This is an optimization exercise on Yosys and OpenROAD, whose aim is small area and a short achievable clock period, not a production implementation.
RTL that was checked went through simulation tests only; none was proved equivalent to the original.
The series may have gaps, and a smaller design here may also do less where the tests do not look.
Function not checked in run 7: the RTL went through the layout flow alone. The flow treats the clock pin as an ideal source, which a real chip does not have.

File: flow/config.mk
export PLATFORM = sky130hd
export DESIGN_NAME = wavegen_core
export DESIGN_NICKNAME = wavegen_core
export VERILOG_FILES = /design/flow/design.v
export SDC_FILE = /design/flow/constraint.sdc
export NUM_CORES = 4
export LEC_CHECK = 0
export CAP_MARGIN = 30
export CORE_MARGIN = 2
export CORE_UTILIZATION = 50
export PLACE_DENSITY = 0.6
export SLEW_MARGIN = 45
File: flow/constraint.sdc
create_clock -name core_clock -period 7.0 [get_ports {clk}]
set_input_delay 1.4000 -clock core_clock [delete_from_list [all_inputs] [get_ports {clk}]]
set_output_delay 1.4000 -clock core_clock [all_outputs]
set_load 0.01 [all_outputs]
File: flow/design.v
module onchip_16_pulse (
	input             clock,
	input             we,
	input      [4:0]  ip,
	input      [31:0] data,
	input      [4:0]  pa,
	output reg [31:0] q
);
	reg [1023:0] ring;
	function is_ins(input integer p);
		is_ins = (p == 0) || (p == 7) || (p == 14) || (p == 20) || (p == 26);
	endfunction
	integer i;
	always @ (posedge clock) begin
		for (i = 0; i < 32; i = i + 1) begin
			if (is_ins(i) && we && ip == i)
				ring[i*32 +: 32] <= data;
			else
				ring[i*32 +: 32] <= ring[((i+1)%32)*32 +: 32];
		end
		q <= ring[pa*32 +: 32];
	end
endmodule
module streamer16p #(
	parameter         ID = 0
)(
	input             iNRST,
	input             iCLK,
	input      [31:0] iTIME_COUNTER,
	input             iSEL_WAVE,      
	input             iSEL_INIT,      
	input             iSEL_VAL,       
	input             iMODE_IDLE,
	input             iMODE_TO_INIT,  
	input             iT_RISE,        
	input             iT_FALL,        
	input             iV_RISE,        
	input             iWIN,           
	input             iWIN_LATE,      
	input      [4:0]  iG,             
	input      [31:0] iDATA_TIME,
	input             iDATA_CH_VAL,
	output            oWAVEFORM
);
localparam ST_IDLE = 3'd0, ST_SET = 3'd1, ST_TO_CHANGE = 3'd2,
           ST_BUF0 = 3'd3, ST_BUF1 = 3'd4;
reg [4:0]  IndexMax, IndexR, IndexW;
reg        InitQ, Q;
reg [2:0]  St;
reg [4:0]  PA;
wire [31:0] TimeToChange;
wire [4:0] Index = iSEL_WAVE ? IndexW : IndexR;
wire [4:0] Tgt   = iWIN_LATE ? IndexMax : IndexW;
onchip_16_pulse mem(
	.clock(iCLK),
	.we   (iSEL_WAVE & iWIN),
	.ip   (Tgt + iG - 5'd1),
	.data (iDATA_TIME),
	.pa   (PA),
	.q    (TimeToChange)
);
always @ (posedge iCLK)
	PA <= Index + iG - 5'd1;
assign oWAVEFORM = Q;
always @ (negedge iNRST or posedge iCLK) begin
	if (!iNRST) begin
		IndexMax <= 0;
		IndexR   <= 0;
		IndexW   <= 0;
		InitQ    <= 1'b0;
		Q        <= 1'b0;
		St       <= ST_IDLE;
	end
	else begin
		if (iSEL_WAVE) begin
			if (iT_RISE) IndexMax <= IndexW;
			if (iT_FALL) IndexW <= IndexW + 1'b1;
		end
		else
			IndexW <= 0;
		if (iSEL_INIT && iV_RISE)
			InitQ <= iDATA_CH_VAL;
		if (iMODE_TO_INIT)
			Q <= InitQ;
		else if (iSEL_VAL && iV_RISE)
			Q <= iDATA_CH_VAL;
		else if (St == ST_BUF0)
			Q <= !Q;
		case (St)
			ST_IDLE:      St <= !iMODE_IDLE ? ST_SET :
			                    (iTIME_COUNTER == TimeToChange) ? ST_TO_CHANGE : ST_IDLE;
			ST_SET:       St <= !iMODE_IDLE ? ST_SET : ST_IDLE;
			ST_TO_CHANGE: St <= ST_BUF0;
			ST_BUF0:      St <= ST_BUF1;
			default:      St <= ST_IDLE;
		endcase
		case (St)
			ST_SET:       IndexR <= IndexMax;
			ST_TO_CHANGE: IndexR <= (IndexR == 0) ? IndexMax : IndexR - 1'b1;
			default:      IndexR <= IndexR;
		endcase
	end
end
endmodule
module SEQ_WAVE_GEN(
	input             iNRST,
	input             iCLK,
	input             iMODE_IDLE,
	input             iMODE_PERIOD,
	input             iMODE_ARM,
	input             iMODE_TO_INIT,    
	input      [7:0]  iSEL_WAVE,
	input      [7:0]  iSEL_INIT,
	input      [7:0]  iSEL_VAL,
	input             iFLAG_TIME_READY,
	input             iFLAG_CH_VAL_READY,
	input      [31:0] iDATA_TIME,
	input             iDATA_CH_VAL,
	input             iTRIG,
	output     [7:0]  oWAVEFORM,
	output reg        oTRIG_SYNC,
	output reg        oARMED,
	output     [3:0]  oTEST
);
localparam CNT_ST_IDLE               = 4'd0;
localparam CNT_ST_ARMED              = 4'd1;
localparam CNT_ST_ARMED_CAUGHT_TRIG  = 4'd2;
localparam CNT_ST_RUN                = 4'd4;
localparam CNT_ST_PERIODIC_RUN       = 4'd5;
localparam CNT_ST_PERIODIC_ZEROING   = 4'd7;
localparam TimeCounterMax = 32'hFFFFFFFF;
reg [3:0]  CounterState, CounterState_next;
reg [31:0] TimeCounter, TimeCounter_next;
reg [31:0] Period;
reg [1:0]  TrigEdgeCatch;
reg [1:0]  FlagTEdgeCatch;
reg [1:0]  FlagVEdgeCatch;
reg [6:0]  OutputSyncTrig;
reg [2:0]  WinCnt;
reg [4:0]  G;
assign oTEST = CounterState;
wire TRise = iFLAG_TIME_READY & ~FlagTEdgeCatch[0];
always @ (*) begin
	case (CounterState)
		CNT_ST_IDLE:
			CounterState_next = iMODE_ARM ? CNT_ST_ARMED : CounterState;
		CNT_ST_ARMED:
			CounterState_next = (!iMODE_IDLE && !iMODE_ARM) ? CNT_ST_IDLE :
			                    (TrigEdgeCatch == 2'b01) ? CNT_ST_ARMED_CAUGHT_TRIG : CNT_ST_ARMED;
		CNT_ST_ARMED_CAUGHT_TRIG:
			CounterState_next = (OutputSyncTrig != 7'd127) ? CNT_ST_ARMED_CAUGHT_TRIG :
			                    (Period != 0) ? CNT_ST_PERIODIC_RUN : CNT_ST_RUN;
		CNT_ST_RUN:
			CounterState_next = !iMODE_IDLE ? CNT_ST_IDLE :
			                    (TimeCounter == TimeCounterMax-1) ? CNT_ST_IDLE : CNT_ST_RUN;
		CNT_ST_PERIODIC_RUN:
			CounterState_next = !iMODE_IDLE ? CNT_ST_IDLE :
			                    (TimeCounter == Period) ? CNT_ST_PERIODIC_ZEROING : CNT_ST_PERIODIC_RUN;
		CNT_ST_PERIODIC_ZEROING:
			CounterState_next = CNT_ST_PERIODIC_RUN;
		default:
			CounterState_next = CNT_ST_IDLE;
	endcase
	case (CounterState)
		CNT_ST_ARMED_CAUGHT_TRIG: TimeCounter_next = 1;
		CNT_ST_RUN:               TimeCounter_next = TimeCounter + 1'b1;
		CNT_ST_PERIODIC_RUN:      TimeCounter_next = TimeCounter + 1'b1;
		CNT_ST_PERIODIC_ZEROING:  TimeCounter_next = 1;
		default:                  TimeCounter_next = TimeCounterMax;
	endcase
end
always @ (negedge iNRST or posedge iCLK) begin
	if (!iNRST) begin
		CounterState   <= CNT_ST_IDLE;
		TimeCounter    <= TimeCounterMax;
		Period         <= 32'd0;
		TrigEdgeCatch  <= 2'b00;
		FlagTEdgeCatch <= 2'b00;
		FlagVEdgeCatch <= 2'b00;
		OutputSyncTrig <= 7'd0;
		WinCnt         <= 3'd0;
		oTRIG_SYNC     <= 1'b0;
		oARMED         <= 1'b0;
	end
	else begin
		CounterState   <= CounterState_next;
		TimeCounter    <= TimeCounter_next;
		TrigEdgeCatch  <= {TrigEdgeCatch[0], iTRIG};
		FlagTEdgeCatch <= {FlagTEdgeCatch[0], iFLAG_TIME_READY};
		FlagVEdgeCatch <= {FlagVEdgeCatch[0], iFLAG_CH_VAL_READY};
		if (iMODE_PERIOD && FlagTEdgeCatch == 2'b01)
			Period <= iDATA_TIME;
		OutputSyncTrig <= (CounterState == CNT_ST_ARMED_CAUGHT_TRIG) ? OutputSyncTrig + 1'b1 : 7'd0;
		WinCnt         <= TRise ? 3'd1 : (WinCnt != 3'd0 && WinCnt != 3'd6) ? WinCnt + 1'b1 : 3'd0;
		oTRIG_SYNC     <= (CounterState_next == CNT_ST_ARMED_CAUGHT_TRIG);
		oARMED         <= (CounterState_next == CNT_ST_ARMED);
	end
end
always @ (posedge iCLK)
	G <= G - 1'b1;
wire Win     = TRise | (WinCnt != 3'd0);
wire WinLate = (WinCnt >= 3'd2);
genvar c;
generate
	for (c = 0; c < 8; c = c + 1) begin : ch
		streamer16p #(.ID(c)) streamer(
			.iNRST        (iNRST),
			.iCLK         (iCLK),
			.iTIME_COUNTER(TimeCounter),
			.iSEL_WAVE    (iSEL_WAVE[c]),
			.iSEL_INIT    (iSEL_INIT[c]),
			.iSEL_VAL     (iSEL_VAL[c]),
			.iMODE_IDLE   (iMODE_IDLE),
			.iMODE_TO_INIT(iMODE_TO_INIT),
			.iT_RISE      (FlagTEdgeCatch == 2'b01),
			.iT_FALL      (FlagTEdgeCatch == 2'b10),
			.iV_RISE      (FlagVEdgeCatch == 2'b01),
			.iWIN         (Win),
			.iWIN_LATE    (WinLate),
			.iG           (G),
			.iDATA_TIME   (iDATA_TIME),
			.iDATA_CH_VAL (iDATA_CH_VAL),
			.oWAVEFORM    (oWAVEFORM[c])
		);
	end
endgenerate
endmodule
module wavegen_core(
	input         clk,
	input         rst_n,
	input  [7:0]  mode,
	input         flag_time,
	input         flag_val,
	input  [7:0]  channel,
	input  [31:0] data_time,
	input         data_val,
	input         trig,
	output [7:0]  waveform,
	output        trig_sync,
	output        armed,
	output [3:0]  state
);
reg                ModeIdle, ModePeriod, ModeArm, ModeToInit;
reg  [7:0]         SelWave, SelInit, SelVal;
reg                FlagTimeReady;
reg                FlagChValueReady;
reg  [31:0]        DataTime;
reg                DataChValue;
wire [7:0] ChDec = (channel[7:3] == 5'd0) ? (8'd1 << channel[2:0]) : 8'd0;
always @ (posedge clk or negedge rst_n) begin
	if (!rst_n) begin
		ModeIdle         <= 1'b1;
		ModePeriod       <= 1'b0;
		ModeArm          <= 1'b0;
		ModeToInit       <= 1'b0;
		SelWave          <= 8'h00;
		SelInit          <= 8'h00;
		SelVal           <= 8'h00;
		FlagTimeReady    <= 1'b0;
		FlagChValueReady <= 1'b0;
	end
	else begin
		ModeIdle         <= (mode == 8'h00);
		ModePeriod       <= (mode == 8'h01);
		ModeArm          <= (mode == 8'h80);
		ModeToInit       <= (mode == 8'h80) || (mode == 8'h81);
		SelWave          <= (mode == 8'h02) ? ChDec : 8'h00;
		SelInit          <= (mode == 8'h03) ? ChDec : 8'h00;
		SelVal           <= (mode == 8'h04) ? ChDec : 8'h00;
		FlagTimeReady    <= flag_time;
		FlagChValueReady <= flag_val;
	end
end
always @ (posedge clk) begin
	DataTime    <= data_time;
	DataChValue <= data_val;
end
SEQ_WAVE_GEN seq_wave_gen0(
	.iNRST             (rst_n),
	.iCLK              (clk),
	.iMODE_IDLE        (ModeIdle),
	.iMODE_PERIOD      (ModePeriod),
	.iMODE_ARM         (ModeArm),
	.iMODE_TO_INIT     (ModeToInit),
	.iSEL_WAVE         (SelWave),
	.iSEL_INIT         (SelInit),
	.iSEL_VAL          (SelVal),
	.iFLAG_TIME_READY  (FlagTimeReady),
	.iFLAG_CH_VAL_READY(FlagChValueReady),
	.iDATA_TIME        (DataTime),
	.iDATA_CH_VAL      (DataChValue),
	.iTRIG             (trig),
	.oWAVEFORM         (waveform),
	.oTRIG_SYNC        (trig_sync),
	.oARMED            (armed),
	.oTEST             (state)
);
endmodule
File: flow/run.sh
#!/bin/bash
# synth_recipe.tcl (not shown) runs the flow's synth.tcl, then flattens the netlist and writes it again
# the make line also repeats each setting of config.mk as NAME=value (left out here)
make -C /OpenROAD-flow-scripts/flow DESIGN_CONFIG=/design/flow/config.mk WORK_HOME=/design/flow/orfs CLKGATE_MAP_FILE= SYNTH_SCRIPT=/design/flow/synth_recipe.tcl finish
run_1/layer_met3.png
Bar = 200 um. Cells faint in the background.
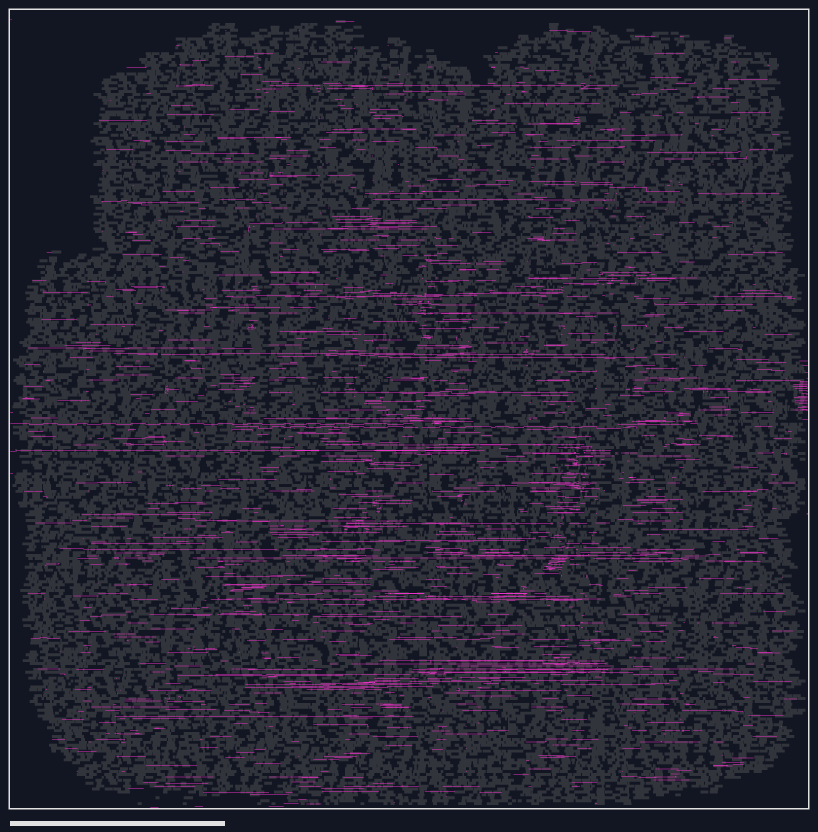
- nets with wire on the layer: 776
- longest straight run: 436 um

run_1/routing.png
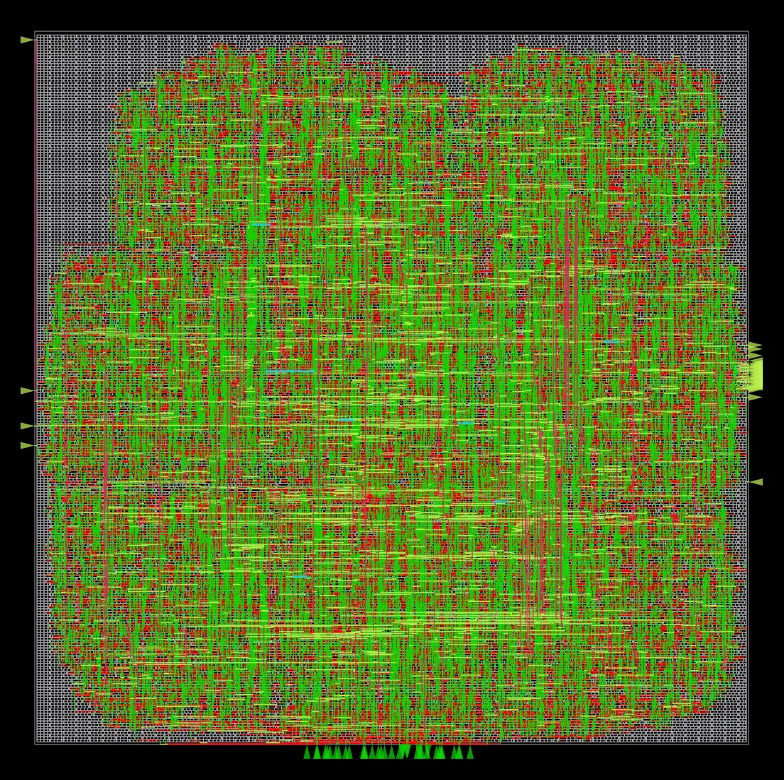
Detailed Route WL: 691000 um
M1 wire length: 324000 um

run_1/io_placement.png
Bar = 200 um. Pins as bars across the die edge, other pins in grey.
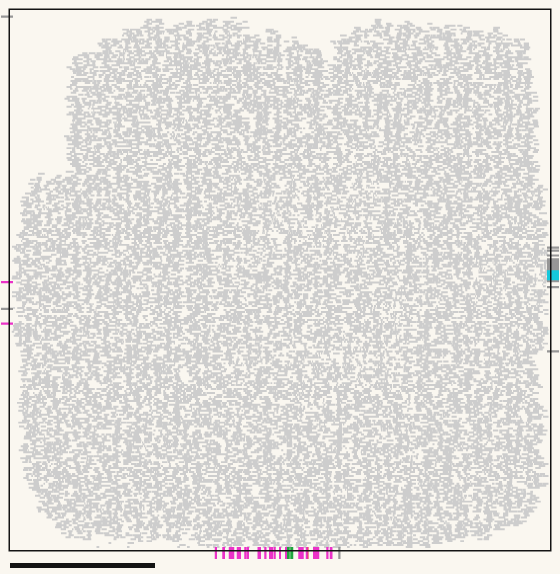
- cyan: mode (pins 8; direction input; edge east)
- green: state (pins 4; direction output; edge south)
- red: trig_sync (pins 1; direction output; edge south)
- magenta: data_time (pins 32; direction input; edge 30 south, 2 west)
- all pins by edge: 37 south, 27 east, 4 west

==> flow_summary.yaml, run 1 <==
detailed_routing:
  drc: 0
  wl_per_cell_um: 26.6
  wl_met3_um: 35600
clock_tree:
  clockRootBuffer: "clkbuf_16"
  clock_latency_ps: 1160
  cts_buffer_depth: 4
synthesis:
  synth_enable_flop_cells: 0
  yosysMostFrequentCell: "dfxtp_1"
  ys_top_cells_by_area: "dfxtp_1 (62%), mux4_2 (13%), mux2_2 (9.5%)"
sta:
  worst_slew_pin_slew_ps: 926
  finalCriticalPeriod_ps: 5270
  maxSlewHeadroom_pct: 38.0
  slew_viol_final: 0
global_routing:
  overflow: 0
  grt_pass1_vias: 151000
placement:
  routabilityCongestion: 0.811
  place.port_buffers: 67
  dp_slack_ps: 1750
cells_and_area:
  n_all_inverters: 165
  mostFrequentLayoutCells: "dfxtp_1 (8453), mux2_2 (2318), mux4_2 (1536), clkbuf_16 (853), mux2i_1 (593)"
  top_regs: "seq_wave_gen0.ch.streamer.mem.ring: 8192 flops, seq_wave_gen0.ch.streamer.mem.q: 256 flops"
  n_all_buffers: 389
  syn_to_final_growth_pct: 13.8
  multi_input_gates: 7798
  multi_input_area_sq_mm: 0.0909
critical_path:
  r2r-end: "seq_wave_gen0.ch[2].streamer.mem.ring[643]"
status:
  status: "no timing/DRC/antenna violations"
floorplanning:
  ios: 68
==> run 2: a larger rewrite; changed files in full <==
==> flow/design.v <==
module onchip_16_pulse (
	input             clock,
	input      [3:0]  ins,
	input      [31:0] data,
	input      [31:0] sel,    
	output reg [31:0] q
);
	reg [1023:0] ring;
	integer i;
	always @ (*) begin
		q = 32'd0;
		for (i = 0; i < 32; i = i + 1)
			q = q | (ring[i*32 +: 32] & {32{sel[i]}});
	end
	always @ (posedge clock) begin
		for (i = 0; i < 32; i = i + 1) begin
			if (i % 8 == 0 && ins[i / 8])
				ring[i*32 +: 32] <= data;
			else
				ring[i*32 +: 32] <= ring[((i+1)%32)*32 +: 32];
		end
	end
endmodule
module streamer16p #(
	parameter         ID = 0
)(
	input             iNRST,
	input             iCLK,
	input      [31:0] iTIME_COUNTER,
	input             iSEL_WAVE,      
	input             iSEL_INIT,      
	input             iSEL_VAL,       
	input             iMODE_IDLE,
	input             iMODE_TO_INIT,  
	input             iT_RISE,        
	input             iT_FALL,        
	input             iV_RISE,        
	input             iWIN_N,         
	input             iWIN_LATE_N,    
	input      [4:0]  iG_M2,          
	input      [31:0] iDATA_TIME,
	input             iDATA_CH_VAL,
	output            oWAVEFORM
);
localparam ST_IDLE = 3'd0, ST_SET = 3'd1, ST_TO_CHANGE = 3'd2,
           ST_BUF0 = 3'd3, ST_BUF1 = 3'd4;
reg [4:0]  IndexMax, IndexR, IndexW;
reg        InitQ, Q, QOut;    
reg [2:0]  St;
reg [4:0]  PIdx;
reg [31:0] PSel;
reg [3:0]  InsEn;
wire [31:0] TimeToChange;
wire [4:0] Index = iSEL_WAVE ? IndexW : IndexR;
wire [4:0] TgtN  = iWIN_LATE_N ? IndexMax : IndexW;
wire [4:0] IpN   = TgtN + iG_M2;
onchip_16_pulse mem(
	.clock(iCLK),
	.ins  (InsEn),
	.data (iDATA_TIME),
	.sel  (PSel),
	.q    (TimeToChange)
);
always @ (posedge iCLK) begin
	PIdx   <= Index + iG_M2;
	PSel   <= 32'd1 << PIdx;
	InsEn <= (iSEL_WAVE && iWIN_N && IpN[2:0] == 3'd0) ? (4'd1 << IpN[4:3]) : 4'd0;
end
assign oWAVEFORM = QOut;
reg Q_next;
always @ (*) begin
	if (iMODE_TO_INIT)
		Q_next = InitQ;
	else if (iSEL_VAL && iV_RISE)
		Q_next = iDATA_CH_VAL;
	else if (St == ST_BUF0)
		Q_next = !Q;
	else
		Q_next = Q;
end
always @ (negedge iNRST or posedge iCLK) begin
	if (!iNRST) begin
		IndexMax <= 0;
		IndexR   <= 0;
		IndexW   <= 0;
		InitQ    <= 1'b0;
		Q        <= 1'b0;
		QOut     <= 1'b0;
		St       <= ST_IDLE;
	end
	else begin
		if (iSEL_WAVE) begin
			if (iT_RISE) IndexMax <= IndexW;
			if (iT_FALL) IndexW <= IndexW + 1'b1;
		end
		else
			IndexW <= 0;
		if (iSEL_INIT && iV_RISE)
			InitQ <= iDATA_CH_VAL;
		Q    <= Q_next;
		QOut <= Q_next;
		case (St)
			ST_IDLE:      St <= !iMODE_IDLE ? ST_SET :
			                    (iTIME_COUNTER == TimeToChange) ? ST_TO_CHANGE : ST_IDLE;
			ST_SET:       St <= !iMODE_IDLE ? ST_SET : ST_IDLE;
			ST_TO_CHANGE: St <= ST_BUF0;
			ST_BUF0:      St <= ST_BUF1;
			default:      St <= ST_IDLE;
		endcase
		case (St)
			ST_SET:       IndexR <= IndexMax;
			ST_TO_CHANGE: IndexR <= (IndexR == 0) ? IndexMax : IndexR - 1'b1;
			default:      IndexR <= IndexR;
		endcase
	end
end
endmodule
module SEQ_WAVE_GEN(
	input             iNRST,
	input             iCLK,
	input             iMODE_IDLE,
	input             iMODE_PERIOD,
	input             iMODE_ARM,
	input             iMODE_TO_INIT,    
	input      [7:0]  iSEL_WAVE,
	input      [7:0]  iSEL_INIT,
	input      [7:0]  iSEL_VAL,
	input             iFLAG_TIME_PORT,   
	input             iFLAG_TIME_READY,
	input             iFLAG_CH_VAL_READY,
	input      [31:0] iDATA_TIME,
	input             iDATA_CH_VAL,
	input             iTRIG,
	output     [7:0]  oWAVEFORM,
	output reg        oTRIG_SYNC,
	output reg        oARMED,
	output     [3:0]  oTEST
);
localparam CNT_ST_IDLE               = 4'd0;
localparam CNT_ST_ARMED              = 4'd1;
localparam CNT_ST_ARMED_CAUGHT_TRIG  = 4'd2;
localparam CNT_ST_RUN                = 4'd4;
localparam CNT_ST_PERIODIC_RUN       = 4'd5;
localparam CNT_ST_PERIODIC_ZEROING   = 4'd7;
localparam TimeCounterMax = 32'hFFFFFFFF;
reg [3:0]  CounterState, CounterState_next;
reg [31:0] TimeCounter, TimeCounter_next;
reg [31:0] PeriodM1;    
reg        PeriodNZ;    
reg        EqPeriod;    
reg        EqMax;       
reg [3:0]  StateOut;    
reg [1:0]  TrigEdgeCatch;
reg [1:0]  FlagTEdgeCatch;
reg [1:0]  FlagVEdgeCatch;
reg [6:0]  OutputSyncTrig;
reg [2:0]  WinCnt;
reg [4:0]  G;
reg        WinLateN;
assign oTEST = StateOut;
wire TRiseEarly = iFLAG_TIME_PORT & ~iFLAG_TIME_READY;
always @ (*) begin
	case (CounterState)
		CNT_ST_IDLE:
			CounterState_next = iMODE_ARM ? CNT_ST_ARMED : CounterState;
		CNT_ST_ARMED:
			CounterState_next = (!iMODE_IDLE && !iMODE_ARM) ? CNT_ST_IDLE :
			                    (TrigEdgeCatch == 2'b01) ? CNT_ST_ARMED_CAUGHT_TRIG : CNT_ST_ARMED;
		CNT_ST_ARMED_CAUGHT_TRIG:
			CounterState_next = (OutputSyncTrig != 7'd127) ? CNT_ST_ARMED_CAUGHT_TRIG :
			                    PeriodNZ ? CNT_ST_PERIODIC_RUN : CNT_ST_RUN;
		CNT_ST_RUN:
			CounterState_next = !iMODE_IDLE ? CNT_ST_IDLE :
			                    EqMax ? CNT_ST_IDLE : CNT_ST_RUN;
		CNT_ST_PERIODIC_RUN:
			CounterState_next = !iMODE_IDLE ? CNT_ST_IDLE :
			                    EqPeriod ? CNT_ST_PERIODIC_ZEROING : CNT_ST_PERIODIC_RUN;
		CNT_ST_PERIODIC_ZEROING:
			CounterState_next = CNT_ST_PERIODIC_RUN;
		default:
			CounterState_next = CNT_ST_IDLE;
	endcase
	case (CounterState)
		CNT_ST_ARMED_CAUGHT_TRIG: TimeCounter_next = 1;
		CNT_ST_RUN:               TimeCounter_next = TimeCounter + 1'b1;
		CNT_ST_PERIODIC_RUN:      TimeCounter_next = TimeCounter + 1'b1;
		CNT_ST_PERIODIC_ZEROING:  TimeCounter_next = 1;
		default:                  TimeCounter_next = TimeCounterMax;
	endcase
end
always @ (negedge iNRST or posedge iCLK) begin
	if (!iNRST) begin
		CounterState   <= CNT_ST_IDLE;
		TimeCounter    <= TimeCounterMax;
		PeriodM1       <= 32'hFFFFFFFF;
		PeriodNZ       <= 1'b0;
		EqPeriod       <= 1'b0;
		EqMax          <= 1'b0;
		StateOut       <= CNT_ST_IDLE;
		TrigEdgeCatch  <= 2'b00;
		FlagTEdgeCatch <= 2'b00;
		FlagVEdgeCatch <= 2'b00;
		OutputSyncTrig <= 7'd0;
		WinCnt         <= 3'd0;
		WinLateN       <= 1'b0;
		oTRIG_SYNC     <= 1'b0;
		oARMED         <= 1'b0;
	end
	else begin
		CounterState   <= CounterState_next;
		TimeCounter    <= TimeCounter_next;
		TrigEdgeCatch  <= {TrigEdgeCatch[0], iTRIG};
		FlagTEdgeCatch <= {FlagTEdgeCatch[0], iFLAG_TIME_READY};
		FlagVEdgeCatch <= {FlagVEdgeCatch[0], iFLAG_CH_VAL_READY};
		StateOut       <= CounterState_next;
		if (iMODE_PERIOD && FlagTEdgeCatch == 2'b01) begin
			PeriodM1 <= iDATA_TIME - 1'b1;
			PeriodNZ <= (iDATA_TIME != 32'd0);
		end
		EqPeriod       <= (CounterState == CNT_ST_RUN || CounterState == CNT_ST_PERIODIC_RUN) ?
		                  (TimeCounter == PeriodM1) : (PeriodM1 == 32'd0);
		EqMax          <= (TimeCounter == TimeCounterMax-2);
		OutputSyncTrig <= (CounterState == CNT_ST_ARMED_CAUGHT_TRIG) ? OutputSyncTrig + 1'b1 : 7'd0;
		WinCnt         <= TRiseEarly ? 3'd1 : (WinCnt != 3'd0) ? WinCnt + 1'b1 : 3'd0;
		WinLateN       <= (WinCnt >= 3'd2);
		oTRIG_SYNC     <= (CounterState_next == CNT_ST_ARMED_CAUGHT_TRIG);
		oARMED         <= (CounterState_next == CNT_ST_ARMED);
	end
end
always @ (posedge iCLK)
	G <= G - 1'b1;
wire WinN     = TRiseEarly | (WinCnt != 3'd0);
genvar c;
generate
	for (c = 0; c < 8; c = c + 1) begin : ch
		streamer16p #(.ID(c)) streamer(
			.iNRST        (iNRST),
			.iCLK         (iCLK),
			.iTIME_COUNTER(TimeCounter),
			.iSEL_WAVE    (iSEL_WAVE[c]),
			.iSEL_INIT    (iSEL_INIT[c]),
			.iSEL_VAL     (iSEL_VAL[c]),
			.iMODE_IDLE   (iMODE_IDLE),
			.iMODE_TO_INIT(iMODE_TO_INIT),
			.iT_RISE      (FlagTEdgeCatch == 2'b01),
			.iT_FALL      (FlagTEdgeCatch == 2'b10),
			.iV_RISE      (FlagVEdgeCatch == 2'b01),
			.iWIN_N       (WinN),
			.iWIN_LATE_N  (WinLateN),
			.iG_M2        (G),
			.iDATA_TIME   (iDATA_TIME),
			.iDATA_CH_VAL (iDATA_CH_VAL),
			.oWAVEFORM    (oWAVEFORM[c])
		);
	end
endgenerate
endmodule
module wavegen_core(
	input         clk,
	input         rst_n,
	input  [7:0]  mode,
	input         flag_time,
	input         flag_val,
	input  [7:0]  channel,
	input  [31:0] data_time,
	input         data_val,
	input         trig,
	output [7:0]  waveform,
	output        trig_sync,
	output        armed,
	output [3:0]  state
);
reg                ModeIdle, ModePeriod, ModeArm, ModeToInit;
reg  [7:0]         SelWave, SelInit, SelVal;
reg                FlagTimeReady;
reg                FlagChValueReady;
reg  [31:0]        DataTime;
reg                DataChValue;
wire [7:0] ChDec = (channel[7:3] == 5'd0) ? (8'd1 << channel[2:0]) : 8'd0;
always @ (posedge clk or negedge rst_n) begin
	if (!rst_n) begin
		ModeIdle         <= 1'b1;
		ModePeriod       <= 1'b0;
		ModeArm          <= 1'b0;
		ModeToInit       <= 1'b0;
		SelWave          <= 8'h00;
		SelInit          <= 8'h00;
		SelVal           <= 8'h00;
		FlagTimeReady    <= 1'b0;
		FlagChValueReady <= 1'b0;
	end
	else begin
		ModeIdle         <= (mode == 8'h00);
		ModePeriod       <= (mode == 8'h01);
		ModeArm          <= (mode == 8'h80);
		ModeToInit       <= (mode == 8'h80) || (mode == 8'h81);
		SelWave          <= (mode == 8'h02) ? ChDec : 8'h00;
		SelInit          <= (mode == 8'h03) ? ChDec : 8'h00;
		SelVal           <= (mode == 8'h04) ? ChDec : 8'h00;
		FlagTimeReady    <= flag_time;
		FlagChValueReady <= flag_val;
	end
end
always @ (posedge clk) begin
	DataTime    <= data_time;
	DataChValue <= data_val;
end
SEQ_WAVE_GEN seq_wave_gen0(
	.iNRST             (rst_n),
	.iCLK              (clk),
	.iMODE_IDLE        (ModeIdle),
	.iMODE_PERIOD      (ModePeriod),
	.iMODE_ARM         (ModeArm),
	.iMODE_TO_INIT     (ModeToInit),
	.iSEL_WAVE         (SelWave),
	.iSEL_INIT         (SelInit),
	.iSEL_VAL          (SelVal),
	.iFLAG_TIME_PORT   (flag_time),
	.iFLAG_TIME_READY  (FlagTimeReady),
	.iFLAG_CH_VAL_READY(FlagChValueReady),
	.iDATA_TIME        (DataTime),
	.iDATA_CH_VAL      (DataChValue),
	.iTRIG             (trig),
	.oWAVEFORM         (waveform),
	.oTRIG_SYNC        (trig_sync),
	.oARMED            (armed),
	.oTEST             (state)
);
endmodule
==> flow/config.mk <==
export PLATFORM = sky130hd
export DESIGN_NAME = wavegen_core
export DESIGN_NICKNAME = wavegen_core
export VERILOG_FILES = /design/flow/design.v
export SDC_FILE = /design/flow/constraint.sdc
export NUM_CORES = 4
export LEC_CHECK = 0
export CAP_MARGIN = 30
export CORE_MARGIN = 2
export CORE_UTILIZATION = 68
export CTS_CLUSTER_DIAMETER = 100
export CTS_CLUSTER_SIZE = 30
export PLACE_DENSITY = 0.78
export SETUP_SLACK_MARGIN = 3.9
export SLEW_MARGIN = 45
run_2/routing.png
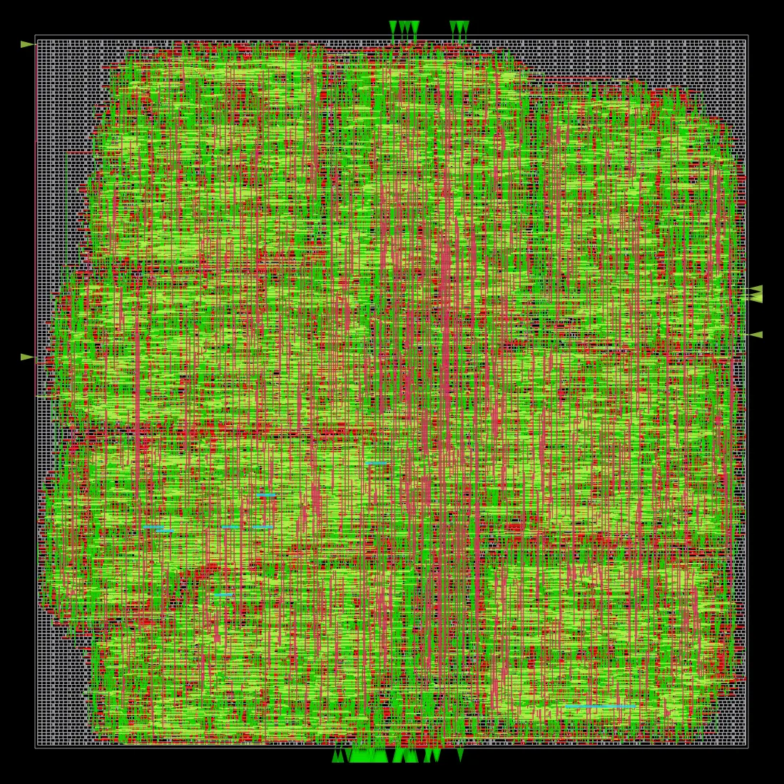
gr usage total: 41.4%
M1 wire length: 298000 um

run_2/layer_met3.png
Bar = 200 um. Cells faint in the background.
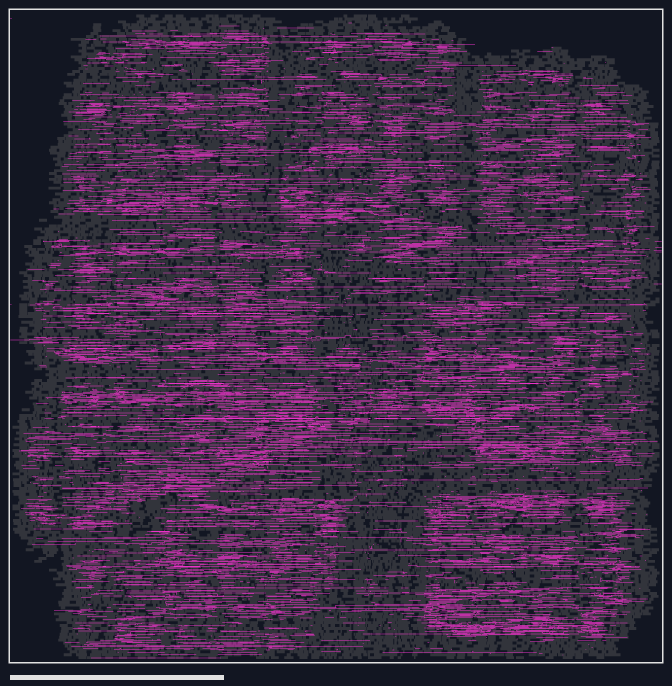
- wire length on this layer: 110 mm
- share of all routed wire: 14%
- longest straight run: 428 um
- nets with wire on the layer: 2896
- main direction: horizontal

==> flow_summary.yaml, run 2 <==
status:
  status: "no timing/DRC/antenna violations"
global_routing:
  grt_pass1_vias: 160000
  overflow: 0
  top_usage_layer: "met2"
floorplanning:
  ios: 68
  rows: 221
critical_path:
  slowest_delay_ps: 650
  cp_slowest_cell: "nor3_1"
  cp_max_fo: 24
  r2r-end: "seq_wave_gen0.ch[3].streamer.St[1]"
  worstPathCellList: "buf_4 > a22o_1 > a221oi_1 > nand4_1 > nor3_1 > xnor2_1 > nor4_1 > nand3_1 > o21ai_1"
  r2r-start: "seq_wave_gen0.ch[3].streamer.PSel[4]"
detailed_routing:
  wl_per_cell_um: 34.4
  drc: 0
  wirelength_um: 796000
  wl_met3_um: 110000
  drtAntennaViolNets: 0
clock_tree:
  clockRootBuffer: "clkbuf_16"
  cts_buffer_depth: 4
  clock_latency_ps: 1020
sta:
  maxSlewHeadroom_pct: 40.5
  slew_viol_final: 0
  clock_skew_ps: 45.2
  finalCriticalPeriod_ps: 3130
  worst_slew_pin_slew_ps: 892
cells_and_area:
  syn_to_final_growth_pct: 6.51
  n_all_inverters: 110
  multi_input_gates: 8502
  mostFrequentLayoutCells: "dfxtp_1 (8237), a22oi_1 (2778), mux2_2 (1104), nand4_1 (701), a22o_1 (677)"
  n_all_buffers: 503
  multi_input_area_sq_mm: 0.0655
synthesis:
  ys_ff_latch: 8838
  synth_enable_flop_cells: 0
  yosysMostFrequentCell: "dfxtp_1"
  ys_top_cells_by_area: "dfxtp_1 (69%), a22oi_1 (8.4%), mux2_2 (5.0%)"
  synthSimpleGateAreaFrac_pct: 5.10
placement:
  dp_slack_ps: 3560
  routabilityCongestion: 0.946
run_2/io_placement.png
Bar = 200 um. Pins as bars across the die edge, other pins in grey.
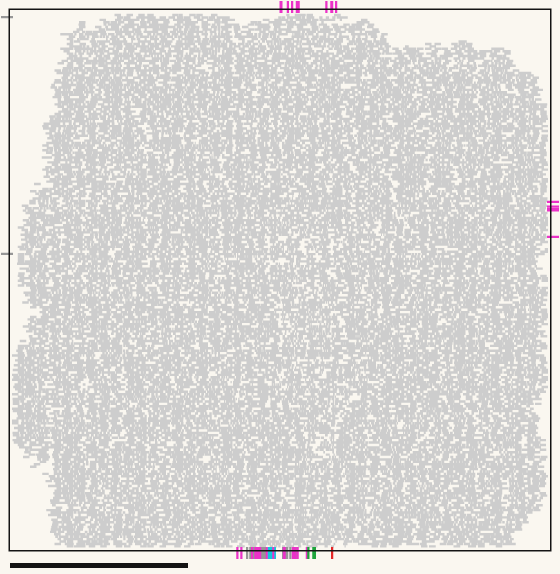
Die W: 608 um
PortBufs: 67
die height: 608 um

--- run 3 (diff from run 2) ---
--- a/flow/design.v
+++ b/flow/design.v
@@ -26,7 +26,7 @@
 )(
 	input             iNRST,
 	input             iCLK,
-	input      [31:0] iTIME_COUNTER,
+	input      [31:0] iTIME_NEXT,     
 	input             iSEL_WAVE,      
 	input             iSEL_INIT,      
 	input             iSEL_VAL,       
@@ -37,7 +37,8 @@
 	input             iV_RISE,        
 	input             iWIN_N,         
 	input             iWIN_LATE_N,    
-	input      [4:0]  iG_M2,          
+	input      [4:0]  iG,             
+	input      [4:0]  iG1,            
 	input      [31:0] iDATA_TIME,
 	input             iDATA_CH_VAL,
 	output            oWAVEFORM
@@ -47,13 +48,13 @@
 reg [4:0]  IndexMax, IndexR, IndexW;
 reg        InitQ, Q, QOut;    
 reg [2:0]  St;
-reg [4:0]  PIdx;
 reg [31:0] PSel;
+reg        Match;
 reg [3:0]  InsEn;
 wire [31:0] TimeToChange;
 wire [4:0] Index = iSEL_WAVE ? IndexW : IndexR;
 wire [4:0] TgtN  = iWIN_LATE_N ? IndexMax : IndexW;
-wire [4:0] IpN   = TgtN + iG_M2;
+wire [4:0] IpN   = TgtN + iG;
 onchip_16_pulse mem(
 	.clock(iCLK),
 	.ins  (InsEn),
@@ -62,8 +63,7 @@
 	.q    (TimeToChange)
 );
 always @ (posedge iCLK) begin
-	PIdx   <= Index + iG_M2;
-	PSel   <= 32'd1 << PIdx;
+	PSel   <= 32'd1 << (Index + iG1);
 	InsEn <= (iSEL_WAVE && iWIN_N && IpN[2:0] == 3'd0) ? (4'd1 << IpN[4:3]) : 4'd0;
 end
 assign oWAVEFORM = QOut;
@@ -87,8 +87,10 @@
 		Q        <= 1'b0;
 		QOut     <= 1'b0;
 		St       <= ST_IDLE;
+		Match    <= 1'b0;
 	end
 	else begin
+		Match <= (iTIME_NEXT == TimeToChange);
 		if (iSEL_WAVE) begin
 			if (iT_RISE) IndexMax <= IndexW;
 			if (iT_FALL) IndexW <= IndexW + 1'b1;
@@ -101,7 +103,7 @@
 		QOut <= Q_next;
 		case (St)
 			ST_IDLE:      St <= !iMODE_IDLE ? ST_SET :
-			                    (iTIME_COUNTER == TimeToChange) ? ST_TO_CHANGE : ST_IDLE;
+			                    Match ? ST_TO_CHANGE : ST_IDLE;
 			ST_SET:       St <= !iMODE_IDLE ? ST_SET : ST_IDLE;
 			ST_TO_CHANGE: St <= ST_BUF0;
 			ST_BUF0:      St <= ST_BUF1;
@@ -144,8 +146,11 @@
 localparam CNT_ST_PERIODIC_ZEROING   = 4'd7;
 localparam TimeCounterMax = 32'hFFFFFFFF;
 reg [3:0]  CounterState, CounterState_next;
-reg [31:0] TimeCounter, TimeCounter_next;
-reg [31:0] PeriodM1;    
+reg [31:0] TimePlus1;
+reg [31:0] TimeCounter_next;
+reg        TcInc;       
+reg        TcOne;       
+reg [31:0] Period;
 reg        PeriodNZ;    
 reg        EqPeriod;    
 reg        EqMax;       
@@ -156,6 +161,7 @@
 reg [6:0]  OutputSyncTrig;
 reg [2:0]  WinCnt;
 reg [4:0]  G;
+reg [4:0]  G1;          
 reg        WinLateN;
 assign oTEST = StateOut;
 wire TRiseEarly = iFLAG_TIME_PORT & ~iFLAG_TIME_READY;
@@ -180,19 +186,15 @@
 		default:
 			CounterState_next = CNT_ST_IDLE;
 	endcase
-	case (CounterState)
-		CNT_ST_ARMED_CAUGHT_TRIG: TimeCounter_next = 1;
-		CNT_ST_RUN:               TimeCounter_next = TimeCounter + 1'b1;
-		CNT_ST_PERIODIC_RUN:      TimeCounter_next = TimeCounter + 1'b1;
-		CNT_ST_PERIODIC_ZEROING:  TimeCounter_next = 1;
-		default:                  TimeCounter_next = TimeCounterMax;
-	endcase
+	TimeCounter_next = TcInc ? TimePlus1 : TcOne ? 32'd1 : TimeCounterMax;
 end
 always @ (negedge iNRST or posedge iCLK) begin
 	if (!iNRST) begin
 		CounterState   <= CNT_ST_IDLE;
-		TimeCounter    <= TimeCounterMax;
-		PeriodM1       <= 32'hFFFFFFFF;
+		TimePlus1      <= 32'd0;
+		TcInc          <= 1'b0;
+		TcOne          <= 1'b0;
+		Period         <= 32'd0;
 		PeriodNZ       <= 1'b0;
 		EqPeriod       <= 1'b0;
 		EqMax          <= 1'b0;
@@ -208,18 +210,19 @@
 	end
 	else begin
 		CounterState   <= CounterState_next;
-		TimeCounter    <= TimeCounter_next;
+		TimePlus1      <= TimeCounter_next + 1'b1;
+		TcInc          <= (CounterState_next == CNT_ST_RUN || CounterState_next == CNT_ST_PERIODIC_RUN);
+		TcOne          <= (CounterState_next == CNT_ST_ARMED_CAUGHT_TRIG || CounterState_next == CNT_ST_PERIODIC_ZEROING);
 		TrigEdgeCatch  <= {TrigEdgeCatch[0], iTRIG};
 		FlagTEdgeCatch <= {FlagTEdgeCatch[0], iFLAG_TIME_READY};
 		FlagVEdgeCatch <= {FlagVEdgeCatch[0], iFLAG_CH_VAL_READY};
 		StateOut       <= CounterState_next;
 		if (iMODE_PERIOD && FlagTEdgeCatch == 2'b01) begin
-			PeriodM1 <= iDATA_TIME - 1'b1;
+			Period   <= iDATA_TIME;
 			PeriodNZ <= (iDATA_TIME != 32'd0);
 		end
-		EqPeriod       <= (CounterState == CNT_ST_RUN || CounterState == CNT_ST_PERIODIC_RUN) ?
-		                  (TimeCounter == PeriodM1) : (PeriodM1 == 32'd0);
-		EqMax          <= (TimeCounter == TimeCounterMax-2);
+		EqPeriod       <= TcInc ? (TimePlus1 == Period) : (Period == 32'd1);
+		EqMax          <= (TimePlus1 == TimeCounterMax-1);
 		OutputSyncTrig <= (CounterState == CNT_ST_ARMED_CAUGHT_TRIG) ? OutputSyncTrig + 1'b1 : 7'd0;
 		WinCnt         <= TRiseEarly ? 3'd1 : (WinCnt != 3'd0) ? WinCnt + 1'b1 : 3'd0;
 		WinLateN       <= (WinCnt >= 3'd2);
@@ -227,8 +230,10 @@
 		oARMED         <= (CounterState_next == CNT_ST_ARMED);
 	end
 end
-always @ (posedge iCLK)
-	G <= G - 1'b1;
+always @ (posedge iCLK) begin
+	G  <= G - 1'b1;
+	G1 <= G;
+end
 wire WinN     = TRiseEarly | (WinCnt != 3'd0);
 genvar c;
 generate
@@ -236,7 +241,7 @@
 		streamer16p #(.ID(c)) streamer(
 			.iNRST        (iNRST),
 			.iCLK         (iCLK),
-			.iTIME_COUNTER(TimeCounter),
+			.iTIME_NEXT   (TimeCounter_next),
 			.iSEL_WAVE    (iSEL_WAVE[c]),
 			.iSEL_INIT    (iSEL_INIT[c]),
 			.iSEL_VAL     (iSEL_VAL[c]),
@@ -247,7 +252,8 @@
 			.iV_RISE      (FlagVEdgeCatch == 2'b01),
 			.iWIN_N       (WinN),
 			.iWIN_LATE_N  (WinLateN),
-			.iG_M2        (G),
+			.iG           (G),
+			.iG1          (G1),
 			.iDATA_TIME   (iDATA_TIME),
 			.iDATA_CH_VAL (iDATA_CH_VAL),
 			.oWAVEFORM    (oWAVEFORM[c])
==> flow/config.mk (replaced) <==
export PLATFORM = sky130hd
export DESIGN_NAME = wavegen_core
export DESIGN_NICKNAME = wavegen_core
export VERILOG_FILES = /design/flow/design.v
export SDC_FILE = /design/flow/constraint.sdc
export NUM_CORES = 4
export LEC_CHECK = 0
export CAP_MARGIN = 30
export CORE_MARGIN = 2
export CORE_UTILIZATION = 64
export CTS_CLUSTER_DIAMETER = 90
export CTS_CLUSTER_SIZE = 26
export PLACE_DENSITY = 0.74
export SETUP_SLACK_MARGIN = 4.1
export SLEW_MARGIN = 45
run_3/layer_met3.png
Bar = 200 um. Cells faint in the background.
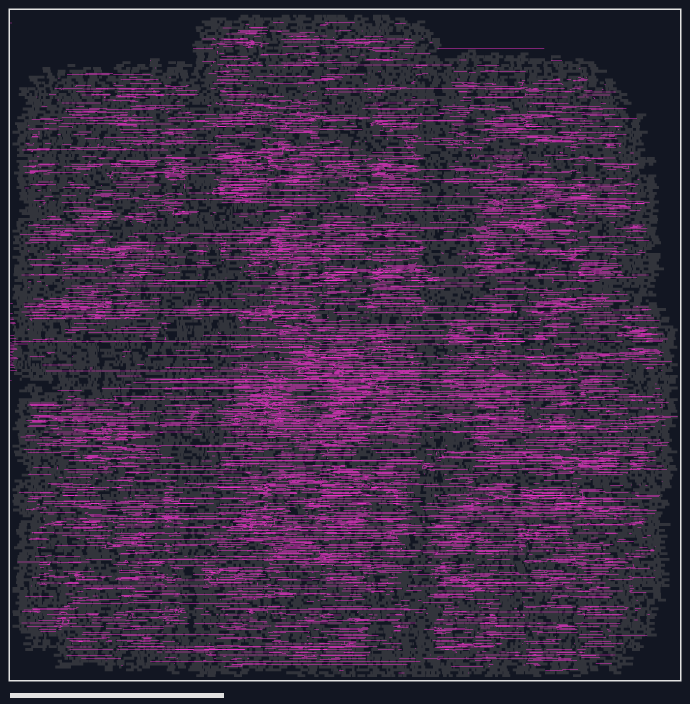
- nets with wire on the layer: 2744
- main direction: horizontal

run_3/io_placement.png
Bar = 200 um. Pins as bars across the die edge, other pins in grey.
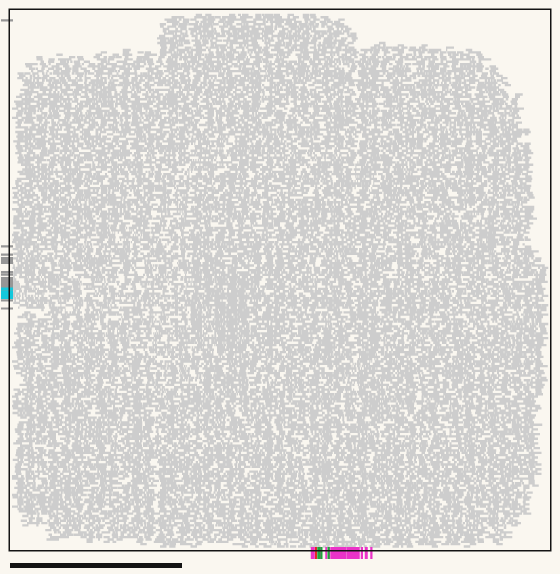
- cyan: mode (pins 8; direction input; edge west)
- green: state (pins 4; direction output; edge south)
- red: trig_sync (pins 1; direction output; edge south)
- magenta: data_time (pins 32; direction input; edge south)

==> flow_summary.yaml, run 3 <==
status:
  status: "no timing/DRC/antenna violations"
cells_and_area:
  nClkBuffers: 435
  drive_gt1_share_pct: 14.2
  mostFrequentLayoutCells: "dfxtp_1 (8196), a22oi_1 (2465), mux2_2 (1137), a22o_1 (839), a221oi_1 (827)"
  syn_to_final_growth_pct: 8.27
  n_all_inverters: 64
  multi_input_area_sq_mm: 0.0675
  seq_share_pct: 66.4
  n_all_buffers: 596
critical_path:
  worstPathCellList: "buf_6 > a22o_1 > a221oi_1 > nand4_1 > o31a_1 > nor4_1 > nand4_1 > nor4_2"
  r2r-start: "seq_wave_gen0.ch[2].streamer.PSel[26]"
  cp_slowest_cell: "dfxtp_2"
  r2r_cells: 8
  slowest_delay_ps: 530
  cp_max_fo: 17
  r2r-end: "seq_wave_gen0.ch[2].streamer.Match"
synthesis:
  ys_top_cells_by_area: "dfxtp_1 (69%), a22oi_1 (7.4%), mux2_2 (5.2%)"
  ys.flop_type: "dfxtp_1"
  netlist_area_sq_mm: 0.249
  synthSimpleGateAreaFrac_pct: 5.30
  ys_ff_latch: 8813
  yosysMostFrequentCell: "dfxtp_1"
  synth_enable_flop_cells: 0
  synth_common_cells: "dfxtp_1 (8523), a22oi_1 (2465), mux2_2 (1137), a22o_1 (839), a221oi_1 (829)"
floorplanning:
  rows: 228
  n_tap_cell: 5175
  die_y_um: 627
  ios: 68
  fp.dieW_um: 627
clock_tree:
  clock_latency_ps: 1040
  clockRootBuffer: "clkbuf_16"
  hold_buffers: 0
  cts_buffer_depth: 4
detailed_routing:
  drt-met1-wl_um: 313000
  wirelength_um: 826000
  drc: 0
  drtAntennaViolNets: 0
  dr_total_vias: 167000
  wl_met3_um: 108000
sta:
  clock_skew_ps: 54.6
  finalCriticalPeriod_ps: 3080
  slew_viol_final: 0
  worst_slew_pin_slew_ps: 904
  whs_ps: 325
placement:
  routabilityCongestion: 0.896
  dp_slack_ps: 2900
  dp.cells: 23000
  place.port_buffers: 67
global_routing:
  overflow: 0
  top_usage_layer: "met2"
run_3/routing.png
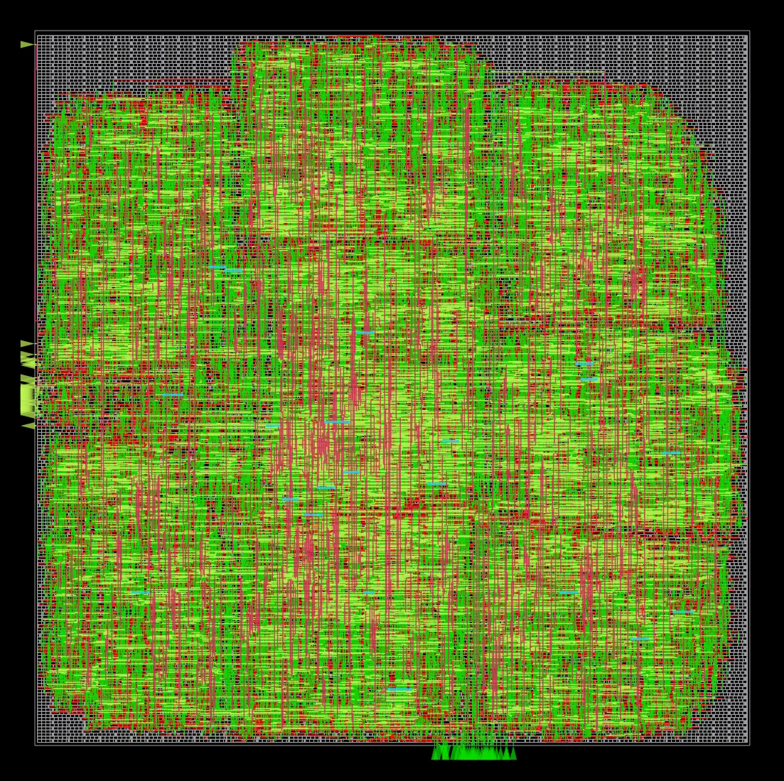
Top Metal Used: met5
per-cell routed wire length: 34.9 um
gr usage total: 40.4%

--- run 4 (diff from run 3) ---
==> flow/flow/run.sh (new file) <==
#!/bin/bash
# The standard layout (standard.sh: standard synthesis, then ORFS to
# finish) with two changes made through ORFS's own variables:
#  - the port buffers are buf_4 cells instead of the smallest buffer ORFS
#    picks (a slow delay cell), so the port paths are not slowed down;
#  - CTS does not add dummy loads to the clock tree.
# The full output of the run goes to flow.log in this folder.
set -euo pipefail
export BUFFER_PORTS_ARGS="-buffer_cell sky130_fd_sc_hd__buf_4"
export CTS_ARGS="-sink_clustering_enable -repair_clock_nets -sink_clustering_size 30 -sink_clustering_max_diameter 100 -dont_use_dummy_load"
bash standard.sh > flow.log 2>&1
==> flow/standard.sh (new file) <==
#!/bin/bash
# synth_recipe.tcl (not shown) runs the flow's synth.tcl, then flattens the netlist and writes it again
# the make line also repeats each setting of config.mk as NAME=value (left out here)
make -C /OpenROAD-flow-scripts/flow DESIGN_CONFIG=/design/flow/config.mk WORK_HOME=/design/flow/orfs CLKGATE_MAP_FILE= SYNTH_SCRIPT=/design/flow/synth_recipe.tcl "${@:-finish}"
--- a/flow/config.mk
+++ b/flow/config.mk
@@ -8,8 +8,8 @@
 export CAP_MARGIN = 30
 export CORE_MARGIN = 2
 export CORE_UTILIZATION = 64
-export CTS_CLUSTER_DIAMETER = 90
-export CTS_CLUSTER_SIZE = 26
+export CTS_CLUSTER_DIAMETER = 100
+export CTS_CLUSTER_SIZE = 30
 export PLACE_DENSITY = 0.74
 export SETUP_SLACK_MARGIN = 4.1
 export SLEW_MARGIN = 45
removed: flow/run.sh
run_4/io_placement.png
Bar = 200 um. Pins as bars across the die edge, other pins in grey.
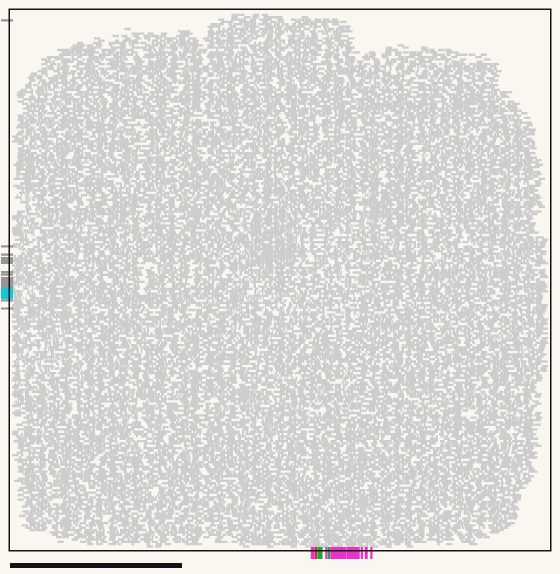
- red: trig_sync (pins 1; direction output; edge south)
- cyan: mode (pins 8; direction input; edge west)
- green: state (pins 4; direction output; edge south)
- magenta: data_time (pins 32; direction input; edge south)

run_4/layer_met3.png
Bar = 200 um. Cells faint in the background.
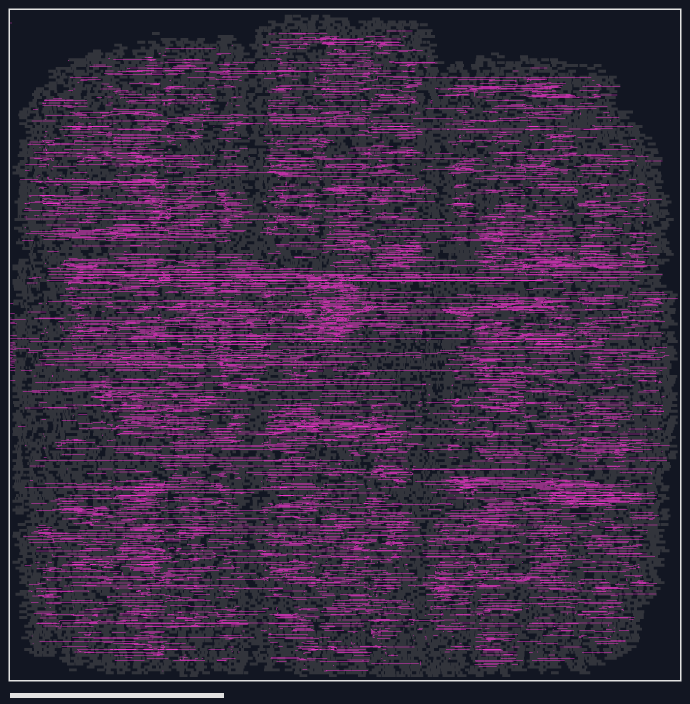
Vias: 166k
met3 Use GR: 10.3%
Detailed Route WL: 820000 um

==> flow_summary.yaml, run 4 <==
floorplanning:
  rows: 228
  ios: 68
  die_y_um: 627
synthesis:
  ys_top_cells_by_area: "dfxtp_1 (69%), a22oi_1 (7.4%), mux2_2 (5.2%)"
  ys.flop_type: "dfxtp_1"
  synthSimpleGateAreaFrac_pct: 5.30
  synth_enable_flop_cells: 0
  yosysMostFrequentCell: "dfxtp_1"
  netlist_area_sq_mm: 0.249
  synth_common_cells: "dfxtp_1 (8523), a22oi_1 (2465), mux2_2 (1137), a22o_1 (839), a221oi_1 (829)"
detailed_routing:
  drc: 0
  wl_met3_um: 105000
  drtAntennaViolNets: 0
  top_layer_used: "met5"
  drt-met1-wl_um: 309000
clock_tree:
  hold_buffers: 0
  cts_buffer_depth: 4
  clockRootBuffer: "clkbuf_16"
  clock_latency_ps: 1000
placement:
  dp_slack_ps: 3090
  routabilityCongestion: 0.902
  place.port_buffers: 67
critical_path:
  cp_max_fo: 24
  r2r-start: "seq_wave_gen0.ch[4].streamer.PSel[7]"
  slowest_delay_ps: 470
  worstPathCellList: "buf_4 > a22o_1 > a221oi_1 > nand4_1 > o31a_1 > nor4_2 > nand4_1 > nor4_1"
  r2r_cells: 8
cells_and_area:
  n_all_buffers: 555
  nClkBuffers: 332
  multi_input_area_sq_mm: 0.0672
  syn_to_final_growth_pct: 7.15
  drive_gt1_share_pct: 13.7
sta:
  finalCriticalPeriod_ps: 2970
  worst_slew_pin_slew_ps: 892
  clock_skew_ps: 79.2
  whs_ps: 303
global_routing:
  top_usage_layer: "met2"
  met1_usage_pct: 53.0
  overflow: 0
status:
  status: "no timing/DRC/antenna violations"
run_4/routing.png
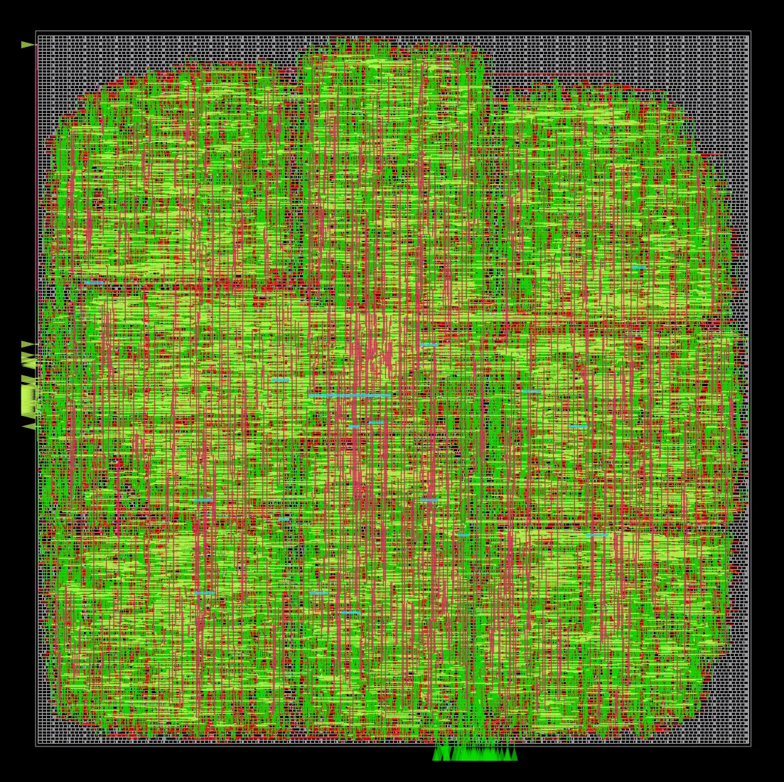
per-cell routed wire length: 34.9 um
gr usage total: 40.2%

--- run 5 (diff from run 4) ---
--- a/flow/design.v
+++ b/flow/design.v
@@ -3,23 +3,25 @@
 	input      [3:0]  ins,
 	input      [31:0] data,
 	input      [31:0] sel,    
-	output reg [31:0] q
+	output     [31:0] q
 );
-	reg [1023:0] ring;
-	integer i;
-	always @ (*) begin
-		q = 32'd0;
-		for (i = 0; i < 32; i = i + 1)
-			q = q | (ring[i*32 +: 32] & {32{sel[i]}});
-	end
-	always @ (posedge clock) begin
-		for (i = 0; i < 32; i = i + 1) begin
-			if (i % 8 == 0 && ins[i / 8])
-				ring[i*32 +: 32] <= data;
-			else
-				ring[i*32 +: 32] <= ring[((i+1)%32)*32 +: 32];
+	wire [1023:0] ring;
+	wire [31:0] acc [0:32];
+	assign acc[0] = 32'd0;
+	genvar w;
+	generate
+		for (w = 0; w < 32; w = w + 1) begin : word
+			reg [31:0] r;
+			always @ (posedge clock)
+				if (w % 8 == 0 && ins[w / 8])
+					r <= data;
+				else
+					r <= ring[((w+1)%32)*32 +: 32];
+			assign ring[w*32 +: 32] = r;
+			assign acc[w+1] = acc[w] | (r & {32{sel[w]}});
 		end
-	end
+	endgenerate
+	assign q = acc[32];
 endmodule
 module streamer16p #(
 	parameter         ID = 0
@@ -28,6 +30,7 @@
 	input             iCLK,
 	input      [31:0] iTIME_NEXT,     
 	input             iSEL_WAVE,      
+	input             iSEL_WAVE_PORT, 
 	input             iSEL_INIT,      
 	input             iSEL_VAL,       
 	input             iMODE_IDLE,
@@ -35,6 +38,7 @@
 	input             iT_RISE,        
 	input             iT_FALL,        
 	input             iV_RISE,        
+	input             iWIN_NOW,       
 	input             iWIN_N,         
 	input             iWIN_LATE_N,    
 	input      [4:0]  iG,             
@@ -55,16 +59,19 @@
 wire [4:0] Index = iSEL_WAVE ? IndexW : IndexR;
 wire [4:0] TgtN  = iWIN_LATE_N ? IndexMax : IndexW;
 wire [4:0] IpN   = TgtN + iG;
+wire       SelW  = iWIN_NOW ? iSEL_WAVE_PORT : iSEL_WAVE;
+wire [4:0] IpNow = IndexW + iG1;
+wire [3:0] InsNow = (SelW && iWIN_NOW && IpNow[2:0] == 3'd0) ? (4'd1 << IpNow[4:3]) : 4'd0;
 onchip_16_pulse mem(
 	.clock(iCLK),
-	.ins  (InsEn),
+	.ins  (InsEn | InsNow),
 	.data (iDATA_TIME),
 	.sel  (PSel),
 	.q    (TimeToChange)
 );
 always @ (posedge iCLK) begin
 	PSel   <= 32'd1 << (Index + iG1);
-	InsEn <= (iSEL_WAVE && iWIN_N && IpN[2:0] == 3'd0) ? (4'd1 << IpN[4:3]) : 4'd0;
+	InsEn <= (SelW && iWIN_N && IpN[2:0] == 3'd0) ? (4'd1 << IpN[4:3]) : 4'd0;
 end
 assign oWAVEFORM = QOut;
 reg Q_next;
@@ -125,6 +132,7 @@
 	input             iMODE_ARM,
 	input             iMODE_TO_INIT,    
 	input      [7:0]  iSEL_WAVE,
+	input      [7:0]  iSEL_WAVE_PORT,    
 	input      [7:0]  iSEL_INIT,
 	input      [7:0]  iSEL_VAL,
 	input             iFLAG_TIME_PORT,   
@@ -210,7 +218,7 @@
 	end
 	else begin
 		CounterState   <= CounterState_next;
-		TimePlus1      <= TimeCounter_next + 1'b1;
+		TimePlus1      <= TcInc ? TimePlus1 + 1'b1 : TcOne ? 32'd2 : 32'd0;
 		TcInc          <= (CounterState_next == CNT_ST_RUN || CounterState_next == CNT_ST_PERIODIC_RUN);
 		TcOne          <= (CounterState_next == CNT_ST_ARMED_CAUGHT_TRIG || CounterState_next == CNT_ST_PERIODIC_ZEROING);
 		TrigEdgeCatch  <= {TrigEdgeCatch[0], iTRIG};
@@ -224,7 +232,7 @@
 		EqPeriod       <= TcInc ? (TimePlus1 == Period) : (Period == 32'd1);
 		EqMax          <= (TimePlus1 == TimeCounterMax-1);
 		OutputSyncTrig <= (CounterState == CNT_ST_ARMED_CAUGHT_TRIG) ? OutputSyncTrig + 1'b1 : 7'd0;
-		WinCnt         <= TRiseEarly ? 3'd1 : (WinCnt != 3'd0) ? WinCnt + 1'b1 : 3'd0;
+		WinCnt         <= TRiseEarly ? 3'd1 : (WinCnt != 3'd0 && WinCnt != 3'd6) ? WinCnt + 1'b1 : 3'd0;
 		WinLateN       <= (WinCnt >= 3'd2);
 		oTRIG_SYNC     <= (CounterState_next == CNT_ST_ARMED_CAUGHT_TRIG);
 		oARMED         <= (CounterState_next == CNT_ST_ARMED);
@@ -243,6 +251,7 @@
 			.iCLK         (iCLK),
 			.iTIME_NEXT   (TimeCounter_next),
 			.iSEL_WAVE    (iSEL_WAVE[c]),
+			.iSEL_WAVE_PORT(iSEL_WAVE_PORT[c]),
 			.iSEL_INIT    (iSEL_INIT[c]),
 			.iSEL_VAL     (iSEL_VAL[c]),
 			.iMODE_IDLE   (iMODE_IDLE),
@@ -250,6 +259,7 @@
 			.iT_RISE      (FlagTEdgeCatch == 2'b01),
 			.iT_FALL      (FlagTEdgeCatch == 2'b10),
 			.iV_RISE      (FlagVEdgeCatch == 2'b01),
+			.iWIN_NOW     (TRiseEarly),
 			.iWIN_N       (WinN),
 			.iWIN_LATE_N  (WinLateN),
 			.iG           (G),
@@ -283,6 +293,7 @@
 reg  [31:0]        DataTime;
 reg                DataChValue;
 wire [7:0] ChDec = (channel[7:3] == 5'd0) ? (8'd1 << channel[2:0]) : 8'd0;
+wire [7:0] SelWavePort = (mode == 8'h02) ? ChDec : 8'h00;
 always @ (posedge clk or negedge rst_n) begin
 	if (!rst_n) begin
 		ModeIdle         <= 1'b1;
@@ -300,7 +311,7 @@
 		ModePeriod       <= (mode == 8'h01);
 		ModeArm          <= (mode == 8'h80);
 		ModeToInit       <= (mode == 8'h80) || (mode == 8'h81);
-		SelWave          <= (mode == 8'h02) ? ChDec : 8'h00;
+		SelWave          <= SelWavePort;
 		SelInit          <= (mode == 8'h03) ? ChDec : 8'h00;
 		SelVal           <= (mode == 8'h04) ? ChDec : 8'h00;
 		FlagTimeReady    <= flag_time;
@@ -319,6 +330,7 @@
 	.iMODE_ARM         (ModeArm),
 	.iMODE_TO_INIT     (ModeToInit),
 	.iSEL_WAVE         (SelWave),
+	.iSEL_WAVE_PORT    (SelWavePort),
 	.iSEL_INIT         (SelInit),
 	.iSEL_VAL          (SelVal),
 	.iFLAG_TIME_PORT   (flag_time),
--- a/flow/flow/run.sh
+++ b/flow/flow/run.sh
@@ -7,5 +7,5 @@
 # The full output of the run goes to flow.log in this folder.
 set -euo pipefail
 export BUFFER_PORTS_ARGS="-buffer_cell sky130_fd_sc_hd__buf_4"
-export CTS_ARGS="-sink_clustering_enable -repair_clock_nets -sink_clustering_size 30 -sink_clustering_max_diameter 100 -dont_use_dummy_load"
+export CTS_ARGS="-sink_clustering_enable -repair_clock_nets -sink_clustering_size 26 -sink_clustering_max_diameter 90 -dont_use_dummy_load"
 bash standard.sh > flow.log 2>&1
--- a/flow/config.mk
+++ b/flow/config.mk
@@ -8,8 +8,8 @@
 export CAP_MARGIN = 30
 export CORE_MARGIN = 2
 export CORE_UTILIZATION = 64
-export CTS_CLUSTER_DIAMETER = 100
-export CTS_CLUSTER_SIZE = 30
+export CTS_CLUSTER_DIAMETER = 90
+export CTS_CLUSTER_SIZE = 26
 export PLACE_DENSITY = 0.74
 export SETUP_SLACK_MARGIN = 4.1
 export SLEW_MARGIN = 45
run_5/routing.png
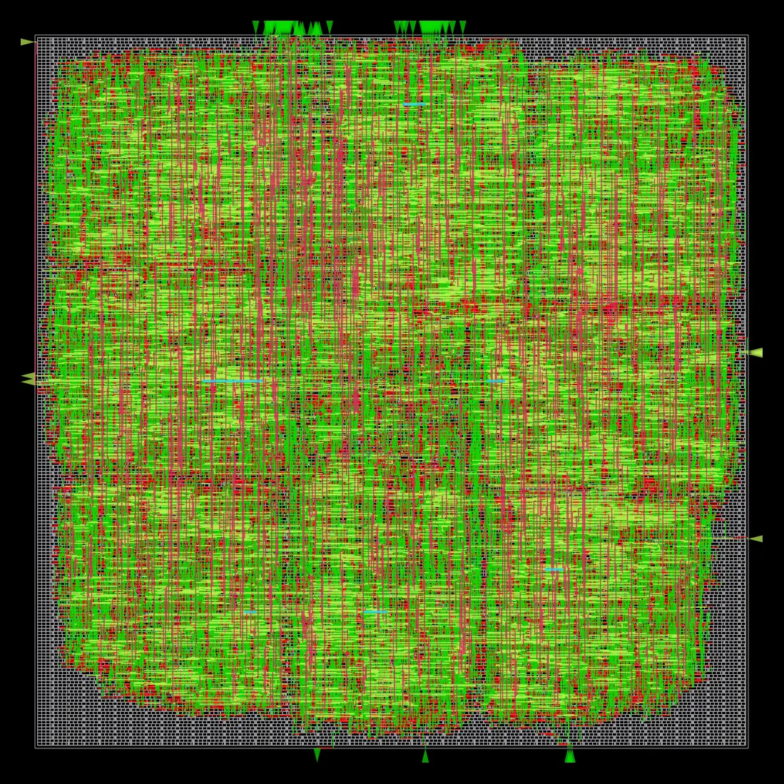
gr usage total: 39.8%
per-cell routed wire length: 33.5 um
Detailed Route WL: 827000 um

run_5/layer_met3.png
Bar = 200 um. Cells faint in the background.
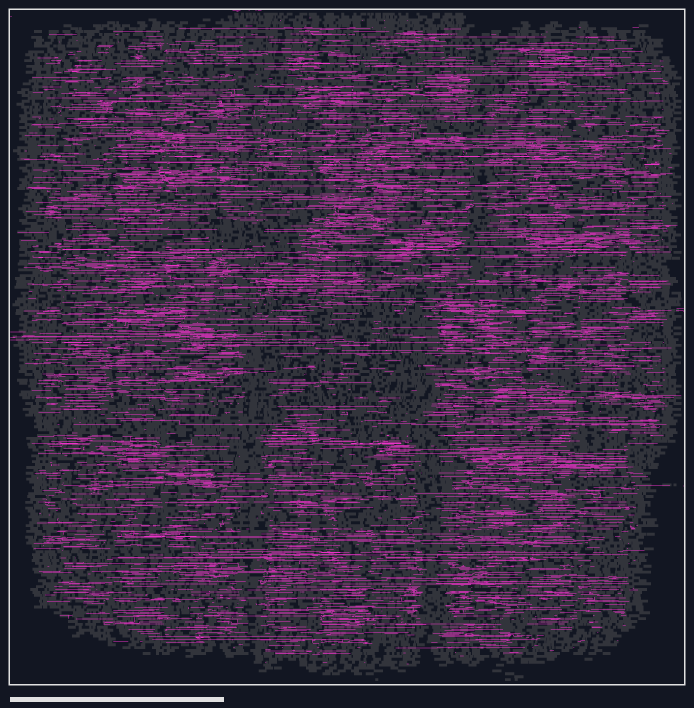
Vias: 169k
met3 Use GR: 9.00%

==> flow_summary.yaml, run 5 <==
status:
  status: "no timing/DRC/antenna violations"
floorplanning:
  ios: 68
  rows: 230
  die_y_um: 631
critical_path:
  cp_max_fo: 8
  worstPathCellList: "buf_8 > or4_4 > or4b_4 > nor2_4 > buf_12 > and3_4 > a21oi_4 > buf_12 > buf_12 > buf_16 > mux2_2"
  r2r_cells: 13
  slowest_delay_ps: 630
synthesis:
  synthSimpleGateAreaFrac_pct: 6.43
  netlist_area_sq_mm: 0.251
  synth_enable_flop_cells: 0
  ys.flop_type: "dfxtp_1"
  ys_top_cells_by_area: "dfxtp_1 (68%), a22oi_1 (12%), mux2_2 (4.5%)"
clock_tree:
  hold_buffers: 0
  cts_buffer_depth: 4
  clockRootBuffer: "clkbuf_16"
detailed_routing:
  drc: 0
  drtAntennaViolNets: 0
  top_layer_used: "met5"
  wl_met3_um: 102000
global_routing:
  met1_usage_pct: 52.7
cells_and_area:
  multi_input_area_sq_mm: 0.0705
  drive_gt1_share_pct: 13.8
sta:
  finalCriticalPeriod_ps: 3190
  worst_slew_pin_slew_ps: 872
placement:
  place.port_buffers: 67
  routabilityCongestion: 0.911
  dp_slack_ps: 2510
run_5/io_placement.png
Bar = 200 um. Pins as bars across the die edge, other pins in grey.
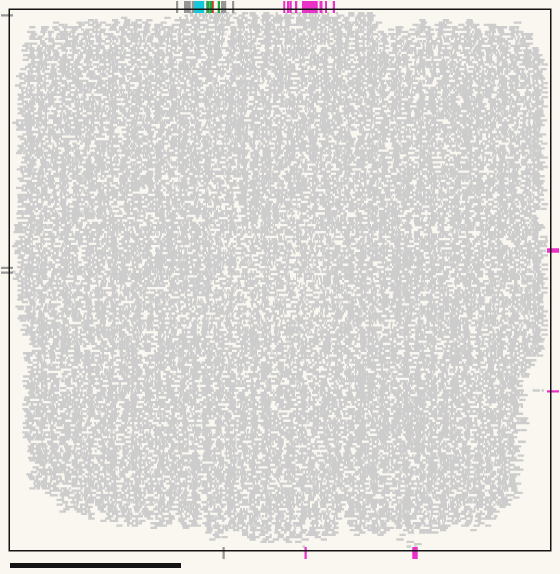
- magenta: data_time (pins 32; direction input; edge 24 north, 4 south, 4 east)
- red: trig_sync (pins 1; direction output; edge north)
- green: state (pins 4; direction output; edge north)
- cyan: mode (pins 8; direction input; edge north)
- all pins by edge: 56 north, 5 south, 4 east, 3 west

--- run 6 (diff from run 5) ---
--- a/flow/config.mk
+++ b/flow/config.mk
@@ -7,9 +7,9 @@
 export LEC_CHECK = 0
 export CAP_MARGIN = 30
 export CORE_MARGIN = 2
-export CORE_UTILIZATION = 64
+export CORE_UTILIZATION = 70
 export CTS_CLUSTER_DIAMETER = 90
 export CTS_CLUSTER_SIZE = 26
-export PLACE_DENSITY = 0.74
+export PLACE_DENSITY = 0.8
 export SETUP_SLACK_MARGIN = 4.1
 export SLEW_MARGIN = 45
run_6/routing.png
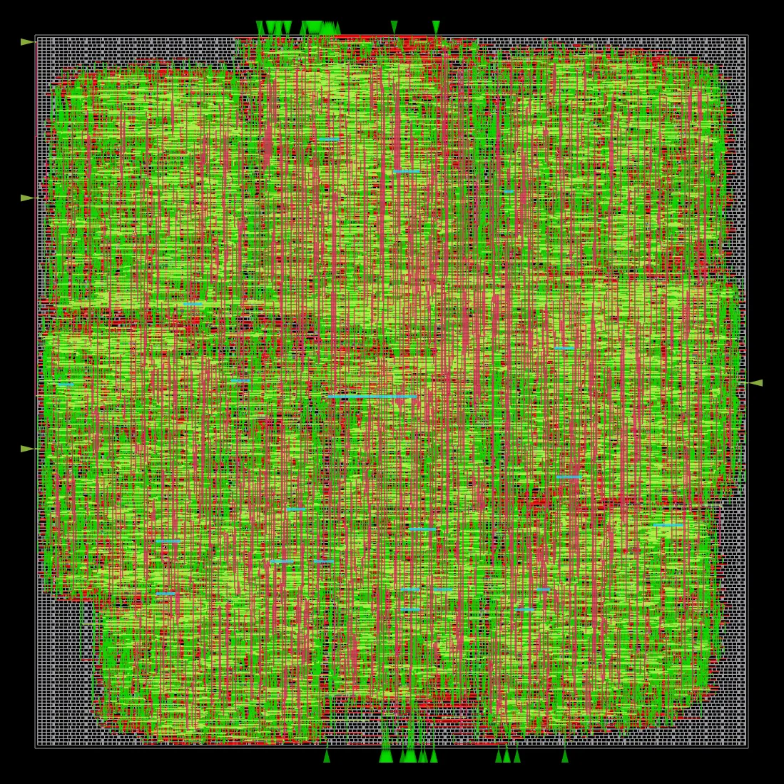
Detailed Route WL: 835000 um
Vias: 173k
per-cell routed wire length: 34.5 um
Routed met3 length: 114000 um

run_6/io_placement.png
Bar = 200 um. Pins as bars across the die edge, other pins in grey.
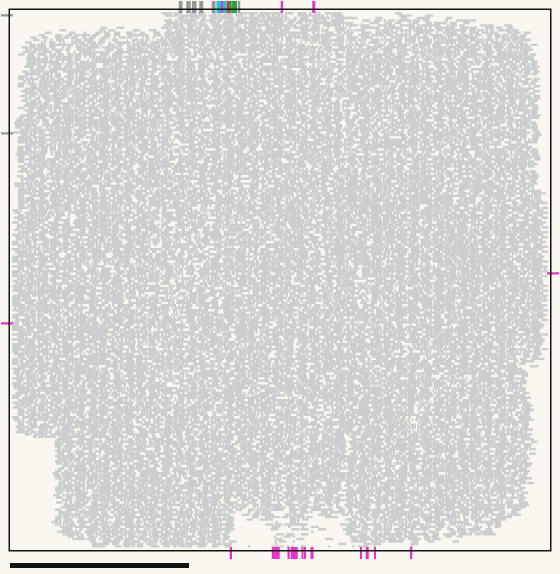
- green: state (pins 4; direction output; edge north)
- red: trig_sync (pins 1; direction output; edge north)
- cyan: mode (pins 8; direction input; edge north)
- magenta: data_time (pins 32; direction input; edge 26 south, 4 north, 1 west, 1 east)
- all pins by edge: 38 north, 26 south, 3 west, 1 east

==> flow_summary.yaml, run 6 <==
floorplanning:
  ios: 68
  die_y_um: 603
  rows: 220
clock_tree:
  clockRootBuffer: "clkbuf_16"
  cts_buffer_depth: 4
  hold_buffers: 0
synthesis:
  synthSimpleGateAreaFrac_pct: 6.43
  synth_top_family_by_area: "compound AO/OA/AOI/OAI gates"
  synth_enable_flop_cells: 0
  ys.flop_type: "dfxtp_1"
  netlist_area_sq_mm: 0.251
  ys_top_cells_by_area: "dfxtp_1 (68%), a22oi_1 (12%), mux2_2 (4.5%)"
cells_and_area:
  multi_input_area_sq_mm: 0.0708
detailed_routing:
  drtAntennaViolNets: 0
  drc: 0
  top_layer_used: "met5"
sta:
  fmax_ghz: 0.328
  worst_slew_pin_slew_ps: 845
  finalCriticalPeriod_ps: 3050
critical_path:
  slowest_delay_ps: 570
  cp_max_fo: 8
  r2r_cells: 7
  worstPathCellList: "buf_6 > or4_4 > or4b_4 > nor2_4 > buf_12 > nand2_4 > nor2_4 > buf_6 > a21oi_4 > clkbuf_16 > mux2_4"
global_routing:
  met1_usage_pct: 55.7
  met3_usage_pct: 12.1
  grt_usage_pct: 43.8
  top_usage_layer: "met2"
placement:
  place.port_buffers: 67
status:
  status: "no timing/DRC/antenna violations"
run_6/layer_met3.png
Bar = 200 um. Cells faint in the background.
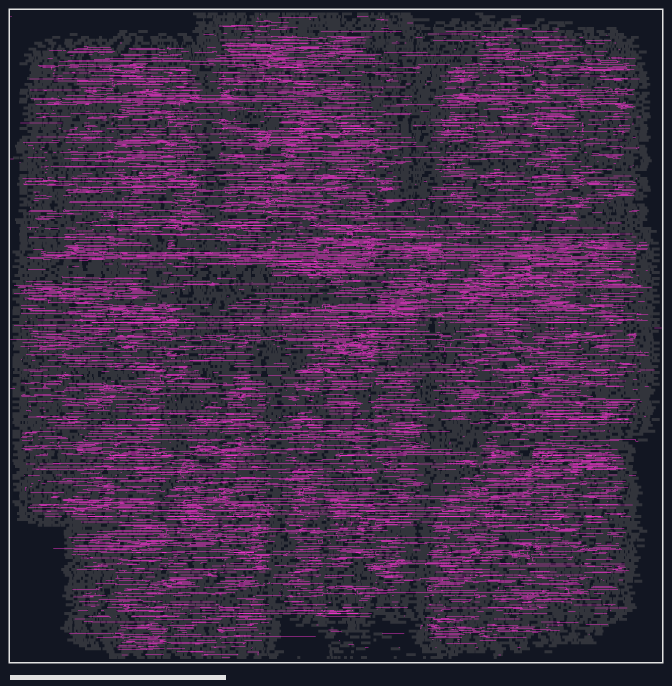
- share of all routed wire: 14%
- main direction: horizontal
- longest straight run: 267 um
- wire length on this layer: 114 mm

==> run 7: a larger rewrite; changed files in full <==
removed: flow/flow/run.sh
removed: flow/standard.sh
==> flow/design.v <==
module onchip_16_pulse (
	address,
	clock,
	data,
	wren,
	q);
	input	[4:0]  address;
	input	  clock;
	input	[31:0]  data;
	input	  wren;
	output	[31:0]  q;
	reg [31:0] ram [0:31];
	reg [31:0] rd;
	reg [31:0] q;
	always @ (posedge clock) begin
		if (wren)
			ram[address] <= data;
		rd <= wren ? data : ram[address];
		q  <= rd;
	end
endmodule
module streamer16p
(
	iNRST,
	iCLK,
	iENABLE,
	iTIME_COUNTER,
	iCTRL_MODE,
    iDATA_CHANNEL,
	iDATA_TIME,
	iDATA_CH_VAL,
	iFLAG_T_EDGE_CATCH,
	iFLAG_V_EDGE_CATCH,
	oWAVEFORM
);
parameter M_IDLE           = 8'h00; 
parameter M_SET_PERIOD     = 8'h01; 
parameter M_SET_CH_WAVE    = 8'h02;
parameter M_SET_CH_INIT    = 8'h03; 
parameter M_SET_CH_VAL     = 8'h04; 
parameter M_SET_SPL_RATE   = 8'h05;
parameter M_CMD_ARM        = 8'h80; 
parameter M_CMD_TO_INIT    = 8'h81; 
parameter M_CMD_RESET_TIME = 8'h82; 
parameter M_CMD_RESET_DEV  = 8'hFF;  
parameter             ID     = 8'd1;
input                 iNRST;
input                 iCLK;
input                 iENABLE;
input [32-1:0]   iTIME_COUNTER;
input [7:0]           iCTRL_MODE;
input [1:0]           iFLAG_T_EDGE_CATCH;
input [1:0]           iFLAG_V_EDGE_CATCH;
input [7:0]           iDATA_CHANNEL;
input [32-1:0]   iDATA_TIME;
input                 iDATA_CH_VAL;
output                oWAVEFORM;
wire [32-1:0]    TimeToChange;
wire                  IsThis;
reg [1:0]             WrEn, WrEn_next;
reg                   InitQ, InitQ_next;
reg                   Q, Q_next;
reg [4:0] Index;
reg [4:0] IndexMax, IndexMax_next;
reg [4:0] IndexR, IndexR_next;
reg [4:0] IndexW, IndexW_next;
onchip_16_pulse mem(
   .address(Index),
   .clock(iCLK),
   .data(iDATA_TIME),
   .wren(|WrEn),
   .q(TimeToChange)
);
assign                oWAVEFORM = Q;
assign                IsThis = (iDATA_CHANNEL==ID);
reg [2:0] Idx_R_State, Idx_R_State_next;
reg       ToInvert, ToInvert_next;
parameter IDX_R_ST_IDLE      = 3'd0;
parameter IDX_R_ST_SET       = 3'd1;
parameter IDX_R_ST_TO_CHANGE = 3'd2;
parameter IDX_R_ST_BUF0      = 3'd3;
parameter IDX_R_ST_BUF1      = 3'd4;
parameter IDX_R_ST_BUF2      = 3'd5;
always @ (*) begin
	if(IsThis && iCTRL_MODE==M_SET_CH_WAVE) begin
		Index = IndexW;
		if(iFLAG_T_EDGE_CATCH==2'b01) begin  
			WrEn_next = 2'd1;
			IndexMax_next = IndexW;
		end
		else begin
			WrEn_next = WrEn + (WrEn!=0); 
			IndexMax_next = IndexMax;
		end
		if(iFLAG_T_EDGE_CATCH==2'b10) 
			IndexW_next = IndexW + 1'b1;
		else 
			IndexW_next = IndexW;
	end
	else begin
		Index = IndexR;
		WrEn_next = WrEn + (WrEn!=0);
		IndexW_next = 0;
		IndexMax_next = IndexMax;
	end
	if(IsThis && iCTRL_MODE==M_SET_CH_INIT && iFLAG_V_EDGE_CATCH==2'b01)
		InitQ_next = iDATA_CH_VAL;
	else
		InitQ_next = InitQ;
	if(iCTRL_MODE == M_CMD_TO_INIT || iCTRL_MODE == M_CMD_ARM)
		Q_next = InitQ;
	else if(IsThis && iCTRL_MODE==M_SET_CH_VAL && iFLAG_V_EDGE_CATCH==2'b01)
		Q_next = iDATA_CH_VAL;
	else if(ToInvert)
		Q_next = !Q;
	else
		Q_next = Q;
	case(Idx_R_State)
		IDX_R_ST_IDLE:      Idx_R_State_next = (iCTRL_MODE != M_IDLE)?        IDX_R_ST_SET:
											   (iTIME_COUNTER==TimeToChange)? IDX_R_ST_TO_CHANGE :
											                                  IDX_R_ST_IDLE;
		IDX_R_ST_SET:       Idx_R_State_next = (iCTRL_MODE != M_IDLE)?        IDX_R_ST_SET : 
																			  IDX_R_ST_IDLE;
		IDX_R_ST_TO_CHANGE: Idx_R_State_next = IDX_R_ST_BUF0;
		IDX_R_ST_BUF0:      Idx_R_State_next = IDX_R_ST_BUF1;
		IDX_R_ST_BUF1:      Idx_R_State_next = IDX_R_ST_IDLE;
		IDX_R_ST_BUF2:      Idx_R_State_next = IDX_R_ST_IDLE;
		default:            Idx_R_State_next = IDX_R_ST_IDLE;
	endcase
	case(Idx_R_State)
		IDX_R_ST_IDLE:      IndexR_next = IndexR;
		IDX_R_ST_SET:       IndexR_next = IndexMax;
		IDX_R_ST_TO_CHANGE: IndexR_next = (IndexR==0)? IndexMax:IndexR-1'b1;
		IDX_R_ST_BUF0:      IndexR_next = IndexR;
		IDX_R_ST_BUF1:      IndexR_next = IndexR;
		IDX_R_ST_BUF2:      IndexR_next = IndexR;
		default:            IndexR_next = IndexR;
	endcase
	ToInvert_next = (Idx_R_State==IDX_R_ST_TO_CHANGE);
end
always @ (negedge iNRST or posedge iCLK)begin
	if(!iNRST) begin
		IndexMax <= 0;
		IndexR   <= 0;
		IndexW   <= 0;
		WrEn     <= 2'd0;
		InitQ    <= 1'b0;
		Q        <= 1'b0;
		Idx_R_State <= IDX_R_ST_IDLE;
		ToInvert <= 1'b0;
	end
	else begin
		IndexMax <= IndexMax_next;
		IndexR   <= IndexR_next;
		IndexW   <= IndexW_next;
		WrEn     <= WrEn_next;
		InitQ    <= InitQ_next;
		Q        <= Q_next;
		Idx_R_State <= Idx_R_State_next;
		ToInvert <= ToInvert_next;
	end
end
endmodule
module SEQ_WAVE_GEN(
	iNRST,
	iCLK,
	iCTRL_MODE,
	iFLAG_TIME_READY,
	iFLAG_CH_VAL_READY,
	iDATA_CHANNEL,
	iDATA_TIME,
	iDATA_CH_VAL,
	iTRIG,
	oWAVEFORM,
	oTRIG_SYNC,
	oOUTPUT_CLK_RESET,
	oARMED
	,oTEST
);
parameter M_IDLE           = 8'h00; 
parameter M_SET_PERIOD     = 8'h01; 
parameter M_SET_CH_WAVE    = 8'h02;
parameter M_SET_CH_INIT    = 8'h03; 
parameter M_SET_CH_VAL     = 8'h04; 
parameter M_SET_SPL_RATE   = 8'h05;
parameter M_CMD_ARM        = 8'h80; 
parameter M_CMD_TO_INIT    = 8'h81; 
parameter M_CMD_RESET_TIME = 8'h82; 
parameter M_CMD_RESET_DEV  = 8'hFF;  
input                 iNRST;
input                 iCLK;
input [7:0]           iCTRL_MODE;
input                 iFLAG_TIME_READY;
input                 iFLAG_CH_VAL_READY;
input [7:0]           iDATA_CHANNEL;
input [32-1:0]   iDATA_TIME;
input                 iDATA_CH_VAL;
input                 iTRIG;
output [7:0]          oWAVEFORM;
output                oTRIG_SYNC;
output                oOUTPUT_CLK_RESET;
output                oARMED;
output [3:0]          oTEST;
reg [3:0]             CounterState, CounterState_next;
reg [32-1:0]     TimeCounter, TimeCounter_next;
reg [32-1:0]     Period, Period_next;
reg [1:0]             TrigEdgeCatch, TrigEdgeCatch_next;
reg [7:0]             OutputSyncTrig, OutputSyncTrig_next;
reg [1:0]             FlagTEdgeCatch, FlagTEdgeCatch_next;  
reg [1:0]             FlagVEdgeCatch, FlagVEdgeCatch_next;  
wire                  Armed;
streamer16p streamer0(
   .iCLK (iCLK),
   .iNRST(iNRST),
   .iENABLE(1'b1),
   .iTIME_COUNTER (TimeCounter),
   .iCTRL_MODE    (iCTRL_MODE),
   .iDATA_CHANNEL (iDATA_CHANNEL),
   .iDATA_TIME    (iDATA_TIME),
   .iDATA_CH_VAL  (iDATA_CH_VAL),
   .iFLAG_T_EDGE_CATCH(FlagTEdgeCatch),
   .iFLAG_V_EDGE_CATCH(FlagVEdgeCatch),
   .oWAVEFORM     (oWAVEFORM[0])
);
defparam streamer0.ID  = 8'd0;
streamer16p streamer1(
   .iCLK (iCLK),
   .iNRST(iNRST),
   .iENABLE(1'b1),
   .iTIME_COUNTER (TimeCounter),
   .iCTRL_MODE    (iCTRL_MODE),
   .iDATA_CHANNEL (iDATA_CHANNEL),
   .iDATA_TIME    (iDATA_TIME),
   .iDATA_CH_VAL  (iDATA_CH_VAL),
   .iFLAG_T_EDGE_CATCH(FlagTEdgeCatch),
   .iFLAG_V_EDGE_CATCH(FlagVEdgeCatch),
   .oWAVEFORM     (oWAVEFORM[1])
);
defparam streamer1.ID  = 8'd1;
streamer16p streamer2(
   .iCLK (iCLK),
   .iNRST(iNRST),
   .iENABLE(1'b1),
   .iTIME_COUNTER (TimeCounter),
   .iCTRL_MODE    (iCTRL_MODE),
   .iDATA_CHANNEL (iDATA_CHANNEL),
   .iDATA_TIME    (iDATA_TIME),
   .iDATA_CH_VAL  (iDATA_CH_VAL),
   .iFLAG_T_EDGE_CATCH(FlagTEdgeCatch),
   .iFLAG_V_EDGE_CATCH(FlagVEdgeCatch),
   .oWAVEFORM     (oWAVEFORM[2])
);
defparam streamer2.ID  = 8'd2;
streamer16p streamer3(
   .iCLK (iCLK),
   .iNRST(iNRST),
   .iENABLE(1'b1),
   .iTIME_COUNTER (TimeCounter),
   .iCTRL_MODE    (iCTRL_MODE),
   .iDATA_CHANNEL (iDATA_CHANNEL),
   .iDATA_TIME    (iDATA_TIME),
   .iDATA_CH_VAL  (iDATA_CH_VAL),
   .iFLAG_T_EDGE_CATCH(FlagTEdgeCatch),
   .iFLAG_V_EDGE_CATCH(FlagVEdgeCatch),
   .oWAVEFORM     (oWAVEFORM[3])
);
defparam streamer3.ID  = 8'd3;
streamer16p streamer4(
   .iCLK (iCLK),
   .iNRST(iNRST),
   .iENABLE(1'b1),
   .iTIME_COUNTER (TimeCounter),
   .iCTRL_MODE    (iCTRL_MODE),
   .iDATA_CHANNEL (iDATA_CHANNEL),
   .iDATA_TIME    (iDATA_TIME),
   .iDATA_CH_VAL  (iDATA_CH_VAL),
   .iFLAG_T_EDGE_CATCH(FlagTEdgeCatch),
   .iFLAG_V_EDGE_CATCH(FlagVEdgeCatch),
   .oWAVEFORM     (oWAVEFORM[4])
);
defparam streamer4.ID  = 8'd4;
streamer16p streamer5(
   .iCLK (iCLK),
   .iNRST(iNRST),
   .iENABLE(1'b1),
   .iTIME_COUNTER (TimeCounter),
   .iCTRL_MODE    (iCTRL_MODE),
   .iDATA_CHANNEL (iDATA_CHANNEL),
   .iDATA_TIME    (iDATA_TIME),
   .iDATA_CH_VAL  (iDATA_CH_VAL),
   .iFLAG_T_EDGE_CATCH(FlagTEdgeCatch),
   .iFLAG_V_EDGE_CATCH(FlagVEdgeCatch),
   .oWAVEFORM     (oWAVEFORM[5])
);
defparam streamer5.ID  = 8'd5;
streamer16p streamer6(
   .iCLK (iCLK),
   .iNRST(iNRST),
   .iENABLE(1'b1),
   .iTIME_COUNTER (TimeCounter),
   .iCTRL_MODE    (iCTRL_MODE),
   .iDATA_CHANNEL (iDATA_CHANNEL),
   .iDATA_TIME    (iDATA_TIME),
   .iDATA_CH_VAL  (iDATA_CH_VAL),
   .iFLAG_T_EDGE_CATCH(FlagTEdgeCatch),
   .iFLAG_V_EDGE_CATCH(FlagVEdgeCatch),
   .oWAVEFORM     (oWAVEFORM[6])
);
defparam streamer6.ID  = 8'd6;
streamer16p streamer7(
   .iCLK (iCLK),
   .iNRST(iNRST),
   .iENABLE(1'b1),
   .iTIME_COUNTER (TimeCounter),
   .iCTRL_MODE    (iCTRL_MODE),
   .iDATA_CHANNEL (iDATA_CHANNEL),
   .iDATA_TIME    (iDATA_TIME),
   .iDATA_CH_VAL  (iDATA_CH_VAL),
   .iFLAG_T_EDGE_CATCH(FlagTEdgeCatch),
   .iFLAG_V_EDGE_CATCH(FlagVEdgeCatch),
   .oWAVEFORM     (oWAVEFORM[7])
);
defparam streamer7.ID  = 8'd7;
parameter CNT_ST_IDLE                  = 4'd0;
parameter CNT_ST_ARMED                 = 4'd1; 
parameter CNT_ST_ARMED_CAUGHT_TRIG     = 4'd2;
parameter CNT_ST_RUN                   = 4'd4;
parameter CNT_ST_PERIODIC_RUN          = 4'd5;
parameter CNT_ST_PERIODIC_ZEROING      = 4'd7;
parameter TimeCounterMax = 32'hFFFFFFFF;
assign oTRIG_SYNC        = (CounterState == CNT_ST_ARMED_CAUGHT_TRIG);
assign oOUTPUT_CLK_RESET = (CounterState == CNT_ST_ARMED_CAUGHT_TRIG);
assign oARMED = Armed;
assign Armed = (CounterState==CNT_ST_ARMED);
assign oTEST = CounterState;
always @ (*) begin
	case(CounterState)
		CNT_ST_IDLE: begin
			CounterState_next = (iCTRL_MODE==M_CMD_ARM)?         CNT_ST_ARMED : CounterState;
		end
		CNT_ST_ARMED: begin
			CounterState_next = (iCTRL_MODE!=M_IDLE && iCTRL_MODE!=M_CMD_ARM)? CNT_ST_IDLE :
                                (TrigEdgeCatch==2'b01)?                        CNT_ST_ARMED_CAUGHT_TRIG : CNT_ST_ARMED;
		end
		CNT_ST_ARMED_CAUGHT_TRIG: begin
			CounterState_next = (OutputSyncTrig != 8'd127)? CNT_ST_ARMED_CAUGHT_TRIG:
								(Period!=0)?                CNT_ST_PERIODIC_RUN : CNT_ST_RUN;
		end
		CNT_ST_RUN: begin
			CounterState_next = (iCTRL_MODE!=M_IDLE)?            CNT_ST_IDLE :
                                (TimeCounter==TimeCounterMax-1)? CNT_ST_IDLE : CNT_ST_RUN;
		end
		CNT_ST_PERIODIC_RUN: begin
			CounterState_next = (iCTRL_MODE!=M_IDLE) ?           CNT_ST_IDLE :
				                (TimeCounter==Period)?           CNT_ST_PERIODIC_ZEROING : CNT_ST_PERIODIC_RUN;
		end
		CNT_ST_PERIODIC_ZEROING: begin
			CounterState_next = CNT_ST_PERIODIC_RUN;
		end
		default:
			CounterState_next = CNT_ST_IDLE;
	endcase
	case(CounterState)
		CNT_ST_ARMED:		            OutputSyncTrig_next = 8'd0;
		CNT_ST_ARMED_CAUGHT_TRIG:       OutputSyncTrig_next = OutputSyncTrig + 1'b1;
		default:                        OutputSyncTrig_next = 8'd0;
	endcase
	case(CounterState)
		CNT_ST_IDLE:                    TimeCounter_next = TimeCounterMax;
		CNT_ST_ARMED:                   TimeCounter_next = TimeCounterMax;
		CNT_ST_ARMED_CAUGHT_TRIG:       TimeCounter_next = 1;
		CNT_ST_RUN:                     TimeCounter_next = TimeCounter + 1'b1;
		CNT_ST_PERIODIC_RUN:            TimeCounter_next = TimeCounter + 1'b1;
		CNT_ST_PERIODIC_ZEROING:        TimeCounter_next = 1;
		default:                        TimeCounter_next = TimeCounterMax;
	endcase
	TrigEdgeCatch_next   = {TrigEdgeCatch[0],   iTRIG};
	FlagTEdgeCatch_next  = {FlagTEdgeCatch[0],  iFLAG_TIME_READY};
	FlagVEdgeCatch_next  = {FlagVEdgeCatch[0],  iFLAG_CH_VAL_READY};
	if(iCTRL_MODE==M_SET_PERIOD && FlagTEdgeCatch==2'b01)
		Period_next = iDATA_TIME;
	else
		Period_next = Period;
end
always @ (negedge iNRST or posedge iCLK) begin
	if(!iNRST) begin
		CounterState   <= CNT_ST_IDLE;
		TimeCounter    <= TimeCounterMax;
		Period         <= 32'd0;
		TrigEdgeCatch  <= 2'b00;
		FlagTEdgeCatch <= 2'b00;
		FlagVEdgeCatch <= 2'b00;
		OutputSyncTrig <= 8'd0;
	end
	else begin
		CounterState   <= CounterState_next;
		TimeCounter    <= TimeCounter_next;
		Period         <= Period_next;
		TrigEdgeCatch  <= TrigEdgeCatch_next;
		FlagTEdgeCatch <= FlagTEdgeCatch_next;
		FlagVEdgeCatch <= FlagVEdgeCatch_next;
		OutputSyncTrig <= OutputSyncTrig_next;
	end
end
endmodule
module wavegen_core(
	input         clk,
	input         rst_n,
	input  [7:0]  mode,
	input         flag_time,
	input         flag_val,
	input  [7:0]  channel,
	input  [31:0] data_time,
	input         data_val,
	input         trig,
	output [7:0]  waveform,
	output        trig_sync,
	output        armed,
	output [3:0]  state
);
reg  [7:0]         Mode;
reg                FlagTimeReady;
reg                FlagChValueReady;
reg  [7:0]         DataChannel;
reg  [31:0]        DataTime;
reg                DataChValue;
always @ (posedge clk or negedge rst_n) begin
	if (!rst_n)begin
		Mode          <= 8'h00;
		FlagTimeReady <= 1'b0;
		FlagChValueReady <= 1'b0;
		DataChannel   <= 8'h00;
		DataTime      <= 32'h00000000;
		DataChValue   <= 1'b0;
	end
	else begin
		Mode             <= mode;
		FlagTimeReady    <= flag_time;
		FlagChValueReady <= flag_val;
		DataChannel      <= channel;
		DataTime         <= data_time;
		DataChValue      <= data_val;
	end
end
SEQ_WAVE_GEN seq_wave_gen0(
	.iNRST    (rst_n),
	.iCLK     (clk),
	.iTRIG    (trig),
	.iCTRL_MODE        (Mode),
	.iFLAG_TIME_READY  (FlagTimeReady),
	.iFLAG_CH_VAL_READY(FlagChValueReady),
	.iDATA_CHANNEL     (DataChannel),
	.iDATA_TIME        (DataTime),
	.iDATA_CH_VAL      (DataChValue),
	.oWAVEFORM (waveform),
	.oTRIG_SYNC(trig_sync),
	.oOUTPUT_CLK_RESET(),
	.oARMED(armed)
	,.oTEST(state)
);
endmodule
==> flow/run.sh <==
#!/bin/bash
# synth_recipe.tcl (not shown) runs the flow's synth.tcl, then flattens the netlist and writes it again
# the make line also repeats each setting of config.mk as NAME=value (left out here)
make -C /OpenROAD-flow-scripts/flow DESIGN_CONFIG=/design/flow/config.mk WORK_HOME=/design/flow/orfs CLKGATE_MAP_FILE= SYNTH_SCRIPT=/design/flow/synth_recipe.tcl finish
==> flow/config.mk <==
export PLATFORM = sky130hd
export DESIGN_NAME = wavegen_core
export DESIGN_NICKNAME = wavegen_core
export VERILOG_FILES = /design/flow/design.v
export SDC_FILE = /design/flow/constraint.sdc
export NUM_CORES = 4
export LEC_CHECK = 0
export CAP_MARGIN = 30
export CORE_MARGIN = 2
export CORE_UTILIZATION = 50
export PLACE_DENSITY = 0.6
export SLEW_MARGIN = 45
run_7/routing.png
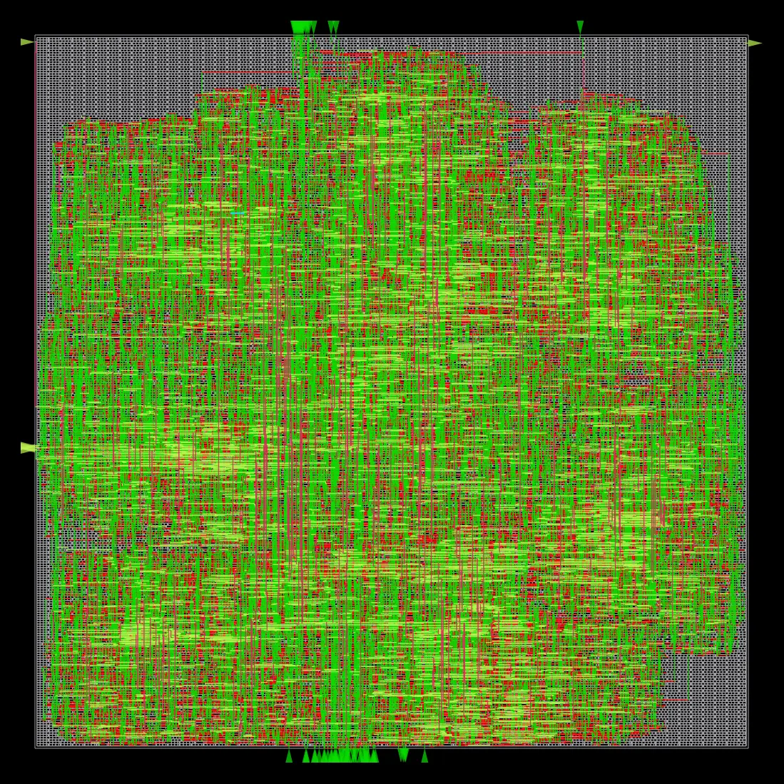
Vias: 169k
met2 wire length: 431000 um
M1 wire length: 378000 um
Detailed Route WL: 917000 um

run_7/io_placement.png
Bar = 200 um. Pins as bars across the die edge, other pins in grey.
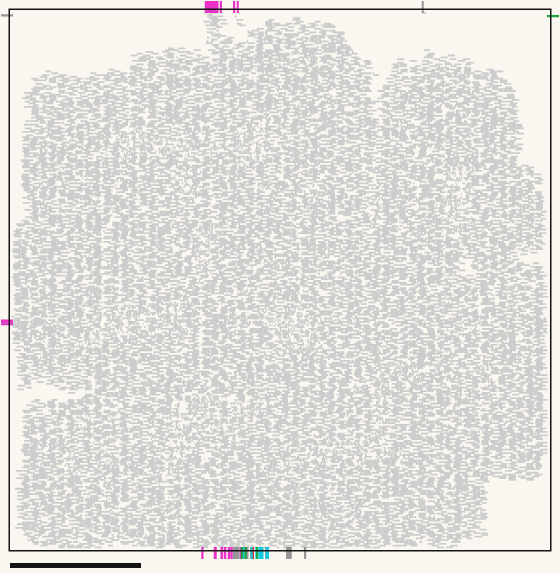
- magenta: data_time (pins 32; direction input; edge 19 north, 10 south, 3 west)
- cyan: mode (pins 8; direction input; edge south)
- green: state (pins 4; direction output; edge 3 south, 1 east)
- red: trig_sync (pins 1; direction output; edge south)
- all pins by edge: 41 south, 20 north, 6 west, 1 east

==> flow_summary.yaml, run 7 <==
status:
  status: "no timing/DRC/antenna violations"
critical_path:
  worstPathRequired_ps: 5600
  cp_max_fo: 11
  cp_slowest_cell: "or3b_2"
  r2r_cells: 7
  worstPathCellList: "or3b_2 > inv_1 > clkdlybuf4s50_1"
  slowest_delay_ps: 630
  end_kind: "output port"
  rrSetupSlack_ps: 2520
synthesis:
  synth_enable_flop_cells: 8192
  ys.flop_type: "edfxtp_1"
  netlist_area_sq_mm: 0.339
  syn_inst: 16200
  ys_top_cells_by_area: "edfxtp_1 (73%), mux4_2 (14%), dfrtp_1 (2.1%)"
  synthSimpleGateAreaFrac_pct: 3.00
  synth_top_family_by_area: "multiplexers"
clock_tree:
  clock_latency_ps: 1170
  cts_max_level: 6
  cts_buffer_depth: 4
  hold_buffers: 0
  clockRootBuffer: "clkbuf_16"
  post_cts_buffers: 0
sta:
  layout_setup_ws_ps: 2500
  fmax_ghz: 0.222
  worst_slew_pin_slew_ps: 988
  finalCriticalPeriod_ps: 4500
  clock_skew_ps: 62.6
global_routing:
  grt_usage_pct: 26.4
  top_usage_layer: "met2"
  met1_usage_pct: 39.1
  antenna_found_initial: 33
  met3_usage_pct: 4.74
detailed_routing:
  drc: 0
  wl_per_cell_um: 34.4
  drtAntennaViolNets: 0
  top_layer_used: "met5"
  wl_met3_um: 79900
cells_and_area:
  nClkBuffers: 1178
  layout_commonest_cell: "edfxtp_1"
  buffer_area_share_pct: 2.27
  multi_input_area_sq_mm: 0.0783
floorplanning:
  fp.dieW_um: 827
  n_tap_cell: 8968
  rows: 302
  die_y_um: 827
  ios: 68
worst_hold_path:
  hp-class: "in -> async"
placement:
  place.port_buffers: 66
run_7/layer_met3.png
Bar = 200 um. Cells faint in the background.
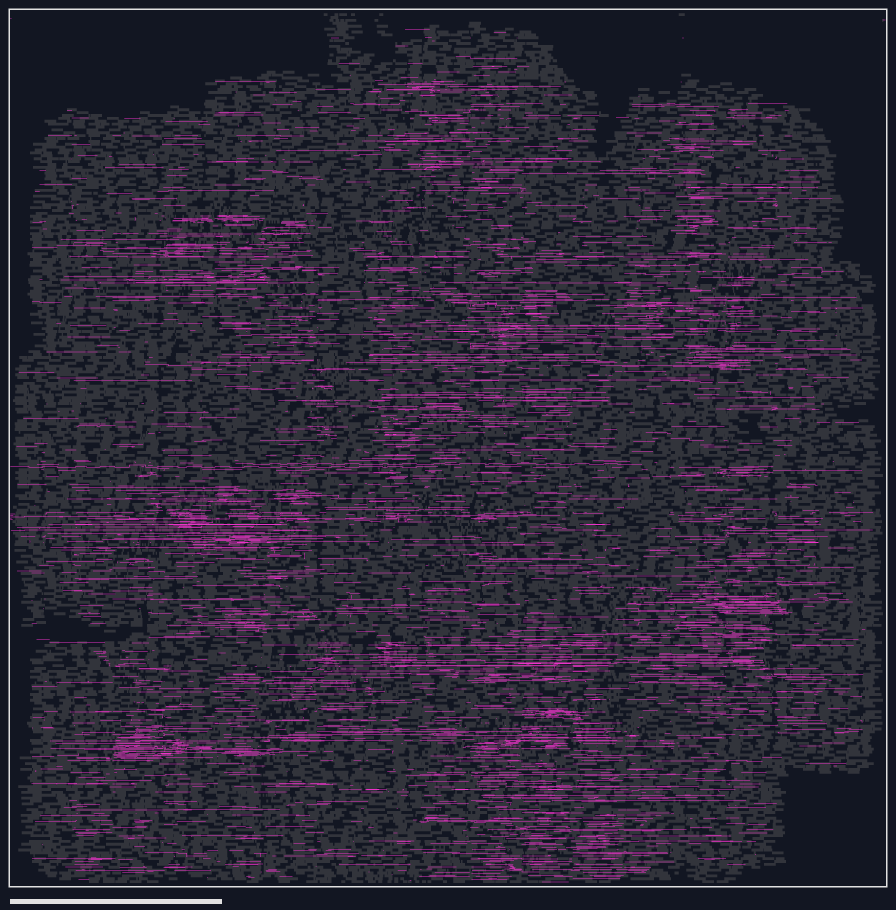
- wire length on this layer: 79.9 mm
- nets with wire on the layer: 1805
- longest straight run: 277 um
- share of all routed wire: 8.7%

-- port drivers added, routing unchanged --
In the flow no input, the clock included, has a driving cell. The finished layouts below were timed again as built, in two steps. Step 1: set_driving_cell puts a clkbuf_16 on clk and a buf_2 on each other input, an assumption about the parent block. Step 2, shift: input delay + t, output delay - t, t = (earliest + latest rising clock arrival at the registers) / 2. This alone moves slack from input paths to output paths. a / b / c = no drivers / after step 1 / after step 2; a / b = the first two.
run | t, ns | slack for setup (ns) | worst slew at a driven data input, ns
run 1 | 1.245 | 1.731 / 1.731 / 1.731 | 0.19
run 2 | 1.114 | 3.870 / 3.807 / 3.522 | 0.07
run 3 | 1.124 | 3.916 / 3.866 / 3.478 | 0.09
run 4 | 1.091 | 4.027 / 3.911 / 3.733 | 0.06
run 5 | 1.103 | 3.807 / 3.751 / 2.774 | 0.26
run 6 | 1.123 | 3.949 / 3.884 / 2.896 | 0.07
run 7 | 1.271 | 2.498 / 2.367 / 2.518 | 0.06
After both steps every run listed still meets setup and hold. The setup slack of run 6, which loses most, moves by -0.065 ns with the drivers and by -1.053 ns with both steps.
